Source: an optimization exercise on an open RTL-to-GDS flow (aim: small area). Production flows keep margins and buffers that such runs may drop.
Only simulation tests tie the RTL to the original design; equivalence was not proved.
The series may have gaps, and a smaller design here may also do less where the tests do not look.

<file path="run.sh">
#!/bin/bash
# synth_recipe.tcl (not shown) runs the flow's synth.tcl, then flattens the netlist and writes it again
# the make line also repeats each setting of config.mk as NAME=value (left out here)
make -C /OpenROAD-flow-scripts/flow DESIGN_CONFIG=/design/flow/config.mk WORK_HOME=/design/flow/orfs CLKGATE_MAP_FILE= SYNTH_SCRIPT=/design/flow/synth_recipe.tcl finish
</file>
<file path="config.mk">
export PLATFORM = sky130hd
export DESIGN_NAME = fir_filter
export DESIGN_NICKNAME = fir_filter
export VERILOG_FILES = /design/flow/design.v
export SDC_FILE = /design/flow/constraint.sdc
export NUM_CORES = 8
export LEC_CHECK = 0
export CAP_MARGIN = 20
export CORE_MARGIN = 2
export CORE_UTILIZATION = 30
export PLACE_DENSITY = 0.4
export SLEW_MARGIN = 20
</file>
<file path="constraint.sdc">
create_clock -name core_clock -period 12.0 [get_ports {i_clk}]
set_input_delay 2.4000 -clock core_clock [delete_from_list [all_inputs] [get_ports {i_clk}]]
set_output_delay 2.4000 -clock core_clock [all_outputs]
set_load 0.01 [all_outputs]
</file>
<file path="design.v">
module fir_filter #(
    parameter ORDER            = 50,
    parameter DATA_IN_WIDTH   = 16,
    parameter DATA_OUT_WIDTH  = 32,
    parameter TAP_DATA_WIDTH  = 16,
    parameter TAP_ADDR_WIDTH  = 6
)(
    input  wire signed [DATA_IN_WIDTH-1:0]   i_fir_data_in,
    input  wire                              i_fir_en,
    input  wire                              i_tap_wr_en,
    input  wire       [TAP_ADDR_WIDTH-1:0]   i_tap_wr_addr,
    input  wire       [TAP_DATA_WIDTH-1:0]   i_tap_wr_data,
    input  wire                              i_clk,
    input  wire                              i_rst_n,
    output reg  signed [DATA_OUT_WIDTH-1:0]  o_fir_data_out
);
reg signed [TAP_DATA_WIDTH-1:0]  tap[0:ORDER];
reg signed [DATA_IN_WIDTH-1:0]   buffer[0:ORDER];
reg signed [DATA_OUT_WIDTH-1:0]  accumulator[0:ORDER];
integer i;
always @(posedge i_clk or negedge i_rst_n) begin
    if (!i_rst_n) begin
        tap[ 0] <= 16'sb1111111111111101;
        tap[ 1] <= 16'sb1111111111101011;
        tap[ 2] <= 16'sb1111111111011010;
        tap[ 3] <= 16'sb1111111111001011;
        tap[ 4] <= 16'sb1111111111000101;
        tap[ 5] <= 16'sb1111111111010010;
        tap[ 6] <= 16'sb1111111111111010;
        tap[ 7] <= 16'sb0000000000111110;
        tap[ 8] <= 16'sb0000000010010011;
        tap[ 9] <= 16'sb0000000011011111;
        tap[10] <= 16'sb0000000100000010;
        tap[11] <= 16'sb0000000011011010;
        tap[12] <= 16'sb0000000001010001;
        tap[13] <= 16'sb1111111101101110;
        tap[14] <= 16'sb1111111001010110;
        tap[15] <= 16'sb1111110101010001;
        tap[16] <= 16'sb1111110010111110;
        tap[17] <= 16'sb1111110011111101;
        tap[18] <= 16'sb1111111001010110;
        tap[19] <= 16'sb0000000011100011;
        tap[20] <= 16'sb0000010010000000;
        tap[21] <= 16'sb0000100011000111;
        tap[22] <= 16'sb0000110100100100;
        tap[23] <= 16'sb0001000011101001;
        tap[24] <= 16'sb0001001101110111;
        tap[25] <= 16'sb0001010001011111;
        tap[26] <= 16'sb0001001101110111;
        tap[27] <= 16'sb0001000011101001;
        tap[28] <= 16'sb0000110100100100;
        tap[29] <= 16'sb0000100011000111;
        tap[30] <= 16'sb0000010010000000;
        tap[31] <= 16'sb0000000011100011;
        tap[32] <= 16'sb1111111001010110;
        tap[33] <= 16'sb1111110011111101;
        tap[34] <= 16'sb1111110010111110;
        tap[35] <= 16'sb1111110101010001;
        tap[36] <= 16'sb1111111001010110;
        tap[37] <= 16'sb1111111101101110;
        tap[38] <= 16'sb0000000001010001;
        tap[39] <= 16'sb0000000011011010;
        tap[40] <= 16'sb0000000100000010;
        tap[41] <= 16'sb0000000011011111;
        tap[42] <= 16'sb0000000010010011;
        tap[43] <= 16'sb0000000000111110;
        tap[44] <= 16'sb1111111111111010;
        tap[45] <= 16'sb1111111111010010;
        tap[46] <= 16'sb1111111111000101;
        tap[47] <= 16'sb1111111111001011;
        tap[48] <= 16'sb1111111111011010;
        tap[49] <= 16'sb1111111111101011;
        tap[50] <= 16'sb1111111111111101;
    end else if (i_tap_wr_en && !i_fir_en) begin
        tap[i_tap_wr_addr] <= i_tap_wr_data;  
    end
end
always @(posedge i_clk or negedge i_rst_n) begin
    if (!i_rst_n) begin
        for (i = 0; i <= ORDER; i = i + 1)
            buffer[i] <= '0;
    end else if (i_fir_en) begin
        buffer[0] <= i_fir_data_in;
        for (i = 1; i <= ORDER; i = i + 1)
            buffer[i] <= buffer[i - 1];
    end
end
always @(posedge i_clk or negedge i_rst_n) begin
    if (!i_rst_n) begin
        for (i = 0; i <= ORDER; i = i + 1)
            accumulator[i] <= '0;
    end else if (i_fir_en) begin
        for (i = 0; i <= ORDER; i = i + 1)
            accumulator[i] <= buffer[i] * tap[i];
    end
end
reg signed [DATA_OUT_WIDTH-1:0] acc_sum;
integer j;
always @(*) begin
    acc_sum = '0;
    for (j = 0; j <= ORDER; j = j + 1)
        acc_sum = acc_sum + accumulator[j];
end
always @(posedge i_clk or negedge i_rst_n) begin
    if (!i_rst_n)
        o_fir_data_out <= '0;
    else if (i_fir_en)
        o_fir_data_out <= acc_sum;
end
endmodule
</file>
==> run summary, run 1 <==
- Commonest non-fill, non-tap cell in the layout: inv_1
- Total GRT Usage: 0.2248
- Max clock buf depth: 6
- Rows: 542
- # DRC: 0
- Distinct cell type count after synthesis: 88
- CTS tree: done
- Worst path bufs/invs: 6
- Outcome: timing/DRC/antenna clean
- Setup CP Type: reg2reg
- EDFF count, synth: 0
- Commonest cells after routing, fill and taps aside: inv_1 (16600), fa_1 (14840), nand2_1 (8132)
- Slew margin rel.: 0.07402
- Synth warn: 4
- CP endpoint kind: flip-flop
- Worst-path clk slew: 0.06 ns
- RSZ-0062 raised after global routing: no
- Final setup fails: 0
- Final hold vios: 0
- Cells after synthesis: 66500
- #FFs+latches synth: 3296
- Die Area: 2.194 mm^2
- Top cell type's share of synthesized area: 0.4536
- Hold-fix buffers, CTS: 0
- Max Cap Viol: 0
- TritonCTS buffer count: 500
- CP delay by family, top: adder cells
- Mapped Nets: 85620
- CP max stage cell: fa_1
- Crit. Startpoint: accumulator[21][10]
- Max incr delay on CP: 0.84 ns
- Setup crit start kind: flip-flop
run 1: final cells by class:
type	instances	area, um^2	area share
multi-input cells	43960	501100	0.7057
diodes	608	1521	0.002143
repair buffers	1025	8377	0.01180
well taps	28830	36070	0.05081
inverters	16600	62300	0.08774
clock inverters	271	3618	0.005096
flip-flops and latches	3296	83050	0.1170
clock buffers	648	14010	0.01974
run 1: final timing paths:
| path | end | slack, ns | cells past startpoint |
|---|---|---|---|
| hold / removal | accumulator[13][28] | 0.48 | 1 |
| setup / recovery | o_fir_data_out[24] | 3.03 | 26 |
| max in group asynchronous | buffer[5][1] | 8.18 | 4 |
| min in group asynchronous | tap[12][15] | 0.92 | 1 |
| hold reg to reg | accumulator[13][28] | 0.48 | 1 |
| setup reg to reg | o_fir_data_out[24] | 3.03 | 26 |
run 1: synth_stat cells (125+ instances only):
cell      number
nor2b_1      125
nor2_1       852
nor3_1       314
o21bai_1     188
clkbuf_1    2613
a211oi_1     178
nand2_1     8151
mux2_2      2288
xnor2_1     1535
a21o_1       669
ha_1        4238
a21oi_1     1146
dfrtp_1     2844
dfstp_2      452
fa_1       14840
a31oi_1      128
xor2_1       272
o21a_1       215
nand3_1      274
and2_1      5111
o21ai_0     1205
inv_1      16600
nand2b_1     870
run 1: registers in the layout (all words and copies together), names as in the netlist:
name / flops
tap: 816
o_fir_data_out: 32
buffer: 816
accumulator: 1632
run 1: per-stage QoR:
step | hold slack [ns] | area [um^2]
floorplan | 0.4432 | 654800
global placement | 0.4618 | 690600
detailed placement | 0.4660 | 690900
CTS | 0.4795 | 708500
global route | 0.4964 | 709600
finish | 0.4774 | 710100
run 1: routing by layer:
layer,up-vias,part of all wire,track usage
li1,194100,-,-
met1,237100,0.44,0.3064
met2,8176,0.47,0.3721
met3,1887,0.044,0.02743
met4,78,0.038,0.07285
met5,-,0.00021,0
run 1: cells by family after synthesis:
| group | count (synthesis) | synth area share |
|---|---|---|
| buf+inv | 19240 | 0.1103 |
| mux | 2378 | 0.04073 |
| flops | 3296 | 0.1268 |
| simple gates | 16210 | 0.1197 |
| xor+xnor | 1807 | 0.02417 |
| fa+ha+maj | 19070 | 0.5346 |
| compound gates | 4496 | 0.04369 |
Fig. 1: run 1, clock wires, drivers and flops
Bar = 500 um.
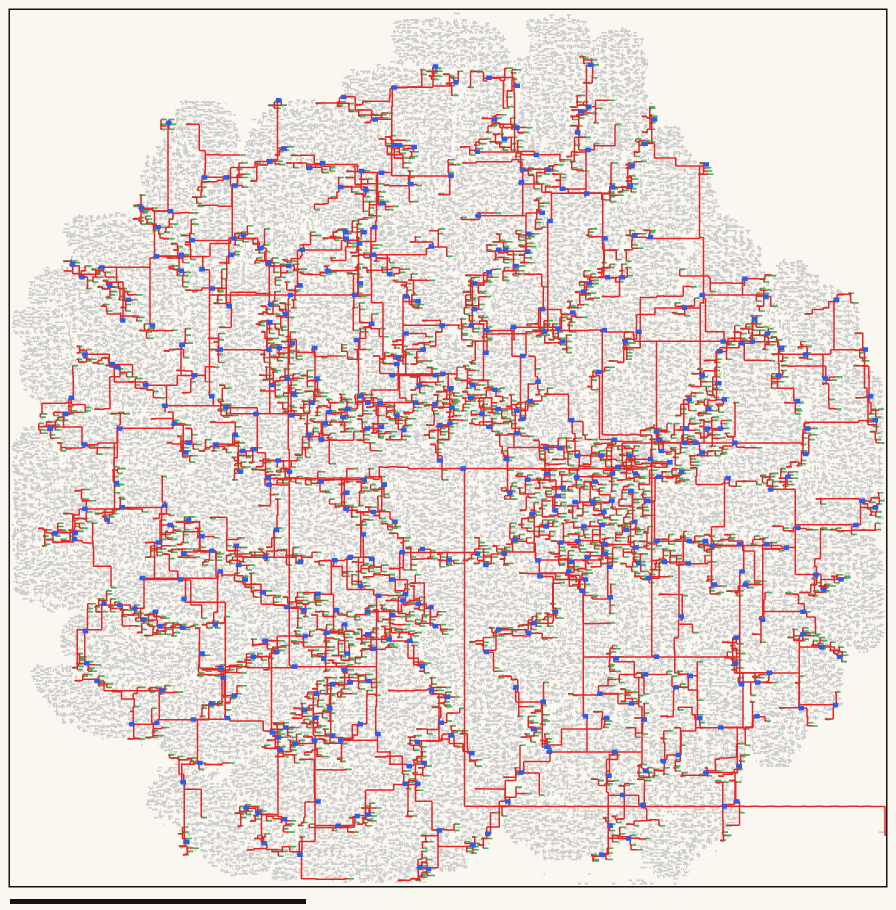
- clock wires: red (length 80.5 mm)
- clock-net drivers: blue (count 500)
- flip-flops: green (count 3296)
- routed clock nets: 501

Fig. 2: run 1, the worst timing path
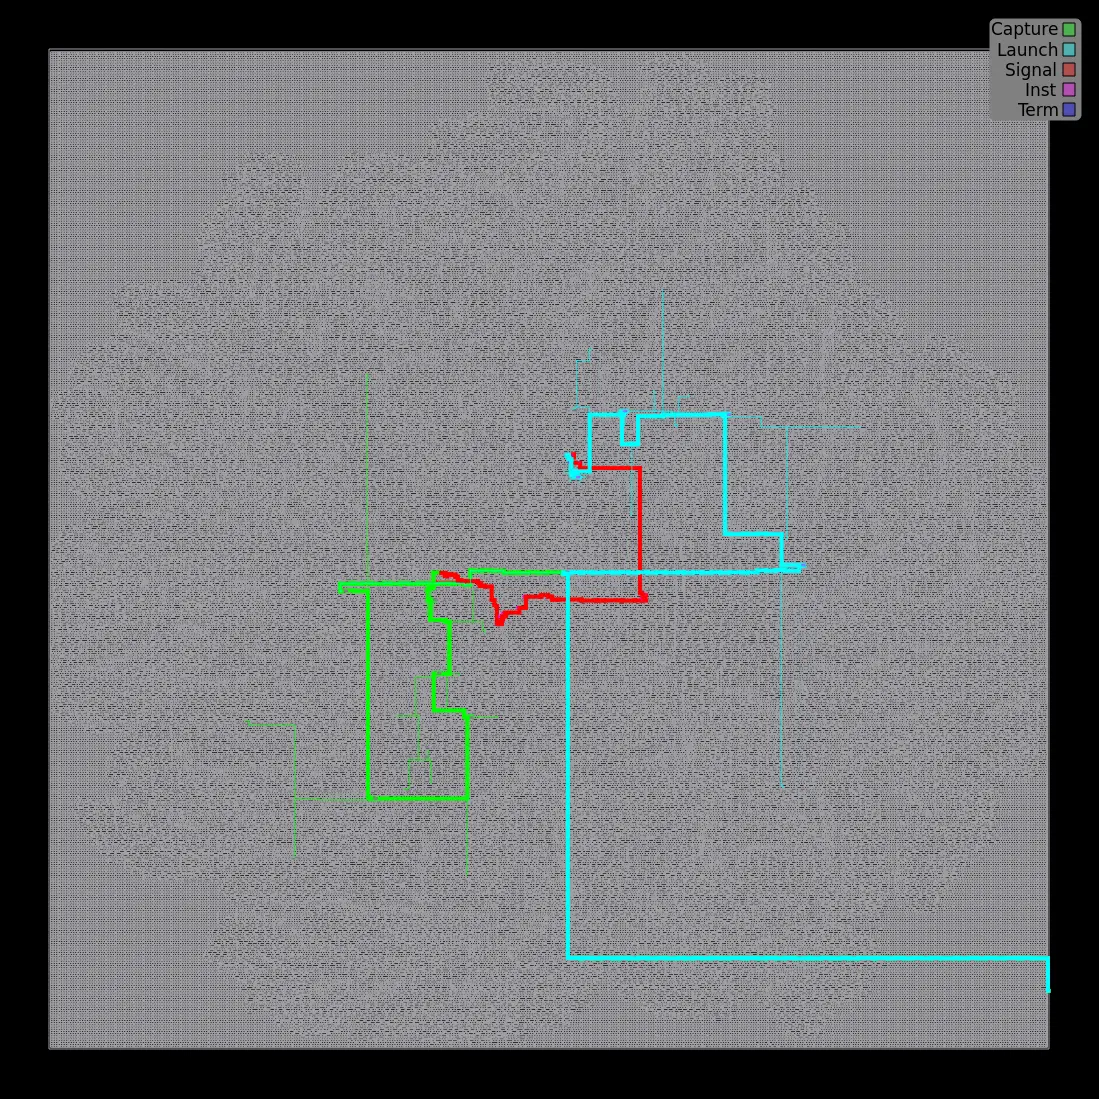
fin worst setup slack: 3.028 ns
TNS Setup: 0 ns
crit path time final: 8.972 ns
fin cells: 95240
Util after Layout: 0.3262

Fig. 3: run 1, local utilization
Bar = 500 um. The die is cut into 37 by 37 equal tiles; white is low, dark blue is high, 0 to 100% covered.
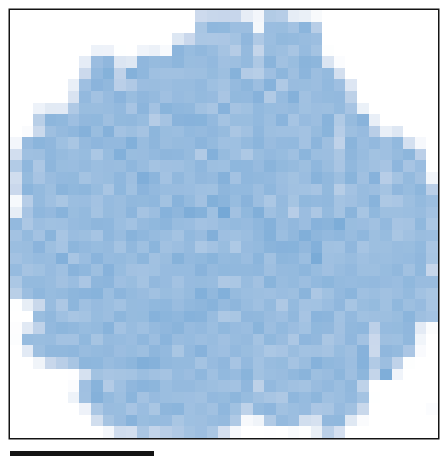
- fullest tile: 51%
- emptiest ninth of the die: upper right
- nearly empty tiles: 19%
- mean over tiles: 31%

Fig. 4: run 1, nets reached from selected ports
Bar = 500 um.
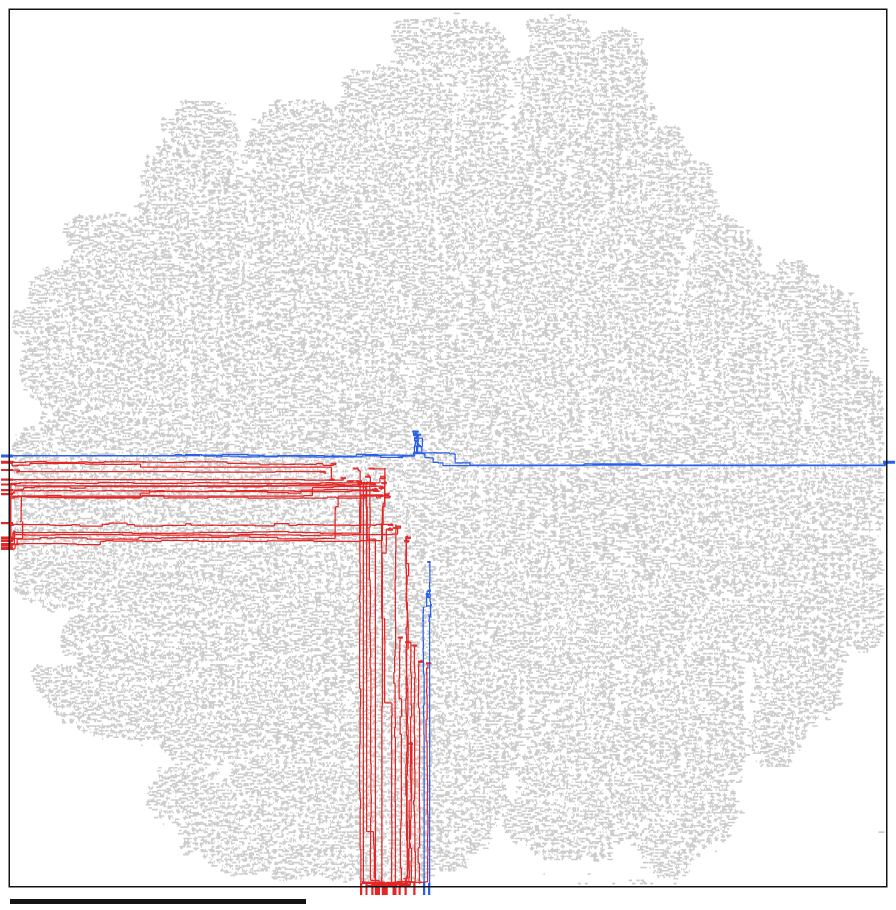
- i_tap_wr_addr: blue (bits 6; direction input; edge 2 right, 2 left, 2 bottom; end cells 24; buffers 7; wire 4420 um)
- o_fir_data_out: red (bits 32; direction output; edge 16 bottom, 16 left; end cells 32; buffers 32; wire 20.5 mm)

## Run 2: large edit since run 1, in outline
design.v: 110 -> 9000 lines; modules unchanged: 0
  fir_filter: edited, 110 -> 8992 lines
  FA: new, 4 lines
  HAN: new, 4 lines
==> module HAN as of run 2 <==
module HAN (input wire a, input wire b, output wire s, output wire co);
    assign s  = ~(a ^ b);
    assign co = a | b;
endmodule
==> module FA as of run 2 <==
module FA (input wire a, input wire b, input wire c, output wire s, output wire co);
    assign s  = a ^ b ^ c;
    assign co = (a & b) | (a & c) | (b & c);
endmodule
--- a/config.mk
+++ b/config.mk
@@ -6,4 +6,5 @@
 export NUM_CORES = 8
 export LEC_CHECK = 0
+export ABC_AREA = 1
 export CAP_MARGIN = 20
 export CORE_MARGIN = 2
@@ -11,2 +12,4 @@
 export PLACE_DENSITY = 0.4
 export SLEW_MARGIN = 20
+export SYNTH_HIERARCHICAL = 1
+export SYNTH_MINIMUM_KEEP_SIZE = 0
Fig. 5: run 2, clock wires, drivers and flops
Bar = 200 um.
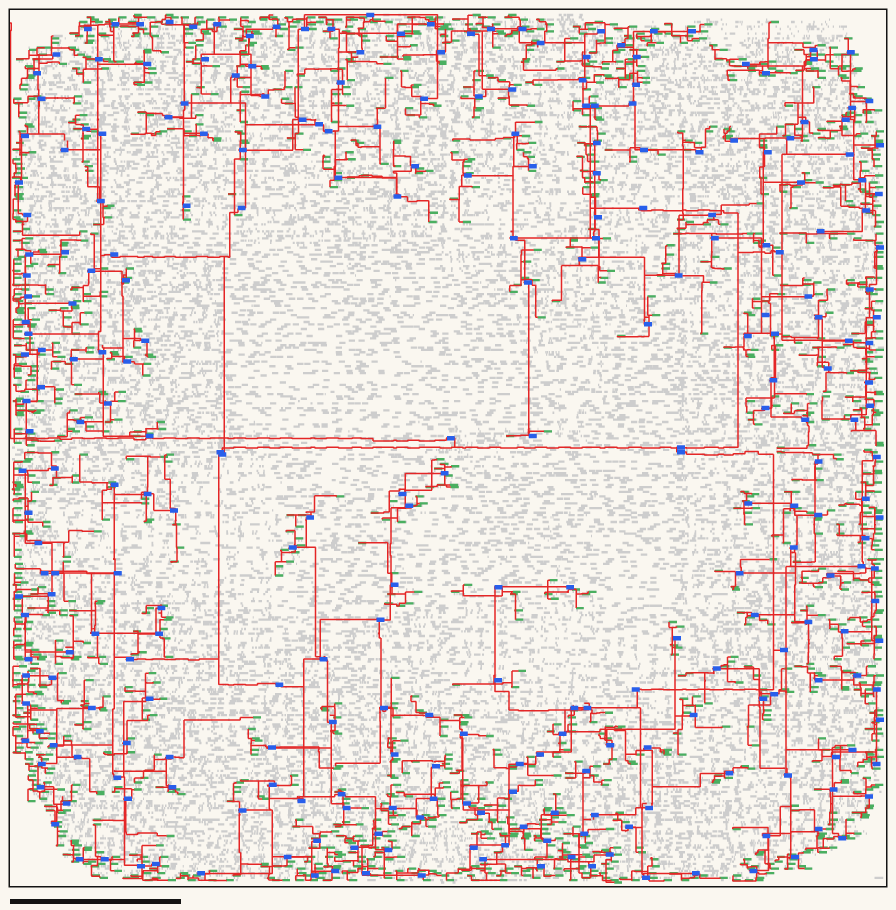
- flip-flops: green (count 1801)
- clock-net drivers: blue (count 292)
- clock wires: red (length 46.6 mm)
- flops lie: widely spread

Fig. 6: run 2, cells colored by class
Bar = 200 um.
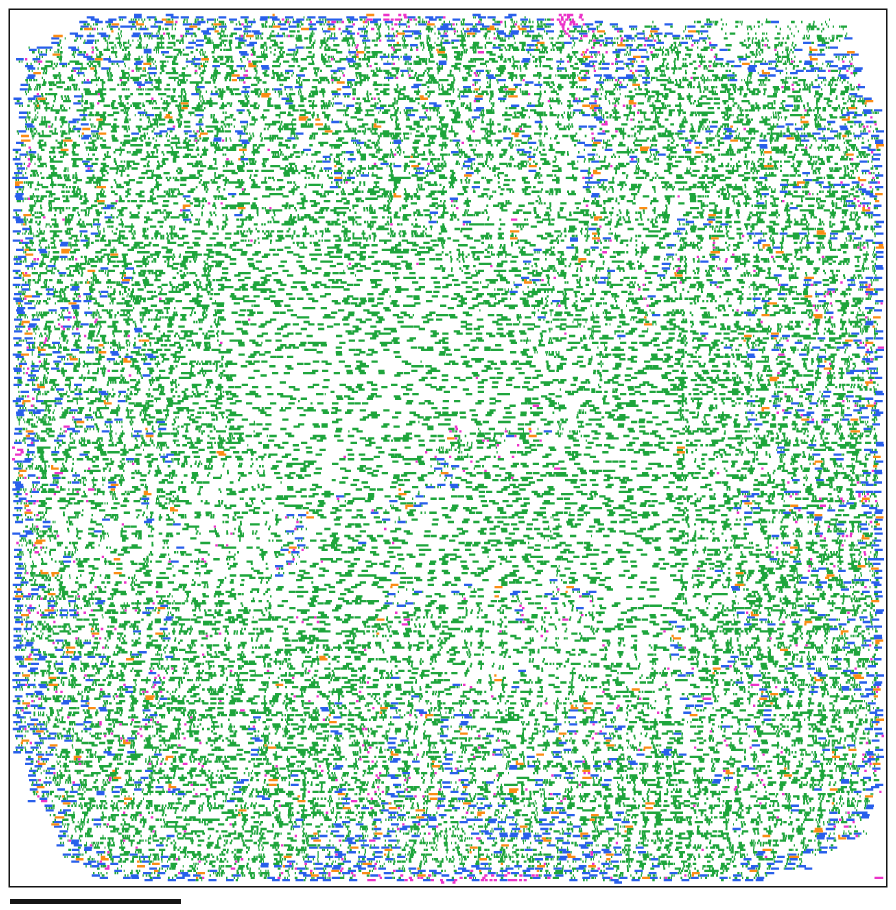
- clock drivers and dummy loads: orange (cells 526)
- remaining buffers and delay cells: magenta (cells 854)
- registers: blue (cells 1801)
- remaining logic cells: green (cells 29424)

==> run 2 against run 1 <==
Sequential share of layout area grew 2.0 points. Fmax is 14% lower. Clock-buffer cell count is 261 lower. Critical path depth down 8. First-iteration DRC count up 91%. Area after synthesis shrank 52%. Cell area down 53%. Synthesized cell count down 48%. Critical path type unchanged. Utilization shrank 0.36 points. Global-route usage increased by 26 points.
==> run summary, run 2 <==
- Hold depth: 2
- Outcome: timing/DRC/antenna clean
- Adder-cell share of the synthesized area: 0.4427
- #FFs+latches synth: 1801
- Setup CP Type: reg2reg
- Biggest regs: buffer: 867 flops, tap: 816 flops
- CTS tree: done
- CP endpoint kind: flip-flop
- Fin worst setup slack: 1.512 ns
- Final setup fails: 0
- Mux contribution to synthesized area: 0
- Top-count cell post-synth: fa_1
- Fin area: 0.3347 mm^2
- Commonest non-fill, non-tap cell in the layout: fa_1
- Max Cap Viol: 0
- Fin cells: 46600
- R2R cell count: 18
- Most frequent cells after synthesis: fa_1 (6838), a21oi_1 (5824), o22ai_1 (5754)
- Slew margin rel.: 0.05916
- Number of flip-flops under the largest register name: 867
- Total GRT Usage: 0.4829
- Rows: 374
- Synth warn: 9
- TNS Setup: 0 ns
- Hold-fix buffers, CTS: 0
- Cells after synthesis: 34570
- XOR/XNOR share of the synthesized area: 0.02562
Fig. 7: run 2, local utilization
Bar = 200 um. The die is cut into 26 by 26 equal tiles; white is low, dark blue is high, 0 to 100% covered.
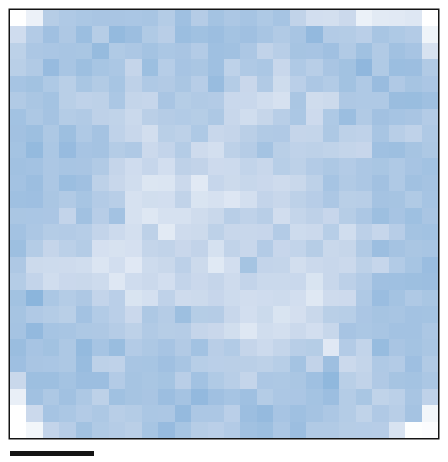
- fullest tile: 44%
- nearly empty tiles: 0.90%
- mean over tiles: 30%
- emptiest ninth of the die: center
Initial Util: 0.3012
Util after Layout: 0.3226

[run 2: cell count changes in the layout (fill, tap and decap cells not counted), moves of 4125 or more]
cell | previous run | this run
o22ai_1 | 43 | 5754
ha_1 | 4238 | 113
a21oi_1 | 1146 | 5817
and2_1 | 5109 | 0
fa_1 | 14836 | 6815
inv_1 | 16595 | 3063
nand2_1 | 8132 | 2515
[run 2: critical path, stage by stage (launching register included)]
cell	delay [ns]
dfstp_2	0.38
inv_1	0.80
nor3_1	0.16
a21oi_1	0.62
fa_1	0.57
fa_1	0.46
fa_1	1.07
fa_1	0.82
fa_1	0.56
fa_1	0.46
fa_1	0.51
fa_1	0.51
fa_1	0.47
fa_1	0.53
fa_1	0.49
fa_1	0.53
fa_1	0.42
nand2_1	0.73
o21ai_0	0.22
[run 2: cell type report]
type / instances / area (um^2)
multi-input cells: 26240 / 242200
clock buffers: 387 / 8124
clock inverters: 139 / 1853
inverters: 3180 / 11980
repair buffers: 854 / 6885
diodes: 270 / 675.6
flip-flops and latches: 1801 / 45740
fillers: 107800 / 702800
well taps: 13720 / 17170
[run 2: routing by layer]
metal	up-vias	global-route usage	wire length, um
met5	-	0.002478	1260
met4	88	0.4340	295400
met3	5103	0.1704	299700
li1	115400	-	-
met1	163100	0.5913	965700
met2	23610	0.6652	1039000
[run 2: path summary, 6_finish.rpt]
check,slack [ns],to,start
hold reg to reg,0.47,tap[47][8],tap[47][8]
min in group asynchronous,1.20,buffer[33][9],i_rst_n
setup / recovery,1.51,acc_a[28],tap[32][15]
max in group asynchronous,8.08,tap[7][13],i_rst_n
hold / removal,0.47,tap[47][8],tap[47][8]
setup reg to reg,1.51,acc_a[28],tap[32][15]
[run 2: Yosys stat by module (local to each module, per instance)]
module	area (um^2)	copies in the design
fir_filter	174400	1
FA	20.02	6829
HAN	27.53	48
[run 2: kinds of logic (layout without fill, tap and decap cells)]
kind of cell               after synthesis  count (layout)
other                                    0             270
DFF                                   1801            1801
buffers and inverters                 6525            4560
adders and majority gates             6953            6953
and+or+nand+nor                       4546            4546
AOI/OAI and AO/OA                    13830           13830
xor gates and xnor gates               914             914
## Run 3: what changed since run 2
--- a/config.mk
+++ b/config.mk
@@ -9,6 +9,8 @@
 export CAP_MARGIN = 20
 export CORE_MARGIN = 2
 export CORE_UTILIZATION = 30
+export CTS_CLUSTER_DIAMETER = 100
+export CTS_CLUSTER_SIZE = 30
 export PLACE_DENSITY = 0.4
 export SLEW_MARGIN = 20
 export SYNTH_HIERARCHICAL = 1
Fig. 8: run 3, clock wires, drivers and flops
Bar = 200 um.
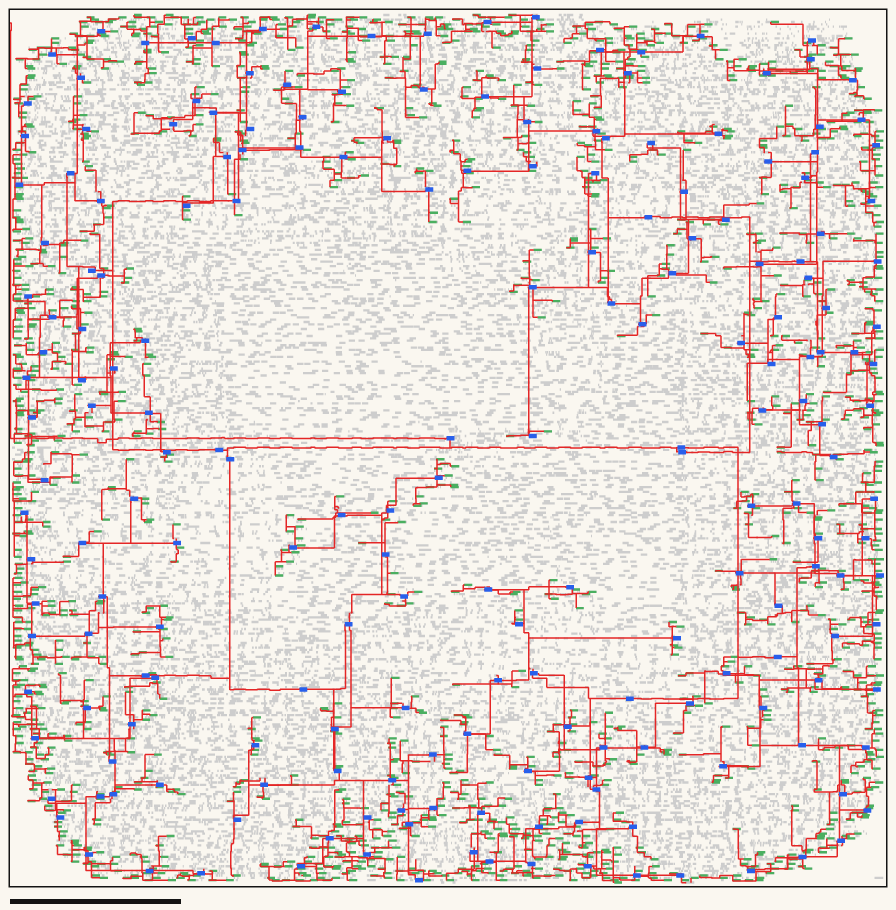
- clock-net drivers: blue (count 209)
- clock wires: red (length 42.3 mm)
- flip-flops: green (count 1801)
- flops lie: widely spread
clock latency on the worst-skew pair: 1.25 ns

Fig. 9: run 3, nets reached from selected ports
Bar = 200 um.
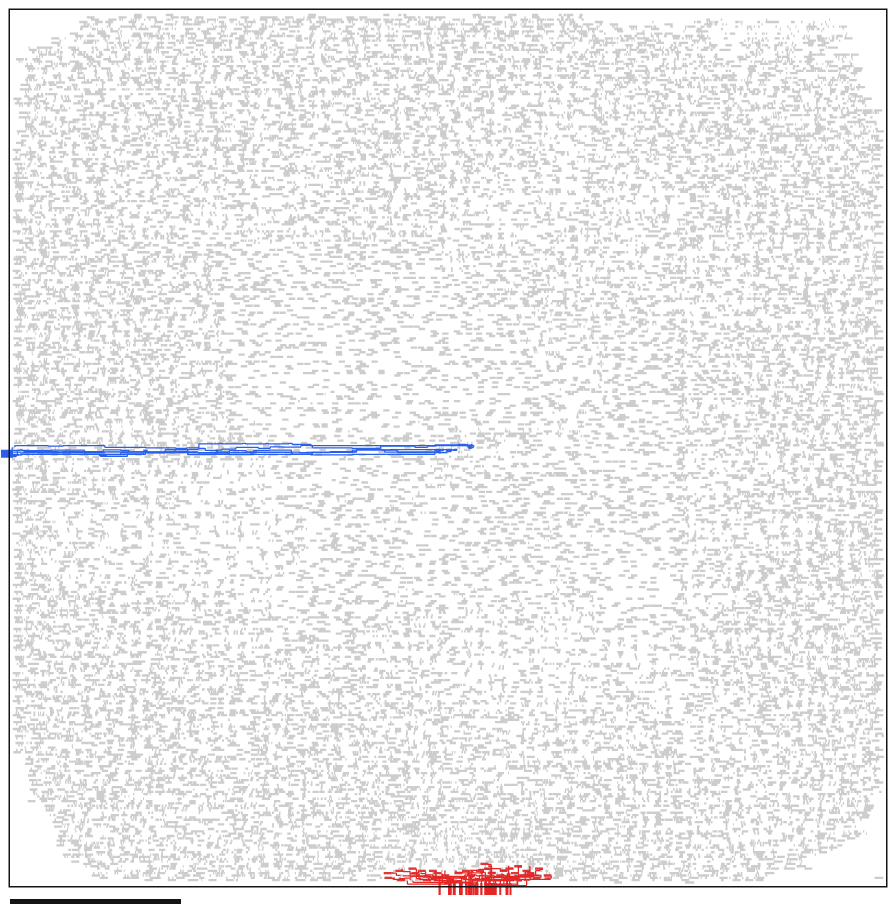
- i_tap_wr_addr: blue (bits 6; direction input; edge left; end cells 15; buffers 6; wire 3330 um)
- o_fir_data_out: red (bits 32; direction output; edge bottom; end cells 32; buffers 32; wire 1800 um)
I/O pins: 74
I/O Buffers: 73

==> run 3 against run 2 <==
Now fails the layout checks on antenna violations, max-capacitance violations, max-slew violations. Critical endpoint is now acc_b[20]. Cell area is 0.60% lower. Critical path type unchanged. Sequential cell count stayed put. Hold slack better by 0.0027 ns.
==> run summary, run 3 <==
- Outcome: failed layout checks
- SO Faults: antenna violations, max-capacitance violations, max-slew violations
- RSZ-0062 raised after global routing: no
- Critical path cell sequence: inv_1, nor2_1, inv_1, o22ai_1, a21oi_1, fa_1, fa_1, fa_1, fa_1, fa_1, fa_1, fa_1, fa_1, fa_1, fa_1, fa_1, fa_1, fa_1, nand2_1, o21ai_0
- Placed Instance Area: 0.3239 mm^2
- Commonest non-fill, non-tap cell in the layout: fa_1
- Most used cell along the critical path: fa_1
- Max clock buf depth: 5
- Reg with most FFs: buffer
- Max Cap Viol: 1
- CTS tree: done
- #FFs+latches synth: 1801
- CP max stage cell: fa_1
- M1 wire length: 966.8 mm
- Most frequent cells after synthesis: fa_1 (6838), a21oi_1 (5824), o22ai_1 (5754)
- Uppermost layer routed: met5
- Commonest cells after routing, fill and taps aside: fa_1 (6815), a21oi_1 (5817), o22ai_1 (5754)
- Top cell type's share of synthesized area: 0.4381
- Antenna Nets Post-Route: 1
- Crit path time final: 10.37 ns
- Max incr delay on CP: 1.14 ns
- Top-count cell post-synth: fa_1
- FF+latch area: 0.04574 mm^2
- EDFF count, synth: 0
- Setup crit start kind: flip-flop
- Total GRT Usage: 0.4821
- Setup CP Type: reg2reg
- CP endpoint kind: flip-flop
- Multi-input logic area: 0.2422 mm^2
- Cells after synthesis: 34570
- Initial Util: 0.3012
- Number of flip-flops under the largest register name: 867
- Worst-path clk slew: 0.10 ns
- Max Slew Vio Count: 3
- Fin cells: 46430
- Fin worst setup slack: 1.627 ns
- Die Area: 1.050 mm^2
- Met2 wire len: 1045 mm
- TNS Setup: 0 ns
Fig. 10: run 3, cells colored by class
Bar = 200 um.
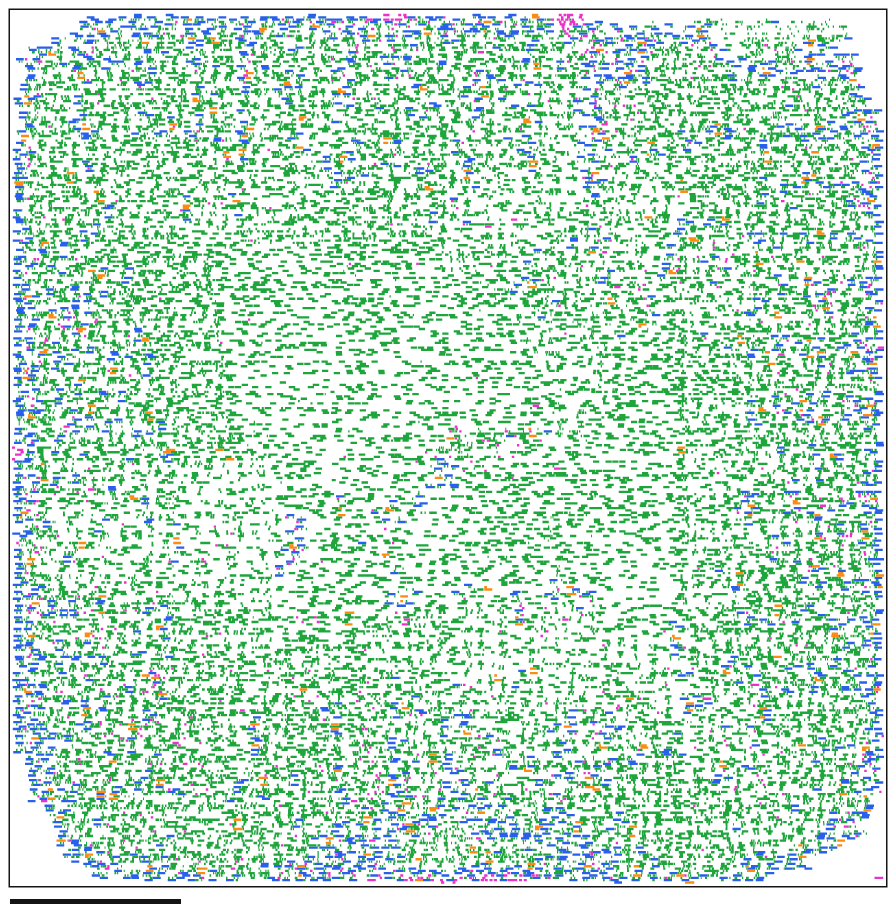
- remaining logic cells: green (cells 29424)
- clock drivers and dummy loads: orange (cells 380)
- registers: blue (cells 1801)
- remaining buffers and delay cells: magenta (cells 856)
Rows: 374
Util after Layout: 0.3206
fin area: 0.3327 mm^2
core footprint: 1.037 mm^2
sequential portion of the cell area: 0.1375

## run 3: critical path, delay by kind of cell (launching register included)
| kind | cells | cell delay (ns) |
|---|---|---|
| adders and majority gates | 13 | 8.27 |
| buffers and inverters | 2 | 0.49 |
| and+or+nand+nor | 2 | 0.49 |
| AOI/OAI and AO/OA | 3 | 0.48 |
| DFF | 1 | 0.38 |
## run 3: kinds of logic after synthesis
logic type | Yosys count | share of synthesized area
xor gates and xnor gates | 914 | 0.02562
adders and majority gates | 6953 | 0.4427
buffers and inverters | 6525 | 0.07920
and+or+nand+nor | 4546 | 0.05728
AOI/OAI and AO/OA | 13830 | 0.2488
DFF | 1801 | 0.1464
## run 3: metrics by stage
step                  util  hold WS, ns
floorplan                -       0.4506
global placement    0.3120       0.4635
detailed placement  0.3122       0.4624
CTS                 0.3199       0.4811
global route        0.3202       0.4926
finish              0.3206       0.4773
## run 3: area by class of cell
| type | instances | share of cell area |
|---|---|---|
| antenna | 249 | 0.001873 |
| tap | 13720 | 0.05162 |
| multi-input combinational | 26240 | 0.7282 |
| timing repair buffer | 856 | 0.02080 |
| clock buffer | 226 | 0.01625 |
| clock inverter | 154 | 0.007778 |
| inverter | 3180 | 0.03602 |
| sequential | 1801 | 0.1375 |
## run 3: path summary, 6_finish.rpt
path / startpoint / endpoint / depth (start not counted)
worst min register to register: tap[47][8] / tap[47][8] / 2
max in group asynchronous: i_rst_n / tap[7][13] / 4
worst min-delay path: tap[47][8] / tap[47][8] / 2
min in group asynchronous: i_rst_n / tap[33][8] / 1
worst max register to register: buffer[50][10] / acc_b[20] / 20
worst max-delay path: buffer[50][10] / acc_b[20] / 20
## run 3: modules after synthesis, one instance, submodules excluded
module | flip-flops and latches | times used
fir_filter | 1801 | 1
HAN | 0 | 48
FA | 0 | 6829
## run 3: layer usage
| layer | track usage | vias to the layer above |
|---|---|---|
| met5 | 0 | - |
| li1 | - | 115100 |
| met3 | 0.1627 | 4733 |
| met1 | 0.5945 | 163600 |
| met4 | 0.4270 | 88 |
| met2 | 0.6680 | 23410 |
## Run 4: what changed since run 3
--- a/config.mk
+++ b/config.mk
@@ -6,12 +6,12 @@
 export NUM_CORES = 8
 export LEC_CHECK = 0
 export ABC_AREA = 1
-export CAP_MARGIN = 20
+export CAP_MARGIN = 30
 export CORE_MARGIN = 2
 export CORE_UTILIZATION = 30
 export CTS_CLUSTER_DIAMETER = 100
 export CTS_CLUSTER_SIZE = 30
 export PLACE_DENSITY = 0.4
-export SLEW_MARGIN = 20
+export SLEW_MARGIN = 30
 export SYNTH_HIERARCHICAL = 1
 export SYNTH_MINIMUM_KEEP_SIZE = 0
Fig. 11: run 4, clock wires, drivers and flops
Bar = 200 um.
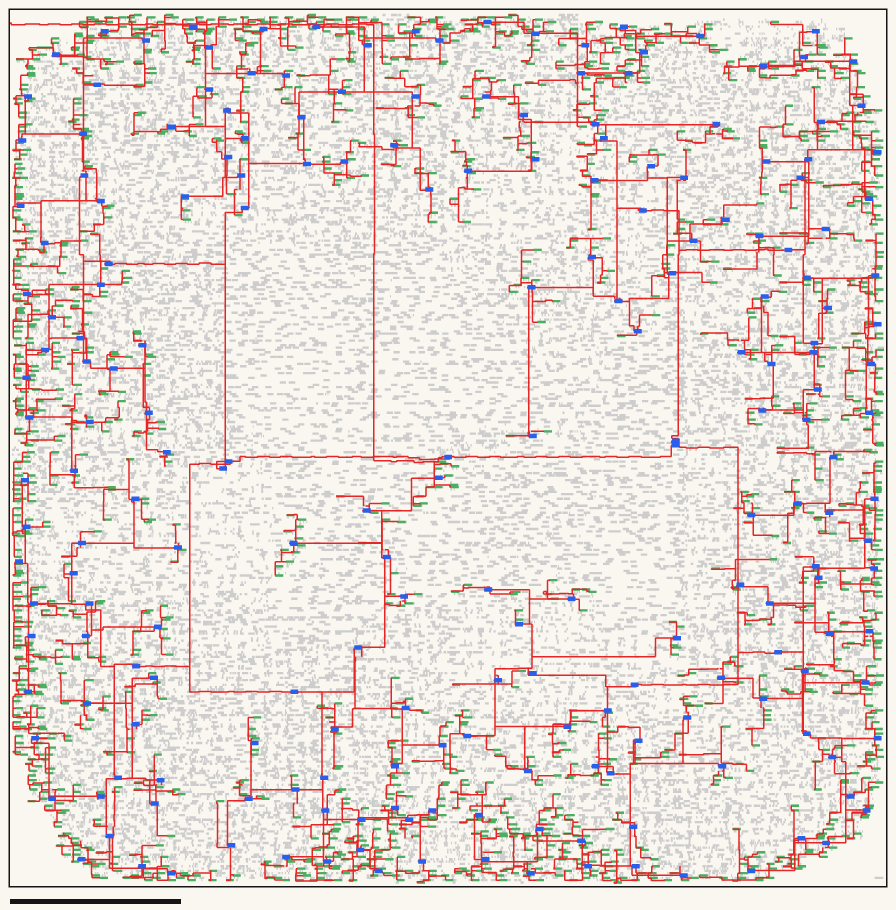
- flip-flops: green (count 1801)
- clock-net drivers: blue (count 214)
- clock wires: red (length 42.0 mm)
- routed clock nets: 215
- flops lie: widely spread
clock latency on the worst-skew pair: 1.21 ns
clock skew: 0.1128 ns

Fig. 12: run 4, the worst timing path
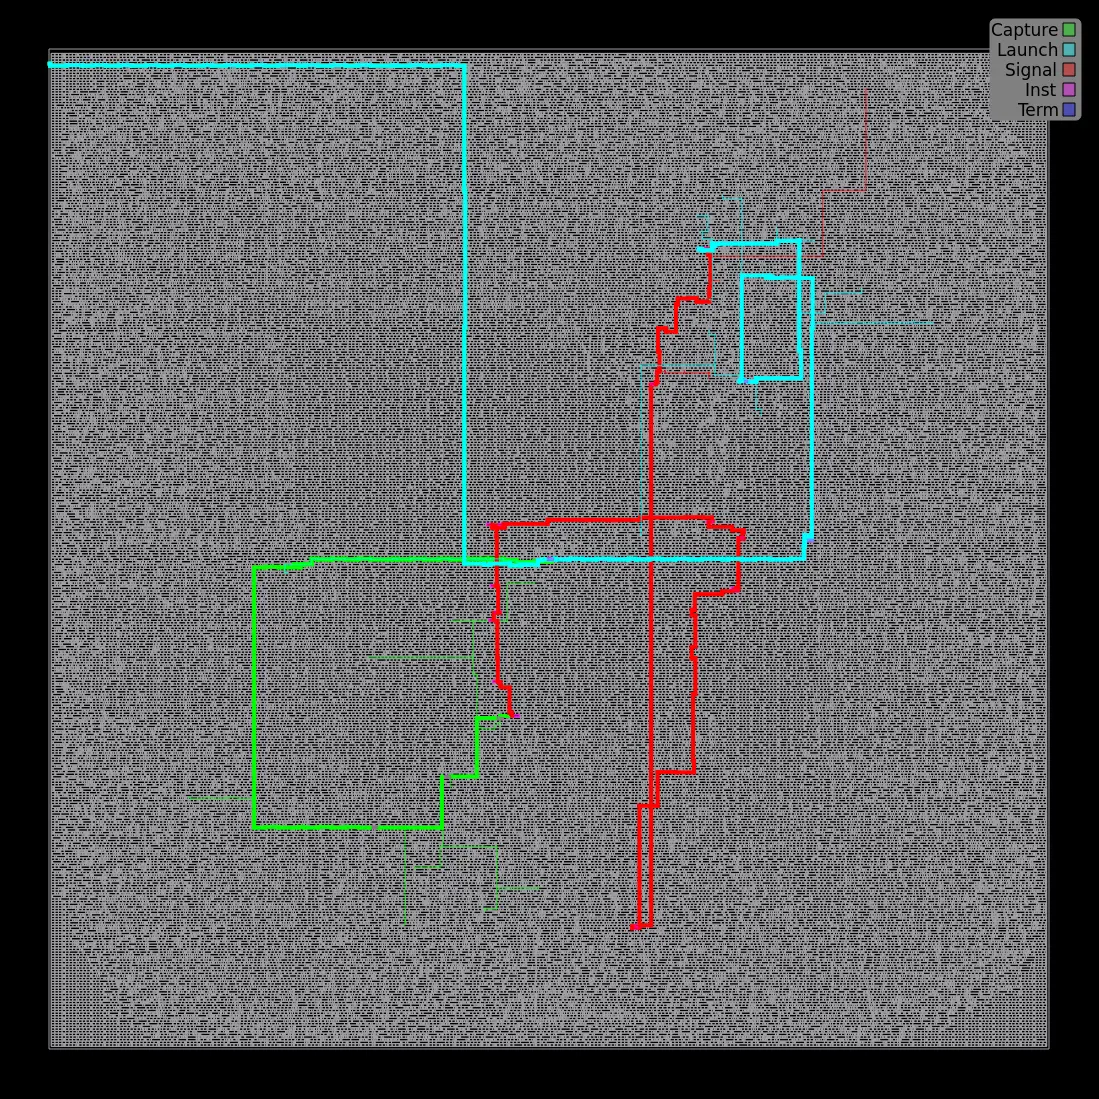
fin cells: 46460
Util after Layout: 0.3212
crit path time final: 10.38 ns

==> run 4 against run 3 <==
Utilization grew 0.054 points. Hold slack improved by 0.00087 ns. The run now finishes clean. Fmax down 0.12%. Clock skew is 0.0067 ns lower. Highest routed layer unchanged. Worst setup slack got worse by 0.012 ns. Non-clock buffer count is 19 higher. Synthesized cell count did not move. Critical endpoint unchanged. Largest cell class unchanged. Register-to-register slack about the same. Sequential share of layout area barely moved. Area after synthesis stayed put. Cell area increased by 0.17%.
==> run summary, run 4 <==
- Outcome: timing/DRC/antenna clean
- Worst-path clk slew: 0.08 ns
- Top cell type's share of synthesized area: 0.4381
- Rows: 374
- Number of flip-flops under the largest register name: 867
- Fillers: 108100
- Total GRT Usage: 0.4823
- #FFs+latches synth: 1801
- Reg with most FFs: buffer
- Distinct cell type count after synthesis: 50
- Max clock buf depth: 5
- TritonCTS buffer count: 214
- Max Slew Vio Count: 0
- Setup crit start kind: flip-flop
- Fin area: 0.3332 mm^2
- Hold path start: tap[47][8]
- Core footprint: 1.037 mm^2
- Final hold vios: 0
- Initial Util: 0.3012
- EDFF count, synth: 0
- CTS tree: done
- Max Cap Viol: 0
- I/O Buffers: 73
- Synth warn: 9
- Most frequent cells after synthesis: fa_1 (6838), a21oi_1 (5824), o22ai_1 (5754)
- CP endpoint kind: flip-flop
- Commonest non-fill, non-tap cell in the layout: fa_1
- Hold-fix buffers, CTS: 0
- Antenna Nets Post-Route: 0
- Mapped Nets: 41570
- Reg-to-reg startpoint: buffer[50][13]
- Biggest regs: buffer: 867 flops, tap: 816 flops
- TNS Setup: 0 ns
- Commonest cells after routing, fill and taps aside: fa_1 (6767), a21oi_1 (5810), o22ai_1 (5754)
- Placed Instance Area: 0.3242 mm^2
- R2R Setup Slk: 1.62 ns
Fig. 13: run 4, cells colored by class
Bar = 200 um.
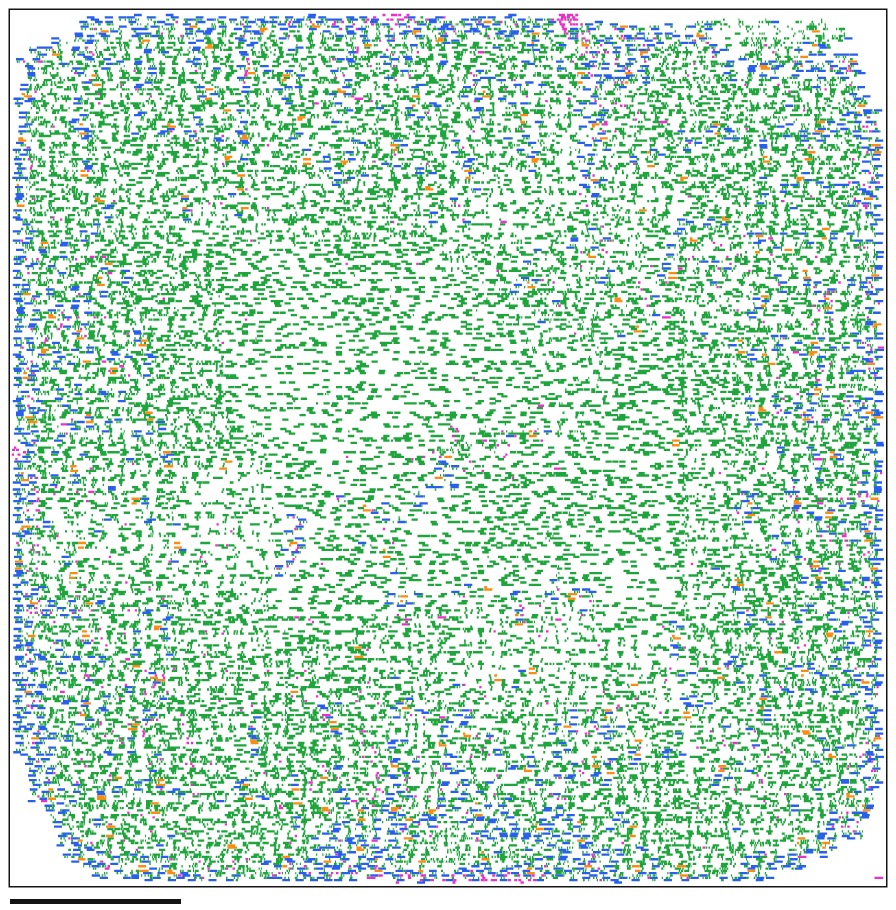
- clock drivers and dummy loads: orange (cells 390)
- remaining logic cells: green (cells 29424)
- registers: blue (cells 1801)
- remaining buffers and delay cells: magenta (cells 875)

-- run 4: cell counts after synthesis --
No cell type changed its count.
-- run 4: cell families after synthesis --
family,share of synthesized area
DFF,0.1464
AOI/OAI and AO/OA,0.2488
adders and majority gates,0.4427
and+or+nand+nor,0.05728
buffers and inverters,0.07920
xor gates and xnor gates,0.02562
-- run 4: worst max-delay path by stage --
stage | to | cells past startpoint | from
floorplan | macc_n[21] | 39 | i_fir_data_in[1]
global placement | macc_n[17] | 41 | i_fir_data_in[1]
detailed placement | macc_n[21] | 41 | i_fir_data_in[1]
CTS | acc_b[20] | 18 | buffer[50][13]
global route | acc_a[28] | 18 | tap[32][8]
finish | acc_b[20] | 18 | buffer[50][13]
-- run 4: per-stage QoR --
stage          worst slack (ns)  hold WS, ns
3_3_place_gp              1.212       0.4635
5_1_grt                   1.720       0.4887
3_5_place_dp              1.664       0.4653
6_report                  1.615       0.4781
2_1_floorplan             3.852       0.4506
4_1_cts                   1.898       0.4795
-- run 4: worst max-delay path, cell delays in order (launching register included) --
cell	delay, ns
dfrtp_1	0.37
nand2_1	0.49
inv_1	0.72
a21oi_1	0.18
fa_1	0.89
fa_1	0.64
fa_1	1.15
fa_1	0.57
fa_1	0.58
fa_1	0.51
fa_1	0.84
fa_1	0.55
fa_1	0.65
fa_1	0.48
fa_1	0.40
fa_1	0.58
fa_1	0.44
nand2_1	0.11
o21ai_0	0.09
-- run 4: cell type report --
cell class                      instances  area, um^2  area share
Multi-Input combinational cell      26240      242400      0.7275
Clock inverter                        163        2571    0.007716
Inverter                             3180       11980     0.03596
Clock buffer                          227        5499     0.01650
Timing Repair Buffer                  875        7226     0.02168
Tap cell                            13720       17170     0.05153
Antenna cell                          243       608.1    0.001825
Sequential cell                      1801       45740      0.1373
-- run 4: Yosys stat by module (local to each module, per instance) --
module	cells inside	flops+latches	cell area, um^2	times used
HAN	5	0	27.53	48
fir_filter	27500	1801	174400	1
FA	1	0	20.02	6829
-- run 4: routing by layer --
metal,share of wire,routed length (um),track usage,up-vias
li1,-,-,-,115100
met5,0.00036,927,0.004100,-
met2,0.40,1043000,0.6665,23120
met3,0.11,295400,0.1661,5049
met1,0.37,968500,0.5927,163400
met4,0.11,291000,0.4297,82
## Run 5: what changed since run 4
--- a/design.v
+++ b/design.v
@@ -109,7 +109,7 @@
         macc_n <= ~macc_next;
         acc_a <= row_a;
         acc_b <= row_b;
-        o_fir_data_out <= ~acc_a + ~acc_b;
+        o_fir_data_out <= ~sum_n;
     end
 end
 wire [16:0] y0 = buffer[0];
@@ -8989,11 +8989,36 @@
 assign t13786 = t13658 ^ t13723 ^ t13722;
 wire [31:0] row_a = {t13786, t13783, t13781, t13780, t13777, t13776, t13773, t13771, t13769, t13767, t13765, t13763, t13761, t13759, t13757, t13755, t13753, t13751, t13749, t13747, t13745, t13743, t13741, t13739, t13737, t13735, t13733, t13731, t13729, t13727, t13725, t13537};
 wire [31:0] row_b = {t13785, t13784, t13782, t13779, t13778, t13775, t13774, t13772, t13770, t13768, t13766, t13764, t13762, t13760, t13758, t13756, t13754, t13752, t13750, t13748, t13746, t13744, t13742, t13740, t13738, t13736, t13734, t13732, t13730, t13728, t13726, t13724};
+wire [31:0] sum_n;                  
+wire [16:1] kl;                     
+wire [31:17] k0, k1;                
+wire [31:16] s0, s1;                
+HAN al0 (acc_a[0], acc_b[0], sum_n[0], kl[1]);
+genvar ai;
+generate for (ai = 1; ai < 16; ai = ai + 1) begin : addl
+    FA a (acc_a[ai], acc_b[ai], kl[ai], sum_n[ai], kl[ai+1]);
+end endgenerate
+HAN ah0 (acc_a[16], acc_b[16], s0[16], k0[17]);
+HA  ah1 (acc_a[16], acc_b[16], s1[16], k1[17]);
+generate for (ai = 17; ai < 32; ai = ai + 1) begin : addh
+    wire u0, u1;
+    FA a0 (acc_a[ai], acc_b[ai], k0[ai], s0[ai], u0);
+    FA a1 (acc_a[ai], acc_b[ai], k1[ai], s1[ai], u1);
+    if (ai < 31) begin : c
+        assign k0[ai+1] = u0;
+        assign k1[ai+1] = u1;
+    end
+end endgenerate
+assign sum_n[31:16] = kl[16] ? s0 : s1;    
 endmodule
 module FA (input wire a, input wire b, input wire c, output wire s, output wire co);
     assign s  = a ^ b ^ c;
     assign co = (a & b) | (a & c) | (b & c);
 endmodule
+module HA (input wire a, input wire b, output wire s, output wire co);
+    assign s  = a ^ b;
+    assign co = a & b;
+endmodule
 module HAN (input wire a, input wire b, output wire s, output wire co);
     assign s  = ~(a ^ b);
     assign co = a | b;
--- a/config.mk
+++ b/config.mk
@@ -11,7 +11,7 @@
 export CORE_UTILIZATION = 30
 export CTS_CLUSTER_DIAMETER = 100
 export CTS_CLUSTER_SIZE = 30
-export PLACE_DENSITY = 0.4
+export PLACE_DENSITY = 0.5
 export SLEW_MARGIN = 30
 export SYNTH_HIERARCHICAL = 1
 export SYNTH_MINIMUM_KEEP_SIZE = 0
Fig. 14: run 5, cells colored by class
Bar = 200 um.
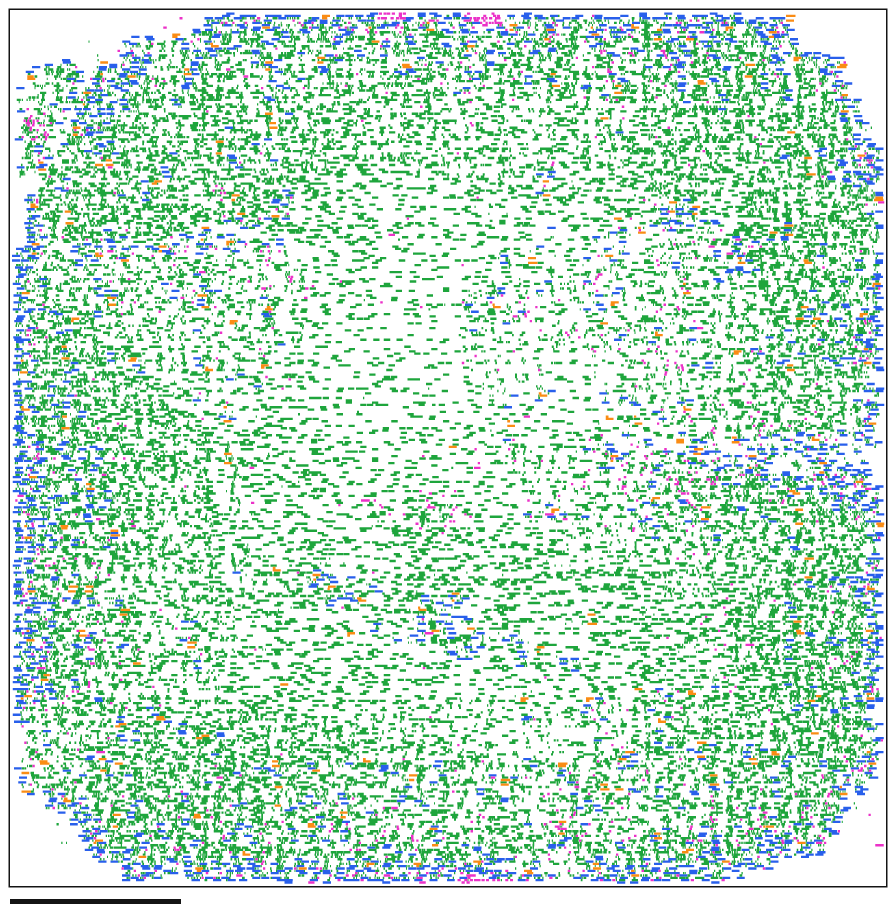
- remaining logic cells: green (cells 29079)
- remaining buffers and delay cells: magenta (cells 1114)
- registers: blue (cells 1801)
- clock drivers and dummy loads: orange (cells 366)
core footprint: 1.036 mm^2
Util after Layout: 0.3221

Fig. 15: run 5, local utilization
Bar = 200 um. The die is cut into 26 by 26 equal tiles; white is low, dark blue is high, 0 to 100% covered.
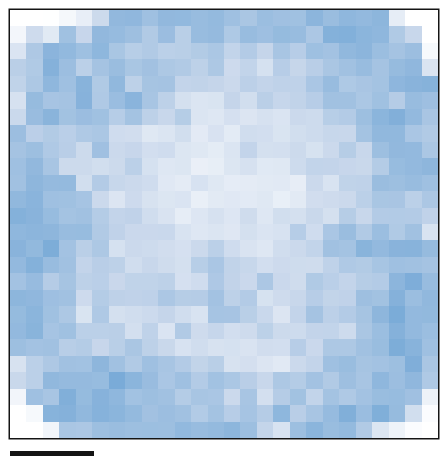
- fullest tile: 49%
- emptiest ninth of the die: center
- nearly empty tiles: 1.8%
- mean over tiles: 30%

==> run 5 against run 4 <==
Register-to-register slack got worse by 0.04 ns. Utilization rose by 0.094 points. Synthesized cell count fell by 0.94%. Clock skew rose by 0.034 ns. Fmax fell by 0.41%. Largest cell class unchanged. Highest routed layer unchanged.
==> run summary, run 5 <==
- TritonCTS buffer count: 202
- Initial Util: 0.3006
- Max Cap Viol: 0
- Total GRT Usage: 0.4965
- Number of flip-flops under the largest register name: 867
- Commonest non-fill, non-tap cell in the layout: fa_1
- Setup CP Type: reg2reg
- Max clock buf depth: 5
- I/O pins: 74
- Placed Instance Area: 0.3251 mm^2
- Outcome: timing/DRC/antenna clean
- I/O Buffers: 73
- Hold path start: acc_b[0]
- Rows: 374
- Synth warn: 9
- Hold depth: 2
- Die Area: 1.046 mm^2
- R2R Setup Slk: 1.57 ns
- EDFF count, synth: 0
- Met2 wire len: 1006 mm
- GR Util met3: 0.2589
- Grt peak-use layer: met2
- #FFs+latches synth: 1801
- Reg-to-reg startpoint: buffer[0][10]
- Clock latency on the worst-skew pair: 1.30 ns
- CP endpoint kind: flip-flop
- RSZ-0062 raised after global routing: no
- Final hold vios: 0
- Top cell type's share of synthesized area: 0.4424
- DP Worst Slack: 1.684 ns
- Hold-fix buffers, CTS: 0
- Max Slew Vio Count: 0
- Fin area: 0.3337 mm^2
- Worst-path clk slew: 0.11 ns
- Top-count cell post-synth: fa_1
- Most frequent cells after synthesis: fa_1 (6882), a21oi_1 (5763), o22ai_1 (5730)
- Final setup fails: 0
- Met3 WL: 419.5 mm
- Mapped Nets: 41260
- Slew margin rel.: 0.1270
- CTS tree: done
- Cells after synthesis: 34240
- Antenna Nets Post-Route: 0
- Clock skew: 0.1469 ns
- Distinct cell type count after synthesis: 44
- Commonest cells after routing, fill and taps aside: fa_1 (6753), a21oi_1 (5748), o22ai_1 (5727)
- Uppermost layer routed: met5
- Met2 Resource Use GR: 0.6429
- Grt met1 use: 0.6428
- M1 wire length: 1035 mm
- TNS Setup: 0 ns
Fig. 16: run 5, the worst timing path
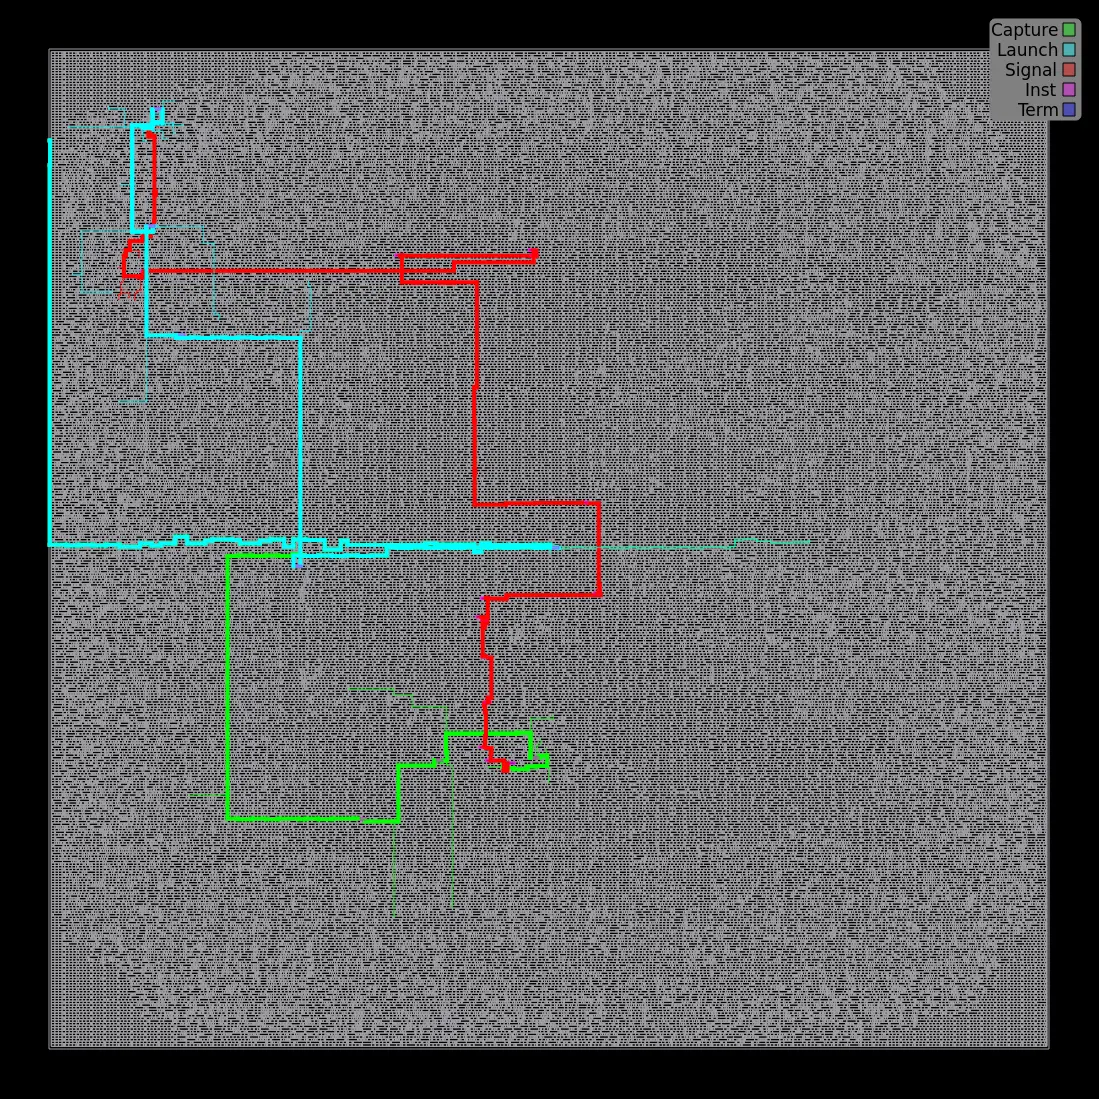
crit path time final: 10.43 ns
fin worst setup slack: 1.573 ns
fin cells: 46280

[run 5: cell count changes in the layout (fill, tap and decap cells not counted), moves of 58 or more]
cell / previous run / this run
inv_1: 3037 / 2897
fa_2: 71 / 129
o21ai_1: 27 / 216
o21ai_0: 1865 / 1610
buf_4: 756 / 992
a21oi_1: 5810 / 5748
[run 5: cell families (layout without fill, tap and decap cells)]
group | after synthesis | after routing | share of synthesized area
AND/OR/NAND/NOR | 4455 | 4455 | 0.05597
XOR/XNOR | 920 | 920 | 0.02587
AO/OA/AOI/OAI | 13700 | 13700 | 0.2476
adder cells (fa/ha/maj) | 6969 | 6969 | 0.4459
flip-flops | 1801 | 1801 | 0.1469
buffers and inverters | 6402 | 4518 | 0.07774
other | 0 | 199 | 0
[run 5: area by class of cell]
cell class,instances,area [um^2]
clock buffer,217,5245
timing repair buffer,1114,9030
clock inverter,149,2471
tap,13720,17170
fill,107700,702300
sequential,1801,45740
inverter,3038,11460
multi-input combinational,26040,242100
antenna,199,498.0
[run 5: worst max-delay path by stage]
stage | startpoint | end | slack [ns] | cells past startpoint
after floorplan | i_fir_data_in[1] | macc_n[20] | 3.78 | 39
after global placement | i_fir_data_in[2] | macc_n[20] | 1.22 | 42
after detailed placement | i_fir_data_in[1] | macc_n[19] | 1.68 | 43
after CTS | tap[25][1] | acc_b[20] | 1.88 | 19
after global routing | buffer[22][0] | acc_b[20] | 1.72 | 21
final | buffer[0][10] | acc_b[21] | 1.57 | 20
[run 5: modules after synthesis, one instance, submodules excluded]
module | copies in the design | area, um^2
fir_filter | 1 | 172400
FA | 6874 | 20.02
HA | 1 | 12.51
HAN | 50 | 27.53
[run 5: worst max-delay path: stages (launching register included)]
cell and delay [ns]:
dfrtp_1 0.41, inv_1 0.07, nor2_1 0.43, inv_1 0.44
o22ai_1 0.28, a21oi_1 0.09, fa_1 1.21, fa_1 0.57
fa_1 0.61, fa_1 1.07, fa_1 0.63, fa_1 0.73
fa_1 0.52, fa_1 0.50, fa_1 0.62, fa_1 0.50
fa_1 0.46, fa_1 0.49, fa_1 0.52, nand2_1 0.06
nand2_1 0.10
## Run 6: what changed since run 5
--- a/config.mk
+++ b/config.mk
@@ -8,9 +8,7 @@
 export ABC_AREA = 1
 export CAP_MARGIN = 30
 export CORE_MARGIN = 2
-export CORE_UTILIZATION = 30
-export CTS_CLUSTER_DIAMETER = 100
-export CTS_CLUSTER_SIZE = 30
+export CORE_UTILIZATION = 40
 export PLACE_DENSITY = 0.5
 export SLEW_MARGIN = 30
 export SYNTH_HIERARCHICAL = 1
Fig. 17: run 6, the worst timing path
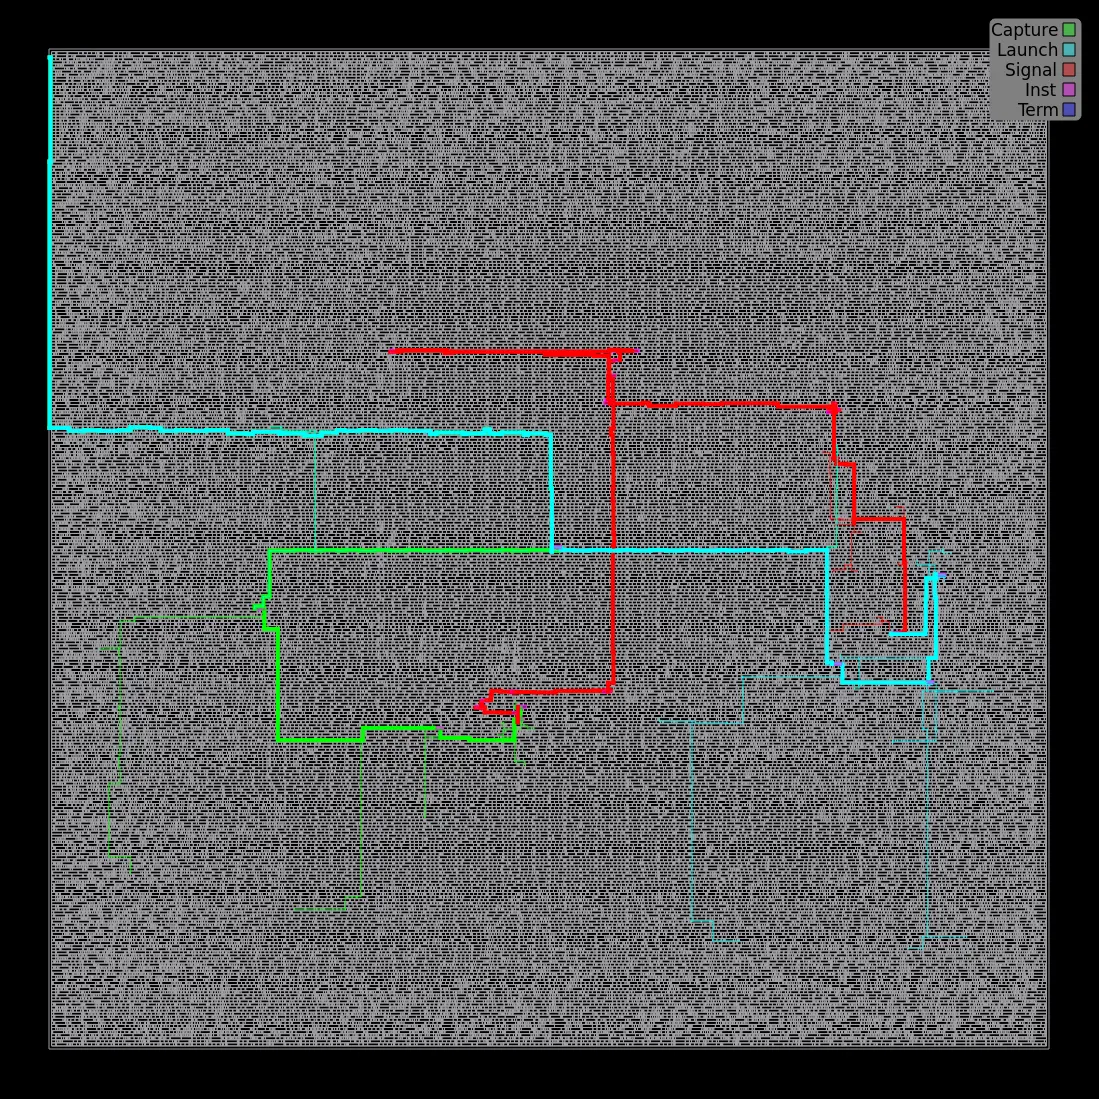
fin worst setup slack: 1.338 ns
Util after Layout: 0.4217
crit path time final: 10.66 ns

Fig. 18: run 6, cells colored by class
Bar = 200 um.
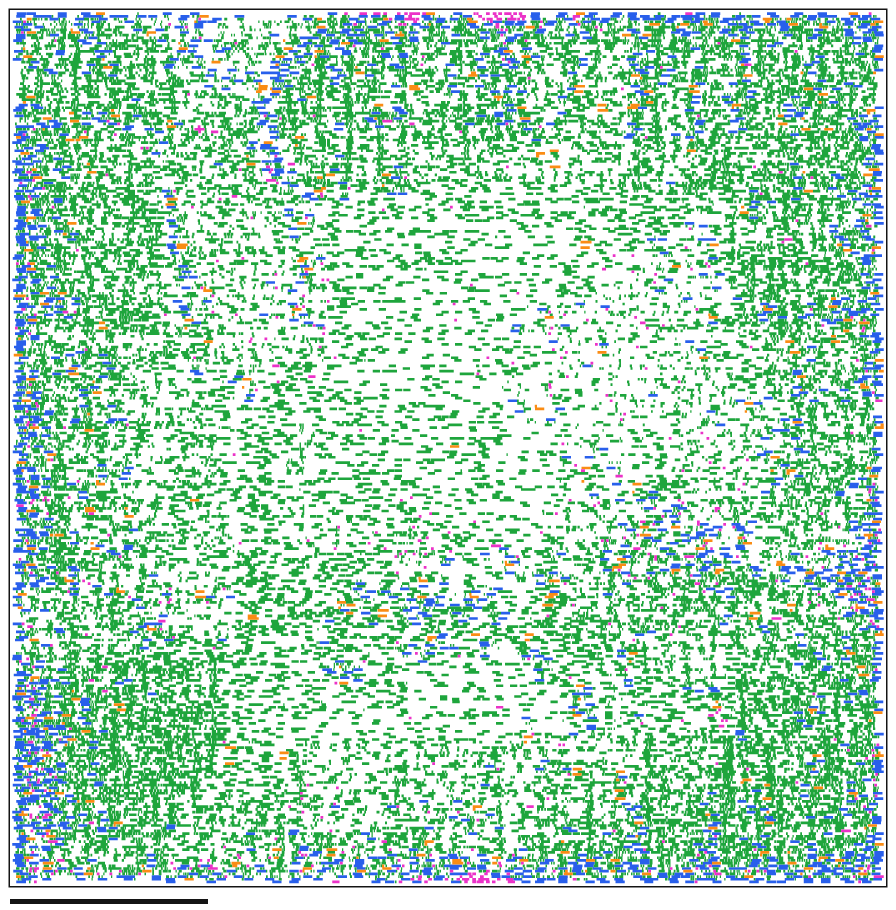
- remaining logic cells: green (cells 29079)
- remaining buffers and delay cells: magenta (cells 654)
- clock drivers and dummy loads: orange (cells 485)
- registers: blue (cells 1801)

==> run 6 against run 5 <==
Die area fell by 25%. Critical path type unchanged. Synthesized cell count did not move. Via count rose by 3.8%. Highest routed layer unchanged. Non-clock buffer count fell by 460. First-iteration DRC count rose by 16%. Critical endpoint unchanged.
==> run summary, run 6 <==
- Outcome: timing/DRC/antenna clean
- Total GRT Usage: 0.6092
- I/O Buffers: 73
- Worst-path clk slew: 0.07 ns
- Antenna Nets Post-Route: 0
- Hold-fix buffers, CTS: 0
- TritonCTS buffer count: 266
- EDFF count, synth: 0
- Max Cap Viol: 0
- Setup crit start kind: flip-flop
- Max incr delay on CP: 0.87 ns
- Max clock buf depth: 4
- Adder-cell share of the synthesized area: 0.4459
- Setup CP Type: reg2reg
- CTS tree: done
- Most frequent cells after synthesis: fa_1 (6882), a21oi_1 (5763), o22ai_1 (5730)
- Largest family of logic cells by synthesized area: adder cells
- DP Worst Slack: 1.776 ns
- Number of flip-flops under the largest register name: 867
- Initial Util: 0.4007
- Reg with most FFs: buffer
- Placed Instance Area: 0.3171 mm^2
- Mux contribution to synthesized area: 0
- Top-count cell post-synth: fa_1
- Synth warn: 9
- Core footprint: 0.7771 mm^2
- Top cell type's share of synthesized area: 0.4424
- FF+latch area: 0.04574 mm^2
- Clock latency on the worst-skew pair: 1.16 ns
- Fin cells: 42670
- Worst path bufs/invs: 1
- Biggest regs: buffer: 867 flops, tap: 816 flops
- Commonest cells after routing, fill and taps aside: fa_1 (6802), a21oi_1 (5753), o22ai_1 (5727)
Fig. 19: run 6, local utilization
Bar = 200 um. The die is cut into 22 by 22 equal tiles; white is low, dark blue is high, 0 to 100% covered.
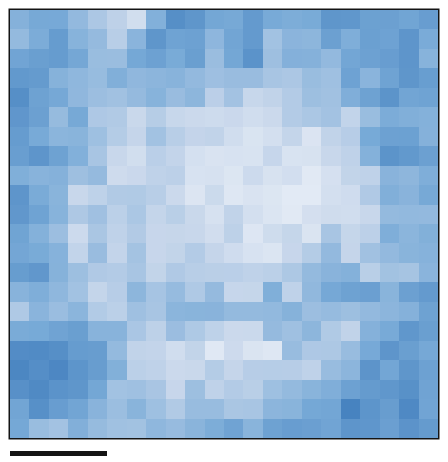
- emptiest ninth of the die: center
- fullest tile: 66%
- mean over tiles: 40%

run 6: cell counts after synthesis:
No cell type changed its count.
run 6: logic make-up (layout without fill, tap and decap cells):
logic type               Yosys count  in the layout
AO/OA/AOI/OAI                  13700          13700
XOR/XNOR                         920            920
adder cells (fa/ha/maj)         6969           6969
buffers and inverters           6402           4177
flip-flops                      1801           1801
other                              0            383
AND/OR/NAND/NOR                 4455           4455
run 6: worst paths after layout:
check	slack [ns]	cells past startpoint	start	to
max reg2reg	1.34	19	tap[16][1]	acc_b[21]
max in group asynchronous	8.12	4	i_rst_n	buffer[16][10]
min reg2reg	0.47	2	acc_b[0]	acc_b[0]
max	1.34	19	tap[16][1]	acc_b[21]
min in group asynchronous	1.22	1	i_rst_n	tap[41][12]
min	0.47	2	acc_b[0]	acc_b[0]
run 6: final cells by class:
type | count | area share
timing repair buffer | 654 | 0.01713
inverter | 3038 | 0.03497
clock inverter | 135 | 0.005318
tap | 10270 | 0.03921
antenna | 383 | 0.002924
clock buffer | 350 | 0.02266
multi-input combinational | 26040 | 0.7382
sequential | 1801 | 0.1396
run 6: modules after synthesis (local to each module, per instance):
module | cells | times used | cell area (um^2) | flip-flops and latches
HAN | 5 | 50 | 27.53 | 0
FA | 1 | 6874 | 20.02 | 0
HA | 1 | 1 | 12.51 | 0
fir_filter | 27120 | 1 | 172400 | 1801
run 6: stage by stage:
| step | hold WS [ns] | utilization |
|---|---|---|
| after floorplan | 0.4437 | - |
| after CTS | 0.4687 | 0.4199 |
| final | 0.4667 | 0.4217 |
| after global placement | 0.4561 | 0.4076 |
| after global routing | 0.4811 | 0.4207 |
| after detailed placement | 0.4604 | 0.4081 |
run 6: per-layer routing:
| layer | wire, um | track usage | share of wire |
|---|---|---|---|
| met1 | 832000 | 0.7022 | 0.34 |
| met2 | 874100 | 0.7371 | 0.35 |
| met3 | 466900 | 0.4192 | 0.19 |
| met4 | 286800 | 0.5320 | 0.12 |
| met5 | 8577 | 0.07268 | 0.0035 |
==> run 7: too many edits to list; what changed since run 6 <==
design.v: 9025 -> 15451 lines; modules unchanged: 3
  fir_filter: edited, 9013 -> 15439 lines
--- a/config.mk
+++ b/config.mk
@@ -9,6 +9,8 @@
 export CAP_MARGIN = 30
 export CORE_MARGIN = 2
-export CORE_UTILIZATION = 40
-export PLACE_DENSITY = 0.5
+export CORE_UTILIZATION = 30
+export CTS_CLUSTER_DIAMETER = 100
+export CTS_CLUSTER_SIZE = 30
+export PLACE_DENSITY = 0.4
 export SLEW_MARGIN = 30
 export SYNTH_HIERARCHICAL = 1
Fig. 20: run 7, clock wires, drivers and flops
Bar = 200 um.
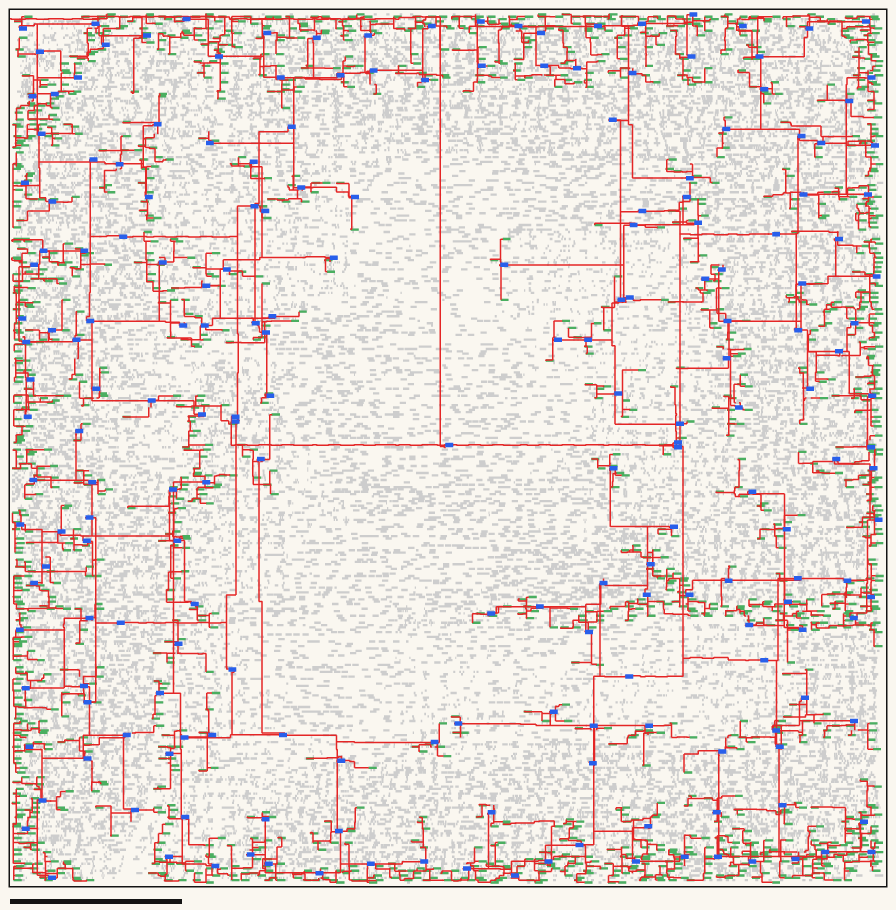
- flip-flops: green (count 1801)
- clock wires: red (length 41.3 mm)
- clock-net drivers: blue (count 209)
- flops lie: widely spread
- routed clock nets: 210

Fig. 21: run 7, the worst timing path
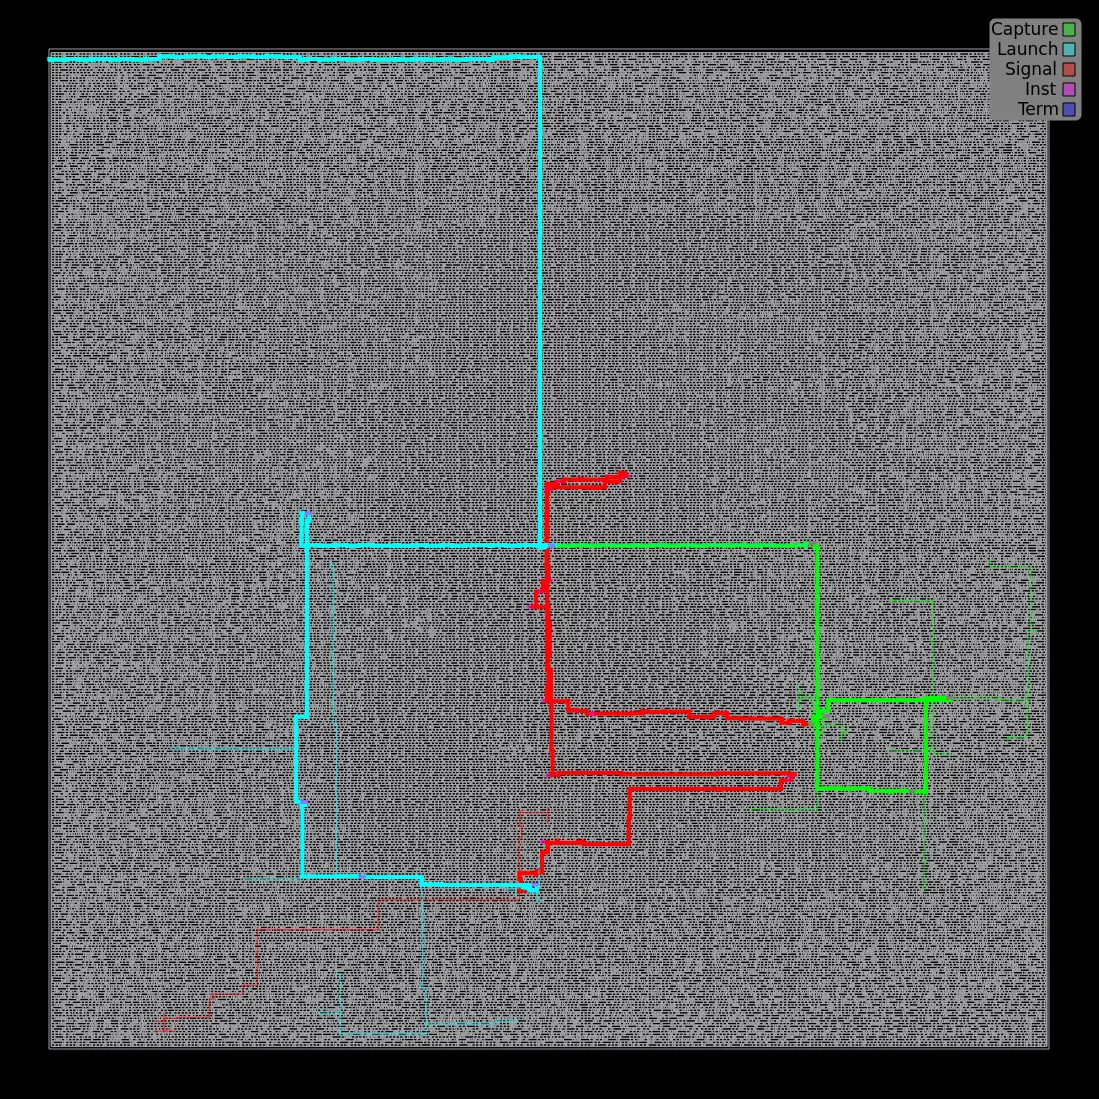
fin cells: 45840
fin worst setup slack: 1.186 ns

==> run 7 against run 6 <==
The layout now fails its checks (antenna violations). Final cell count grew 7.4%. Clock-buffer cell count down 126. Sequential cell count stayed put. Critical path depth increased by 1. First-iteration DRC count down 13%. Sequential share of layout area decreased by 0.18 points. Cell area grew 1.3%. Clock skew rose by 0.017 ns. Highest routed layer unchanged.
==> run summary, run 7 <==
- Util after Layout: 0.3237
- SO Faults: antenna violations
- Slew margin rel.: 0.03676
- RSZ-0062 raised after global routing: no
- Total GRT Usage: 0.5267
- CP endpoint kind: flip-flop
- Clock skew: 0.1149 ns
- Commonest non-fill, non-tap cell in the layout: fa_1
- Die Area: 1.037 mm^2
- XOR/XNOR share of the synthesized area: 0.02571
- Initial Util: 0.3009
- I/O pins: 74
- Rows: 372
- Mux contribution to synthesized area: 0
- Setup CP Type: reg2reg
- Outcome: failed layout checks
- Synth warn: 9
- Final setup fails: 0
- Clock latency on the worst-skew pair: 1.20 ns
- Antenna Nets Post-Route: 1
- I/O Buffers: 73
- CP max stage cell: fa_1
- TNS Setup: 0 ns
- CP delay by family, top: adder cells
Fig. 22: run 7, cells colored by class
Bar = 200 um.
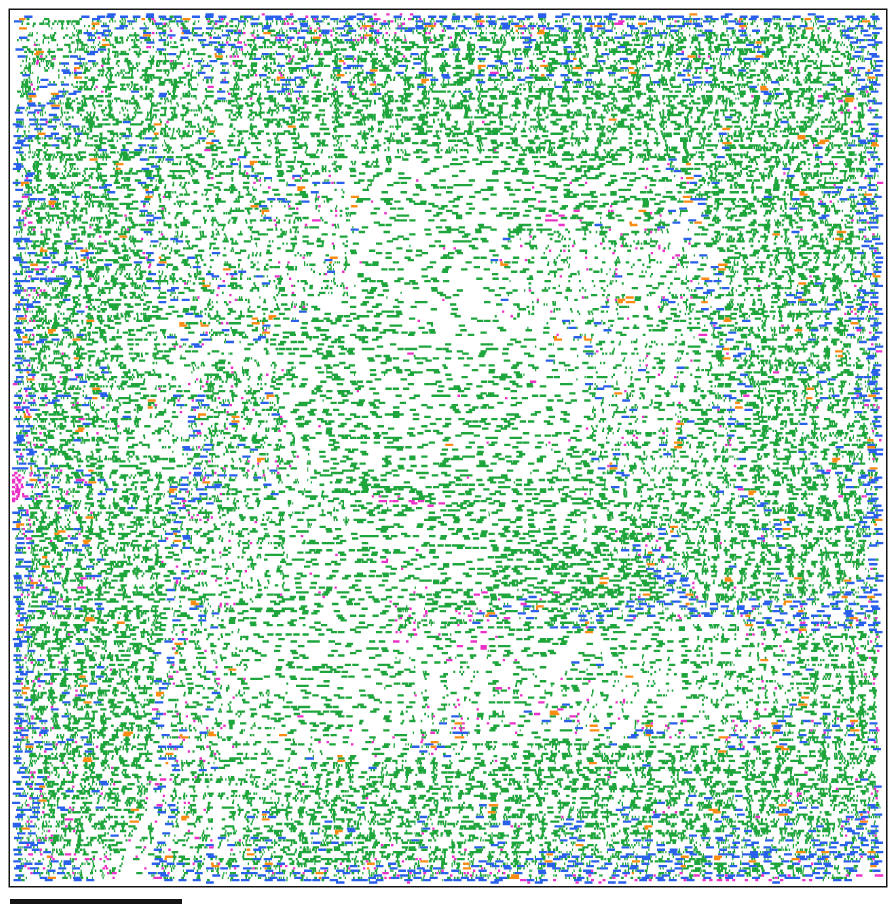
- registers: blue (cells 1801)
- remaining logic cells: green (cells 28609)
- remaining buffers and delay cells: magenta (cells 1060)
- clock drivers and dummy loads: orange (cells 378)

## run 7: changes by cell type in the layout (fill, tap and decap cells not counted), moves of 340 or more
cell | before | now
o21bai_1 | 2 | 356
a221oi_1 | 340 | 0
nand2_1 | 2532 | 3622
a21oi_1 | 5753 | 5382
nor3_1 | 357 | 7
nor2_1 | 1450 | 401
o21ai_0 | 1611 | 2455
buf_4 | 533 | 915
inv_1 | 2892 | 2410
## run 7: tightest hold or removal path: stages (launching register included)
cell	delay, ns
dfstp_2	0.38
nand2_1	0.05
nand2_1	0.04
## run 7: per-module statistics from Yosys (local to each module, per instance)
module | times used | cell area [um^2] | flops+latches
FA | 6874 | 20.02 | 0
HA | 1 | 12.51 | 0
HAN | 50 | 27.53 | 0
fir_filter | 1 | 169600 | 1801
## run 7: stage by stage
step	cells	setup slack, ns	area (um^2)
global placement	45100	1.009	322300
floorplan	33670	3.800	308600
CTS	45490	1.600	330700
finish	45840	1.186	332000
detailed placement	45110	1.544	322800
global route	45560	1.371	331300
## run 7: path summary, 6_finish.rpt
path	startpoint	end	slack [ns]	cells after the start
setup reg to reg	tap[36][13]	acc_b[24]	1.19	20
setup / recovery	tap[36][13]	acc_b[24]	1.19	20
hold reg to reg	acc_b[0]	acc_b[0]	0.47	2
hold / removal	acc_b[0]	acc_b[0]	0.47	2
max in group asynchronous	i_rst_n	buffer[34][2]	8.03	4
min in group asynchronous	i_rst_n	tap[39][8]	1.15	1
## run 7: per-layer routing
layer / global-route usage / routed length (um) / vias up
met5: 0.005562 / 2109 / -
met4: 0.3636 / 244600 / 228
met3: 0.2791 / 439700 / 4949
met2: 0.6805 / 1057000 / 27510
met1: 0.6655 / 1063000 / 166000
li1: - / - / 112900
## run 7: final cells by class
class                   instances  area [um^2]  share of cell area
diodes                        337        843.3            0.002540
clock buffers                 224         5379             0.01620
clock inverters               154         2490            0.007499
inverters                    2561         9703             0.02922
multi-input cells           26050       241700              0.7280
flip-flops and latches       1801        45740              0.1378
well taps                   13650        17080             0.05144
repair buffers               1060         9070             0.02732
## Run 8: what changed since run 7
--- a/config.mk
+++ b/config.mk
@@ -9,8 +9,6 @@
 export CAP_MARGIN = 30
 export CORE_MARGIN = 2
 export CORE_UTILIZATION = 30
-export CTS_CLUSTER_DIAMETER = 100
-export CTS_CLUSTER_SIZE = 30
 export PLACE_DENSITY = 0.4
 export SLEW_MARGIN = 30
 export SYNTH_HIERARCHICAL = 1
Fig. 23: run 8, the worst timing path
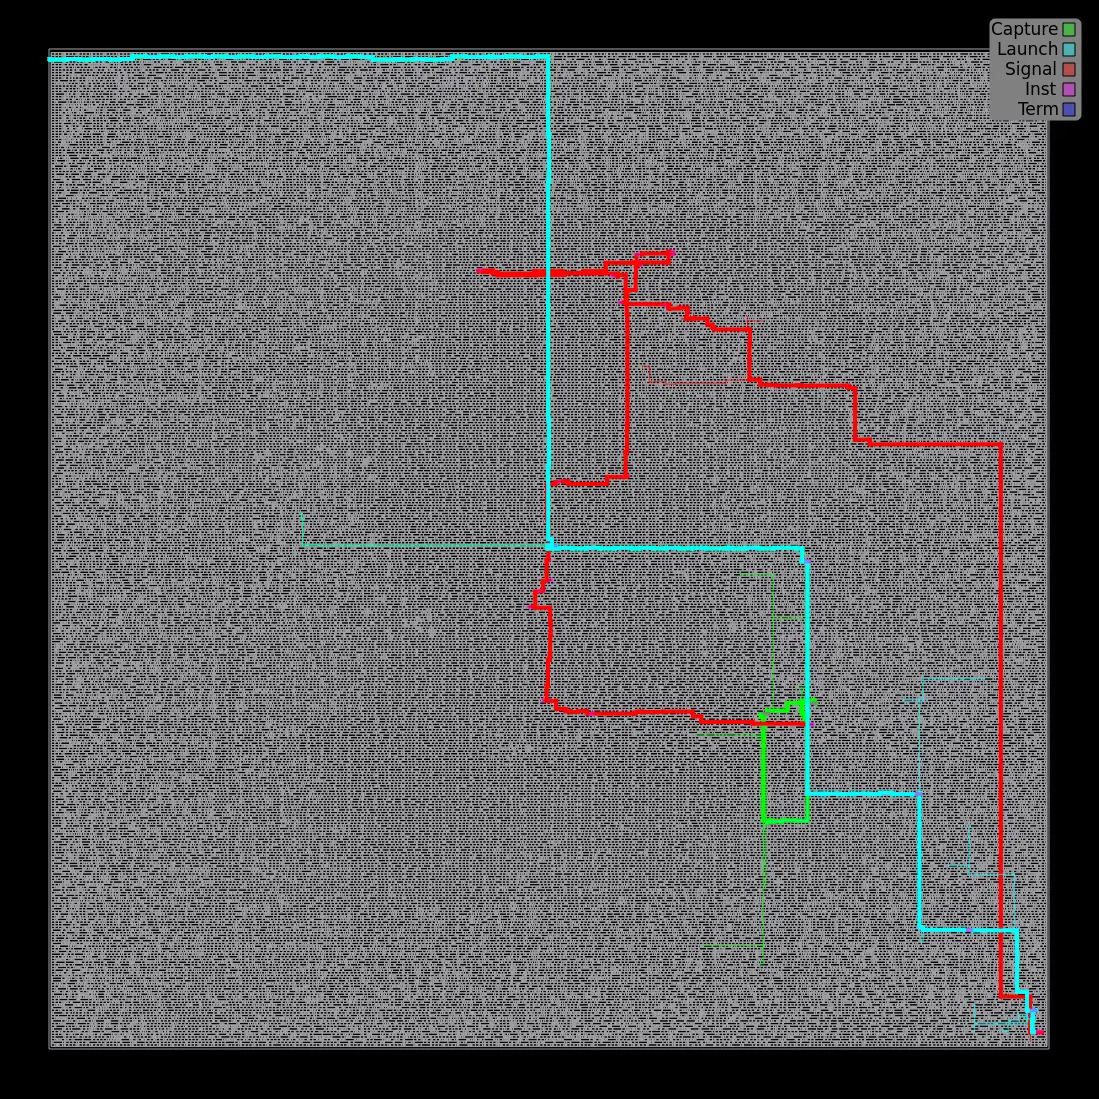
fin cells: 46010
Util after Layout: 0.3260
crit path time final: 10.75 ns
fin worst setup slack: 1.247 ns

Fig. 24: run 8, local utilization
Bar = 200 um. The die is cut into 25 by 25 equal tiles; white is low, dark blue is high, 0 to 100% covered.
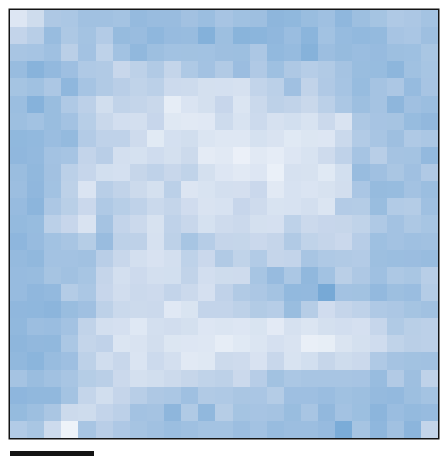
- fullest tile: 50%
- emptiest ninth of the die: center
- mean over tiles: 31%
Initial Util: 0.3009
core footprint: 1.026 mm^2

==> run 8 against run 7 <==
Still fails the layout checks on antenna violations. Worst setup slack better by 0.061 ns. Cell area is 0.72% higher. Clock-buffer cell count is 164 higher. Critical path depth is 1 higher. Global-route usage hardly changed. Wire length is 0.13% higher. Fmax is 0.57% higher. Largest cell class unchanged.
==> run summary, run 8 <==
- Outcome: failed layout checks
- SO Faults: antenna violations
- Synth warn: 9
- Hold depth: 2
- Max Cap Viol: 0
- Total GRT Usage: 0.5272
- Die Area: 1.037 mm^2
- # DRC: 0
- GR Util met3: 0.2814
- DP Worst Slack: 1.544 ns
- EDFF count, synth: 0
- M1 wire length: 1060 mm
- Most frequent cells after synthesis: fa_1 (6882), o22ai_1 (5766), a21oi_1 (5396)
- Reg with most FFs: buffer
- RSZ-0062 raised after global routing: no
- Final setup fails: 0
- Hold-fix buffers, CTS: 0
- Final hold vios: 0
- Max Slew Vio Count: 0
- Number of flip-flops under the largest register name: 867
- R2r endpoint: acc_b[24]
- Hold path start: acc_b[0]
- Commonest non-fill, non-tap cell in the layout: fa_1
- Fillers: 106700
- Rows: 372
- Commonest cells after routing, fill and taps aside: fa_1 (6729), o22ai_1 (5765), a21oi_1 (5382)
- FF+latch area: 0.04574 mm^2
- I/O Buffers: 73
- Max clock buf depth: 5
- Biggest regs: buffer: 867 flops, tap: 816 flops
- Worst-path clk slew: 0.06 ns
- Antenna Nets Post-Route: 2
- R2R Setup Slk: 1.25 ns
Fig. 25: run 8, clock wires, drivers and flops
Bar = 200 um.
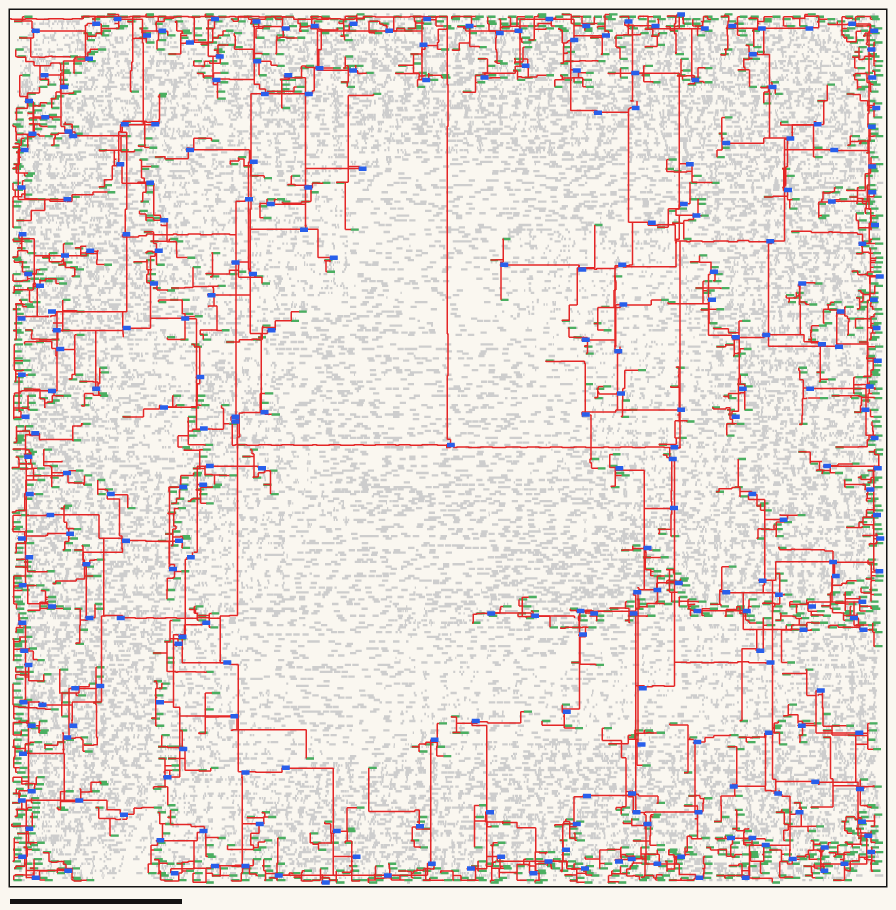
- clock wires: red (length 44.8 mm)
- flip-flops: green (count 1801)
- clock-net drivers: blue (count 291)
- flops lie: widely spread
clock skew: 0.1065 ns
clock latency on the worst-skew pair: 1.15 ns

## run 8: cell count changes in the layout (fill, tap and decap cells not counted), moves of 8 or more
cell / change
diode_2: +24
bufinv_16: +39
inv_8: -19
clkinv_16: -16
clkinv_2: +31
inv_16: -20
clkbuf_16: +83
clkinv_8: -19
clkbuf_8: +31
clkbuf_1: +50
clkinv_4: +8
inv_12: -19
## run 8: cells by family after synthesis
logic type / after synthesis / share of synthesized area
AND/OR/NAND/NOR: 4141 / 0.05094
flip-flops: 1801 / 0.1482
adder cells (fa/ha/maj): 6969 / 0.4499
buffers and inverters: 5823 / 0.07110
AO/OA/AOI/OAI: 14030 / 0.2541
XOR/XNOR: 906 / 0.02571
## run 8: final cells by class
type                            instances  area share
Antenna cell                          361    0.002701
Clock buffer                          388     0.02413
Clock inverter                        138    0.006476
Inverter                             2561     0.02901
Multi-Input combinational cell      26050      0.7228
Sequential cell                      1801      0.1368
Tap cell                            13650     0.05107
Timing Repair Buffer                 1060     0.02699
## run 8: worst max path at each step
| stage | endpoint | cells past startpoint | slack [ns] |
|---|---|---|---|
| global route | acc_b[24] | 21 | 1.45 |
| CTS | acc_b[24] | 21 | 1.57 |
| detailed placement | macc_n[19] | 40 | 1.54 |
| floorplan | macc_n[19] | 38 | 3.80 |
| global placement | macc_n[19] | 40 | 1.01 |
| finish | acc_b[24] | 21 | 1.25 |
## run 8: per-module statistics from Yosys (local to each module, per instance)
module      flip-flops and latches  times used  area (um^2)  cells inside
FA                               0        6874        20.02             1
fir_filter                    1801           1       169600         26550
HA                               0           1        12.51             1
HAN                              0          50        27.53             5
## run 8: worst max-delay path, stage by stage (launching register included)
cell     delay [ns]
dfstp_2        1.05
inv_1          0.65
buf_4          0.34
o22ai_1        0.16
a21oi_1        0.11
fa_1           0.67
fa_1           0.49
fa_1           0.66
fa_1           0.71
fa_1           0.52
fa_1           0.53
fa_1           0.48
fa_1           0.64
fa_1           0.56
fa_1           0.58
fa_1           0.47
fa_1           0.44
fa_1           0.58
fa_1           0.59
nand2_1        0.11
buf_12         0.20
nand2_1        0.06
## run 8: metrics by stage
stage	hold slack, ns	instance area, um^2
after floorplan	0.4436	308600
after global placement	0.4539	322300
after detailed placement	0.4608	322800
after CTS	0.4666	333000
after global routing	0.4783	333700
final	0.4638	334400
## Run 9: what changed since run 8
--- a/config.mk
+++ b/config.mk
@@ -8,8 +8,8 @@
 export ABC_AREA = 1
 export CAP_MARGIN = 30
 export CORE_MARGIN = 2
-export CORE_UTILIZATION = 30
-export PLACE_DENSITY = 0.4
+export CORE_UTILIZATION = 40
+export PLACE_DENSITY = 0.5
 export SLEW_MARGIN = 30
 export SYNTH_HIERARCHICAL = 1
 export SYNTH_MINIMUM_KEEP_SIZE = 0
Fig. 26: run 9, the worst timing path
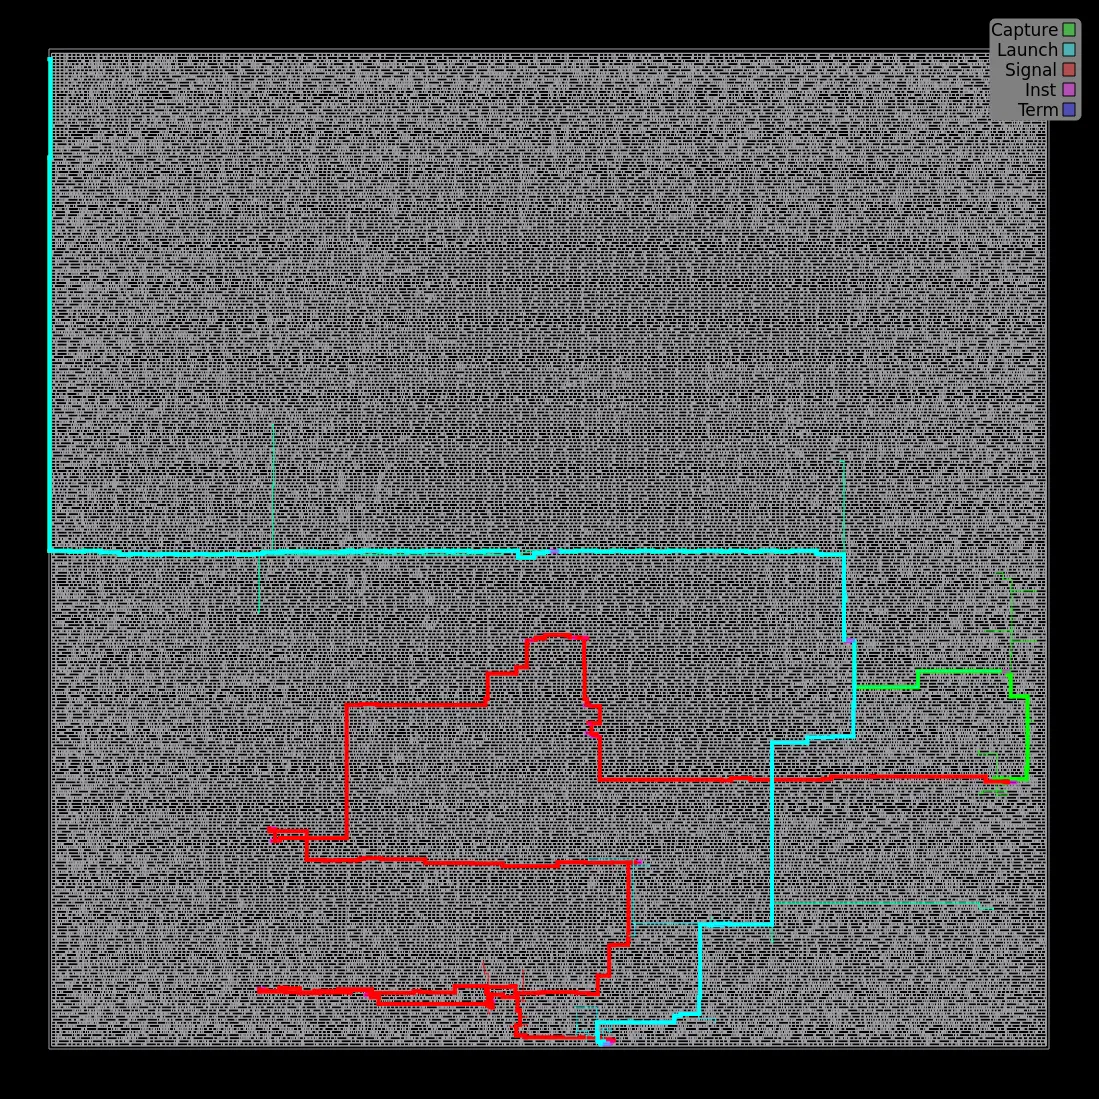
crit path time final: 11.27 ns
Util after Layout: 0.4251

Fig. 27: run 9, local utilization
Bar = 200 um. The die is cut into 22 by 22 equal tiles; white is low, dark blue is high, 0 to 100% covered.
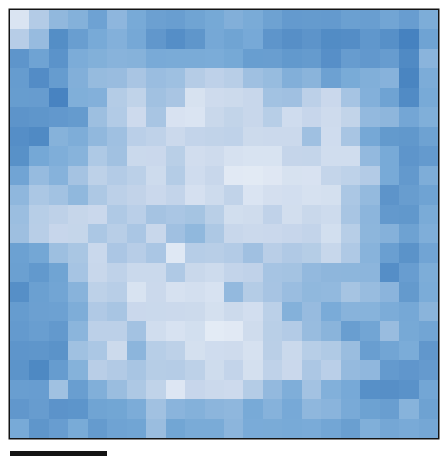
- emptiest ninth of the die: center
- fullest tile: 67%
- mean over tiles: 40%
core footprint: 0.7687 mm^2
Initial Util: 0.4015

==> run 9 against run 8 <==
Critical endpoint is now acc_b[21]. The layout still fails its checks (antenna violations). Clock skew is 0.026 ns higher. Highest routed layer unchanged. Final cell count is 7.9% lower. Largest cell class unchanged. Area after synthesis stayed put.
==> run summary, run 9 <==
- Syn_area_per_cell: 9.166 um^2
- Initial antenna violation count: 425
- R2R cell count: 19
- Die Area: 0.7786 mm^2
- Commonest cells after routing, fill and taps aside: fa_1 (6801), o22ai_1 (5765), a21oi_1 (5388)
- Most used cell along the critical path: fa_1
- Top-count cell post-synth: fa_1
- Commonest non-fill, non-tap cell in the layout: fa_1
- Setup CP Type: reg2reg
- I/O pins: 74
- RSZ-0062 raised after global routing: no
- Antenna Nets Post-Route: 1
- Hold-fix buffers, CTS: 0
- Critical path cell sequence: nor2_1, inv_1, o22ai_1, a21oi_1, fa_1, fa_1, fa_1, fa_1, fa_1, fa_1, fa_1, fa_1, fa_1, fa_1, fa_1, fa_1, fa_1, nand2_1, nand2_1
- Fillers: 74470
- Grt peak-use layer: met2
- Final hold vios: 0
- Grt met1 use: 0.7068
- Max Cap Viol: 0
- Max incr delay on CP: 1.29 ns
- Distinct cell type count after synthesis: 41
- Reg with most FFs: buffer
- Hold path start: acc_a[0]
- Top cell type's share of synthesized area: 0.4464
- CTS tree: done
- Clock skew: 0.1320 ns
- Final setup fails: 0
- Synth warn: 9
- Hold Slack: 0.4727 ns
- H-tree depth: 5
- Cells after synthesis: 33670
- Setup crit start kind: flip-flop
- Total GRT Usage: 0.6333
- Crit. Startpoint: buffer[40][10]
- Largest net degree at the start of global routing: 166
- Hold depth: 2
- Rows: 322
- EDFF count, synth: 0
- Number of flip-flops under the largest register name: 867
- I/O Buffers: 73
- CP max stage cell: fa_1
- GR Util met3: 0.4807
- Mapped Nets: 40680
- CP endpoint kind: flip-flop
- Outcome: failed layout checks
- SO Faults: antenna violations
- #FFs+latches synth: 1801
- Reg-to-reg startpoint: buffer[40][10]
- Met2 Resource Use GR: 0.7526
- Most frequent cells after synthesis: fa_1 (6882), o22ai_1 (5766), a21oi_1 (5396)
- Biggest regs: buffer: 867 flops, tap: 816 flops
Fig. 28: run 9, cells colored by class
Bar = 200 um.
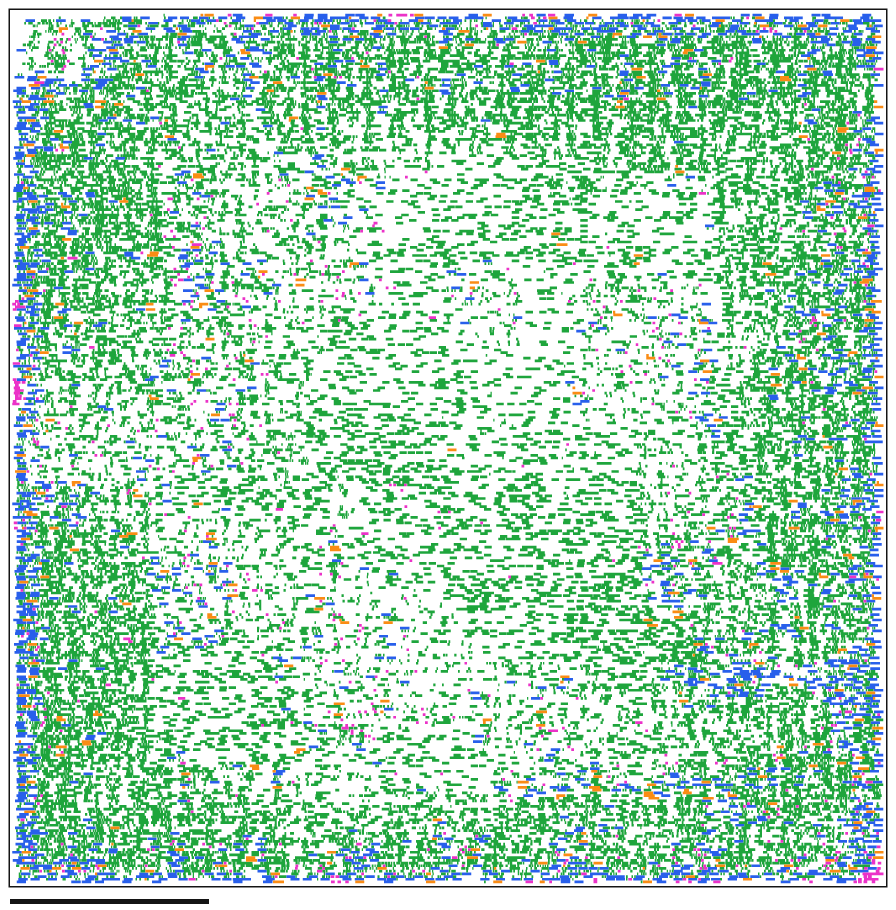
- remaining buffers and delay cells: magenta (cells 780)
- clock drivers and dummy loads: orange (cells 479)
- remaining logic cells: green (cells 28609)
- registers: blue (cells 1801)

-- run 9: changes by cell type in the layout (fill, tap and decap cells not counted), sizes merged --
cell / delta
diode: +135
inv: +5
bufinv: -2
clkinv: -14
clkinvlp: +8
clkdlybuf4s50: +2
buf: -282
clkbuf: -44
-- run 9: layer usage --
metal,share of wire,up-vias
met3,0.20,9528
li1,-,112700
met4,0.12,230
met2,0.35,37520
met5,0.0040,-
met1,0.33,165000
-- run 9: cell families after synthesis --
| kind of cell | Yosys count | synth area share |
|---|---|---|
| AO/OA/AOI/OAI | 14030 | 0.2541 |
| XOR/XNOR | 906 | 0.02571 |
| adder cells (fa/ha/maj) | 6969 | 0.4499 |
| buffers and inverters | 5823 | 0.07110 |
| flip-flops | 1801 | 0.1482 |
| AND/OR/NAND/NOR | 4141 | 0.05094 |
-- run 9: layout make-up --
type	count	area, um^2	share of cell area
multi-input cells	26050	241500	0.7389
clock buffers	344	7198	0.02203
diodes	496	1241	0.003798
inverters	2561	9691	0.02965
flip-flops and latches	1801	45740	0.1400
well taps	10210	12770	0.03907
repair buffers	780	6467	0.01979
clock inverters	135	2237	0.006846
-- run 9: worst paths after layout --
kind	slack, ns	to
max in group asynchronous	7.96	macc_n[16]
setup / recovery	0.73	acc_b[21]
min in group asynchronous	1.15	o_fir_data_out[12]
setup reg to reg	0.73	acc_b[21]
hold / removal	0.47	acc_a[0]
hold reg to reg	0.47	acc_a[0]
-- run 9: through the flow --
step	setup WS, ns	cells	area, um^2
global route	1.130	42040	326000
CTS	1.636	41860	325200
global placement	0.7826	41380	315400
finish	0.7325	42370	326800
detailed placement	1.359	41380	315800
floorplan	3.800	33670	308600
-- run 9: per-module statistics from Yosys (local to each module, per instance) --
module	cell area, um^2	cells inside	times used	flops+latches
fir_filter	169600	26550	1	1801
HAN	27.53	5	50	0
FA	20.02	1	6874	0
HA	12.51	1	1	0
-- run 9: worst max-delay path, delay by kind of cell, from the launching register on --
| family | cells | cell delay, ns |
|---|---|---|
| adder cells (fa/ha/maj) | 13 | 9.23 |
| AND/OR/NAND/NOR | 3 | 0.72 |
| flip-flops | 1 | 0.48 |
| AO/OA/AOI/OAI | 2 | 0.32 |
| buffers and inverters | 1 | 0.30 |
## Run 10: what changed since run 9
--- a/config.mk
+++ b/config.mk
@@ -8,8 +8,8 @@
 export ABC_AREA = 1
 export CAP_MARGIN = 30
 export CORE_MARGIN = 2
-export CORE_UTILIZATION = 40
-export PLACE_DENSITY = 0.5
+export CORE_UTILIZATION = 45
+export PLACE_DENSITY = 0.55
 export SLEW_MARGIN = 30
 export SYNTH_HIERARCHICAL = 1
 export SYNTH_MINIMUM_KEEP_SIZE = 0
Fig. 29: run 10, cells colored by class
Bar = 200 um.
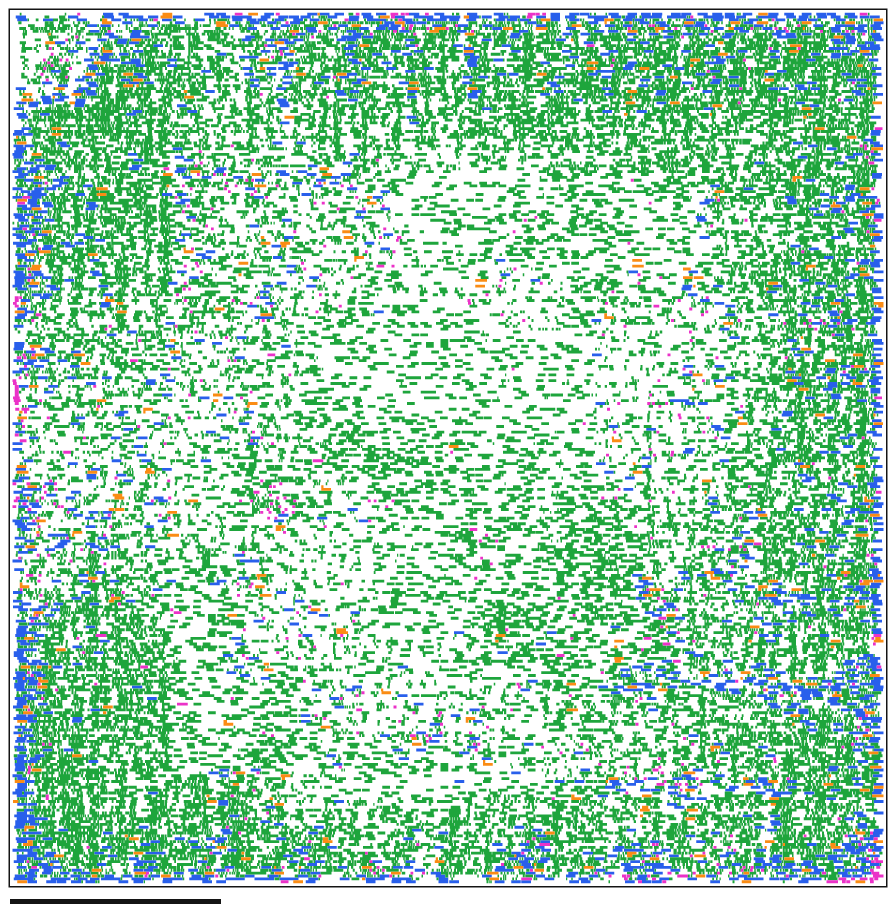
- clock drivers and dummy loads: orange (cells 478)
- remaining logic cells: green (cells 28609)
- remaining buffers and delay cells: magenta (cells 713)
- registers: blue (cells 1801)
fin area: 0.3250 mm^2
Rows: 304
core footprint: 0.6843 mm^2
sequential portion of the cell area: 0.1407
Util after Layout: 0.4749

Fig. 30: run 10, local utilization
Bar = 200 um. The die is cut into 21 by 21 equal tiles; white is low, dark blue is high, 0 to 100% covered.
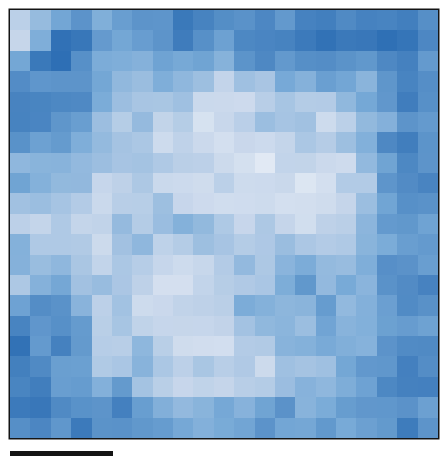
- emptiest ninth of the die: center
- fullest tile: 75%
- mean over tiles: 45%

==> run 10 against run 9 <==
Fails layout checks on max-slew violations. Critical path type unchanged. Hold slack got worse by 0.0055 ns. Critical endpoint is now acc_a[31]. Non-clock buffer count decreased by 67. Global-route usage increased by 5.1 points. Worst setup slack improved by 0.17 ns. Fmax increased by 1.5%. Clock-buffer cell count increased by 19.
==> run summary, run 10 <==
- Syn_area_per_cell: 9.166 um^2
- Met2 Resource Use GR: 0.8006
- Top-count cell post-synth: fa_1
- Hold-fix buffers, CTS: 0
- Setup CP Type: reg2reg
- Initial antenna violation count: 371
- Max Cap Viol: 0
- Fin cells: 41340
- Cells after synthesis: 33670
- Biggest regs: buffer: 867 flops, tap: 816 flops
- Max incr delay on CP: 1.32 ns
- CP delay by family, top: adder cells
- Most used cell along the critical path: fa_1
- H-tree depth: 5
- Worst-path clk slew: 0.07 ns
- #FFs+latches synth: 1801
- Crit path time final: 11.10 ns
- Initial Util: 0.4510
- Final hold vios: 0
- Reg-to-reg startpoint: tap[21][14]
- Slew margin rel.: -0.09630
- Worst path bufs/invs: 5
- Fillers: 63970
- Hold path start: acc_a[0]
- GR Util met3: 0.5559
- Uppermost layer routed: met5
- Placed Cells: 40150
- CTS tree: done
- Final setup fails: 0
- Top cell type's share of synthesized area: 0.4464
- Met3 WL: 513.5 mm
- # DRC: 0
- Placed Instance Area: 0.3139 mm^2
- Mapped Nets: 40680
- Total GRT Usage: 0.6842
- SO Faults: max-slew violations
- Max Slew Vio Count: 15
- RSZ-0062 raised after global routing: no
- Reg with most FFs: buffer
- Grt peak-use layer: met2
- TNS Setup: 0 ns
- Outcome: failed layout checks
- I/O Buffers: 73
- Most frequent cells after synthesis: fa_1 (6882), o22ai_1 (5766), a21oi_1 (5396)
Fig. 31: run 10, clock wires, drivers and flops
Bar = 200 um.
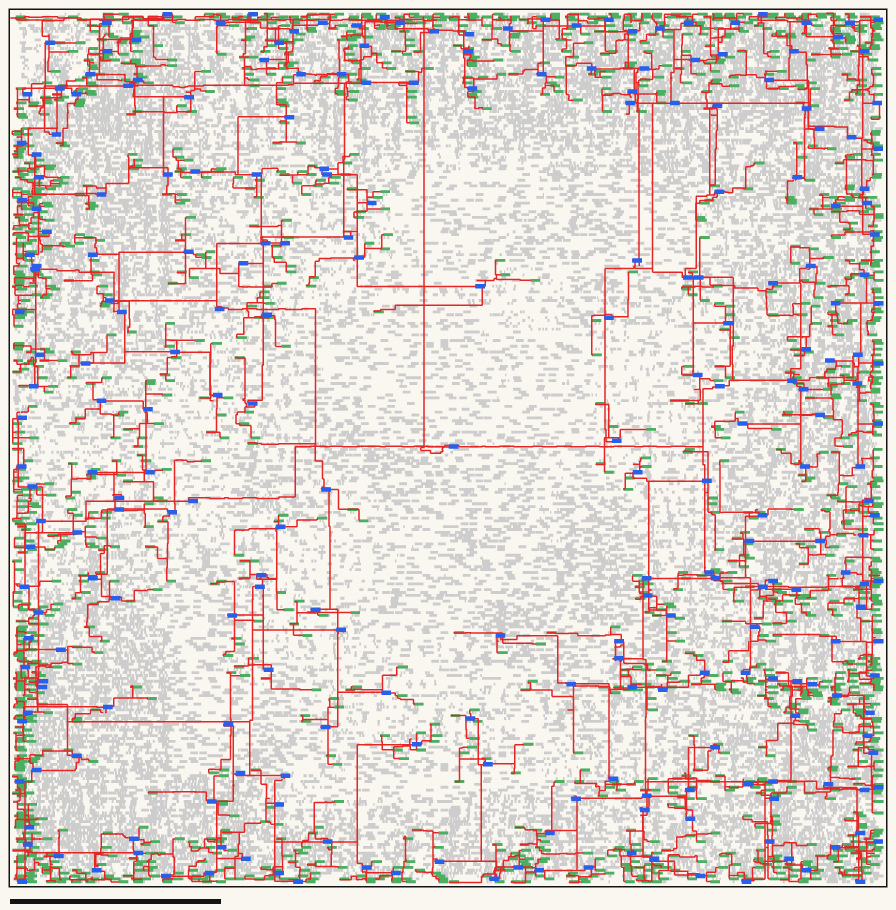
- clock-net drivers: blue (count 262)
- clock wires: red (length 39.1 mm)
- flip-flops: green (count 1801)
- flops lie: widely spread
clock skew: 0.1043 ns
clock latency on the worst-skew pair: 1.16 ns

-- run 10: cell count changes in the layout (fill, tap and decap cells not counted), sizes merged --
cell	delta
buf	-67
bufinv	-14
clkbuf	+19
clkinv	-10
clkinvlp	-1
diode	+217
inv	+5
-- run 10: layout make-up --
class                      instances  area [um^2]  share of cell area
timing repair buffer             713         6028             0.01855
multi-input combinational      26050       241400              0.7429
tap                             9027        11290             0.03476
clock inverter                   115         1622            0.004990
sequential                      1801        45740              0.1407
clock buffer                     363         7423             0.02284
antenna                          713         1784            0.005490
inverter                        2561         9671             0.02976
-- run 10: modules after synthesis (local to each module, per instance) --
module | area (um^2) | copies in the design | cells inside
fir_filter | 169600 | 1 | 26550
HAN | 27.53 | 50 | 5
FA | 20.02 | 6874 | 1
HA | 12.51 | 1 | 1
-- run 10: worst paths after layout --
path | slack (ns) | end | depth (start not counted)
setup / recovery | 0.90 | acc_a[31] | 27
hold / removal | 0.47 | acc_a[0] | 2
setup reg to reg | 0.90 | acc_a[31] | 27
hold reg to reg | 0.47 | acc_a[0] | 2
max in group asynchronous | 7.86 | buffer[4][10] | 4
min in group asynchronous | 1.16 | o_fir_data_out[0] | 1
-- run 10: metrics by stage --
stage / utilization / hold WS (ns) / worst slack [ns]
floorplan: - / 0.4436 / 3.800
global placement: 0.4583 / 0.4510 / 1.362
finish: 0.4749 / 0.4672 / 0.8983
detailed placement: 0.4587 / 0.4586 / 1.797
CTS: 0.4720 / 0.4678 / 1.926
global route: 0.4733 / 0.4895 / 1.500
-- run 10: cell families (layout without fill, tap and decap cells) --
logic type / after synthesis / count (layout) / synth area share
compound gates: 14030 / 14030 / 0.2541
other cells: 0 / 713 / 0
flops: 1801 / 1801 / 0.1482
fa+ha+maj: 6969 / 6969 / 0.4499
buf+inv: 5823 / 3752 / 0.07110
simple gates: 4141 / 4141 / 0.05094
xor+xnor: 906 / 906 / 0.02571
-- run 10: tightest hold or removal path, delay by kind of cell, from the launching register on --
kind / cells / cell delay [ns]
simple gates: 2 / 0.10
flops: 1 / 0.37
## Run 11: what changed since run 10
--- a/config.mk
+++ b/config.mk
@@ -8,8 +8,10 @@
 export ABC_AREA = 1
 export CAP_MARGIN = 30
 export CORE_MARGIN = 2
-export CORE_UTILIZATION = 45
-export PLACE_DENSITY = 0.55
+export CORE_UTILIZATION = 30
+export CTS_CLUSTER_DIAMETER = 100
+export CTS_CLUSTER_SIZE = 30
+export PLACE_DENSITY = 0.45
 export SLEW_MARGIN = 30
 export SYNTH_HIERARCHICAL = 1
 export SYNTH_MINIMUM_KEEP_SIZE = 0
Fig. 32: run 11, local utilization
Bar = 200 um. The die is cut into 25 by 25 equal tiles; white is low, dark blue is high, 0 to 100% covered.
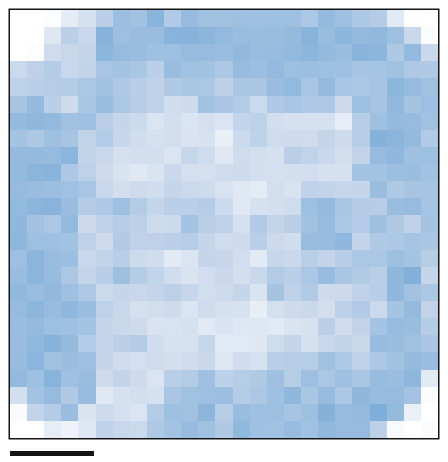
- nearly empty tiles: 2.4%
- fullest tile: 48%
- emptiest ninth of the die: center

Fig. 33: run 11, clock wires, drivers and flops
Bar = 200 um.
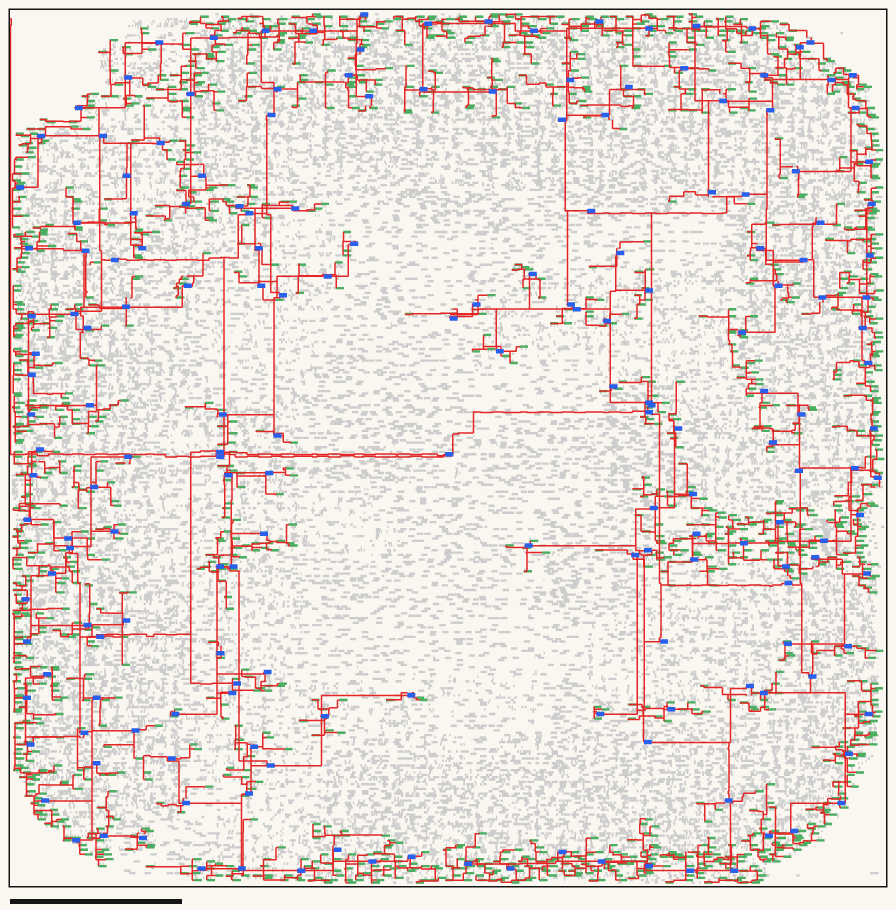
- clock wires: red (length 39.8 mm)
- clock-net drivers: blue (count 192)
- flip-flops: green (count 1801)
- routed clock nets: 193
- flops lie: widely spread
clock latency on the worst-skew pair: 1.21 ns

==> run 11 against run 10 <==
Largest cell class unchanged. Via count fell by 7.6%. Non-clock buffer count increased by 308. Critical path type unchanged. Fmax up 2.8%. Worst setup slack better by 0.30 ns. Sequential share of layout area decreased by 0.23 points. Register-to-register slack improved by 0.30 ns. Fails layout checks on antenna violations.
==> run summary, run 11 <==
- Slew margin rel.: 0.1236
- Worst path bufs/invs: 2
- Rows: 372
- Fin area: 0.3303 mm^2
- SO Faults: antenna violations
- Most frequent cells after synthesis: fa_1 (6882), o22ai_1 (5766), a21oi_1 (5396)
- Top-count cell post-synth: fa_1
- Outcome: failed layout checks
- M1 wire length: 1013 mm
- Crit. Startpoint: tap[35][7]
- R2R Setup Slk: 1.20 ns
- Adder-cell share of the synthesized area: 0.4499
- Antenna Nets Post-Route: 1
Fig. 34: run 11, the worst timing path
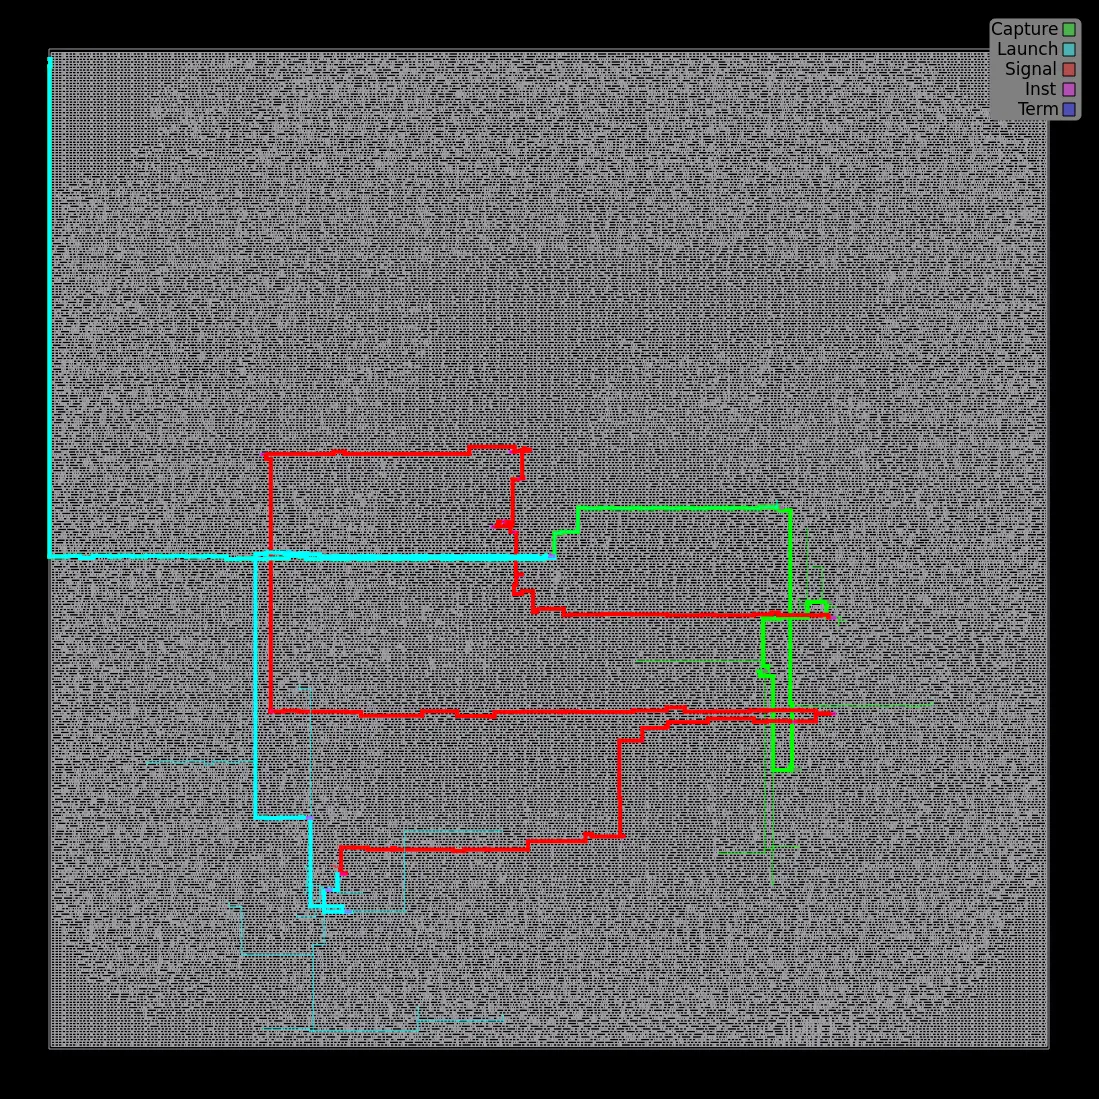
fin cells: 45770
crit path time final: 10.80 ns

## run 11: cell counts after synthesis
Identical to the previous run, type by type.
## run 11: through the flow
step                hold slack [ns]  setup WS, ns  utilization
finish                       0.4685         1.201       0.3220
global route                 0.4934         1.441       0.3215
CTS                          0.4694         1.741       0.3209
detailed placement           0.4582         1.635       0.3139
global placement             0.4523         1.080       0.3135
floorplan                    0.4436         3.800            -
## run 11: area by class of cell
cell class                      count  area (um^2)  area share
Multi-Input combinational cell  26050       241500      0.7311
Sequential cell                  1801        45740      0.1385
Tap cell                        13650        17080     0.05170
Inverter                         2561         9696     0.02935
Timing Repair Buffer             1021         8298     0.02512
Clock buffer                      206         4937     0.01495
Clock inverter                    139         2231    0.006753
Antenna cell                      340        850.8    0.002576

-- port drivers added, routing unchanged --
How much do the figures lean on ideal ports? The routed layouts below were timed once more, with nothing changed but the port constraints. Step 1, drivers: a clkbuf_16 drives i_clk and a buf_2 each remaining input, both assumed. Step 2, shift: input delay + t, output delay - t, t = (earliest + latest rising clock arrival at the registers) / 2. This alone moves slack from input paths to output paths. a / b / c = ideal ports / drivers / drivers and shift; a / b = the first two.
run	shift t [ns]	setup WS [ns]	worst setup path at the end	clock arrival spread, ns	cell pins on the clock port's net
run 1	1.644	3.028 / 3.028 / 3.028	register to register	0.196 / 0.196	1
run 2	1.285	1.512 / 1.512 / 1.492	input to register	0.155 / 0.155	1
run 3	1.356	1.627 / 1.627 / 1.466	input to register	0.133 / 0.132	1
run 4	1.360	1.615 / 1.615 / 1.440	input to register	0.128 / 0.127	1
run 5	1.344	1.573 / 1.573 / 1.492	input to register	0.147 / 0.147	1
run 6	1.292	1.338 / 1.338 / 1.338	register to register	0.102 / 0.103	1
run 7	1.337	1.186 / 1.186 / 1.186	register to register	0.115 / 0.115	1
run 8	1.286	1.247 / 1.247 / 1.247	register to register	0.107 / 0.106	1
run 9	1.277	0.732 / 0.732 / 0.732	register to register	0.136 / 0.136	1
run 10	1.272	0.898 / 0.898 / 0.898	register to register	0.107 / 0.107	1
run 11	1.315	1.201 / 1.201 / 1.201	register to register	0.130 / 0.129	1
The setup slack of run 4, which loses most, moves by 0.000 ns with the drivers and by -0.175 ns with both steps.
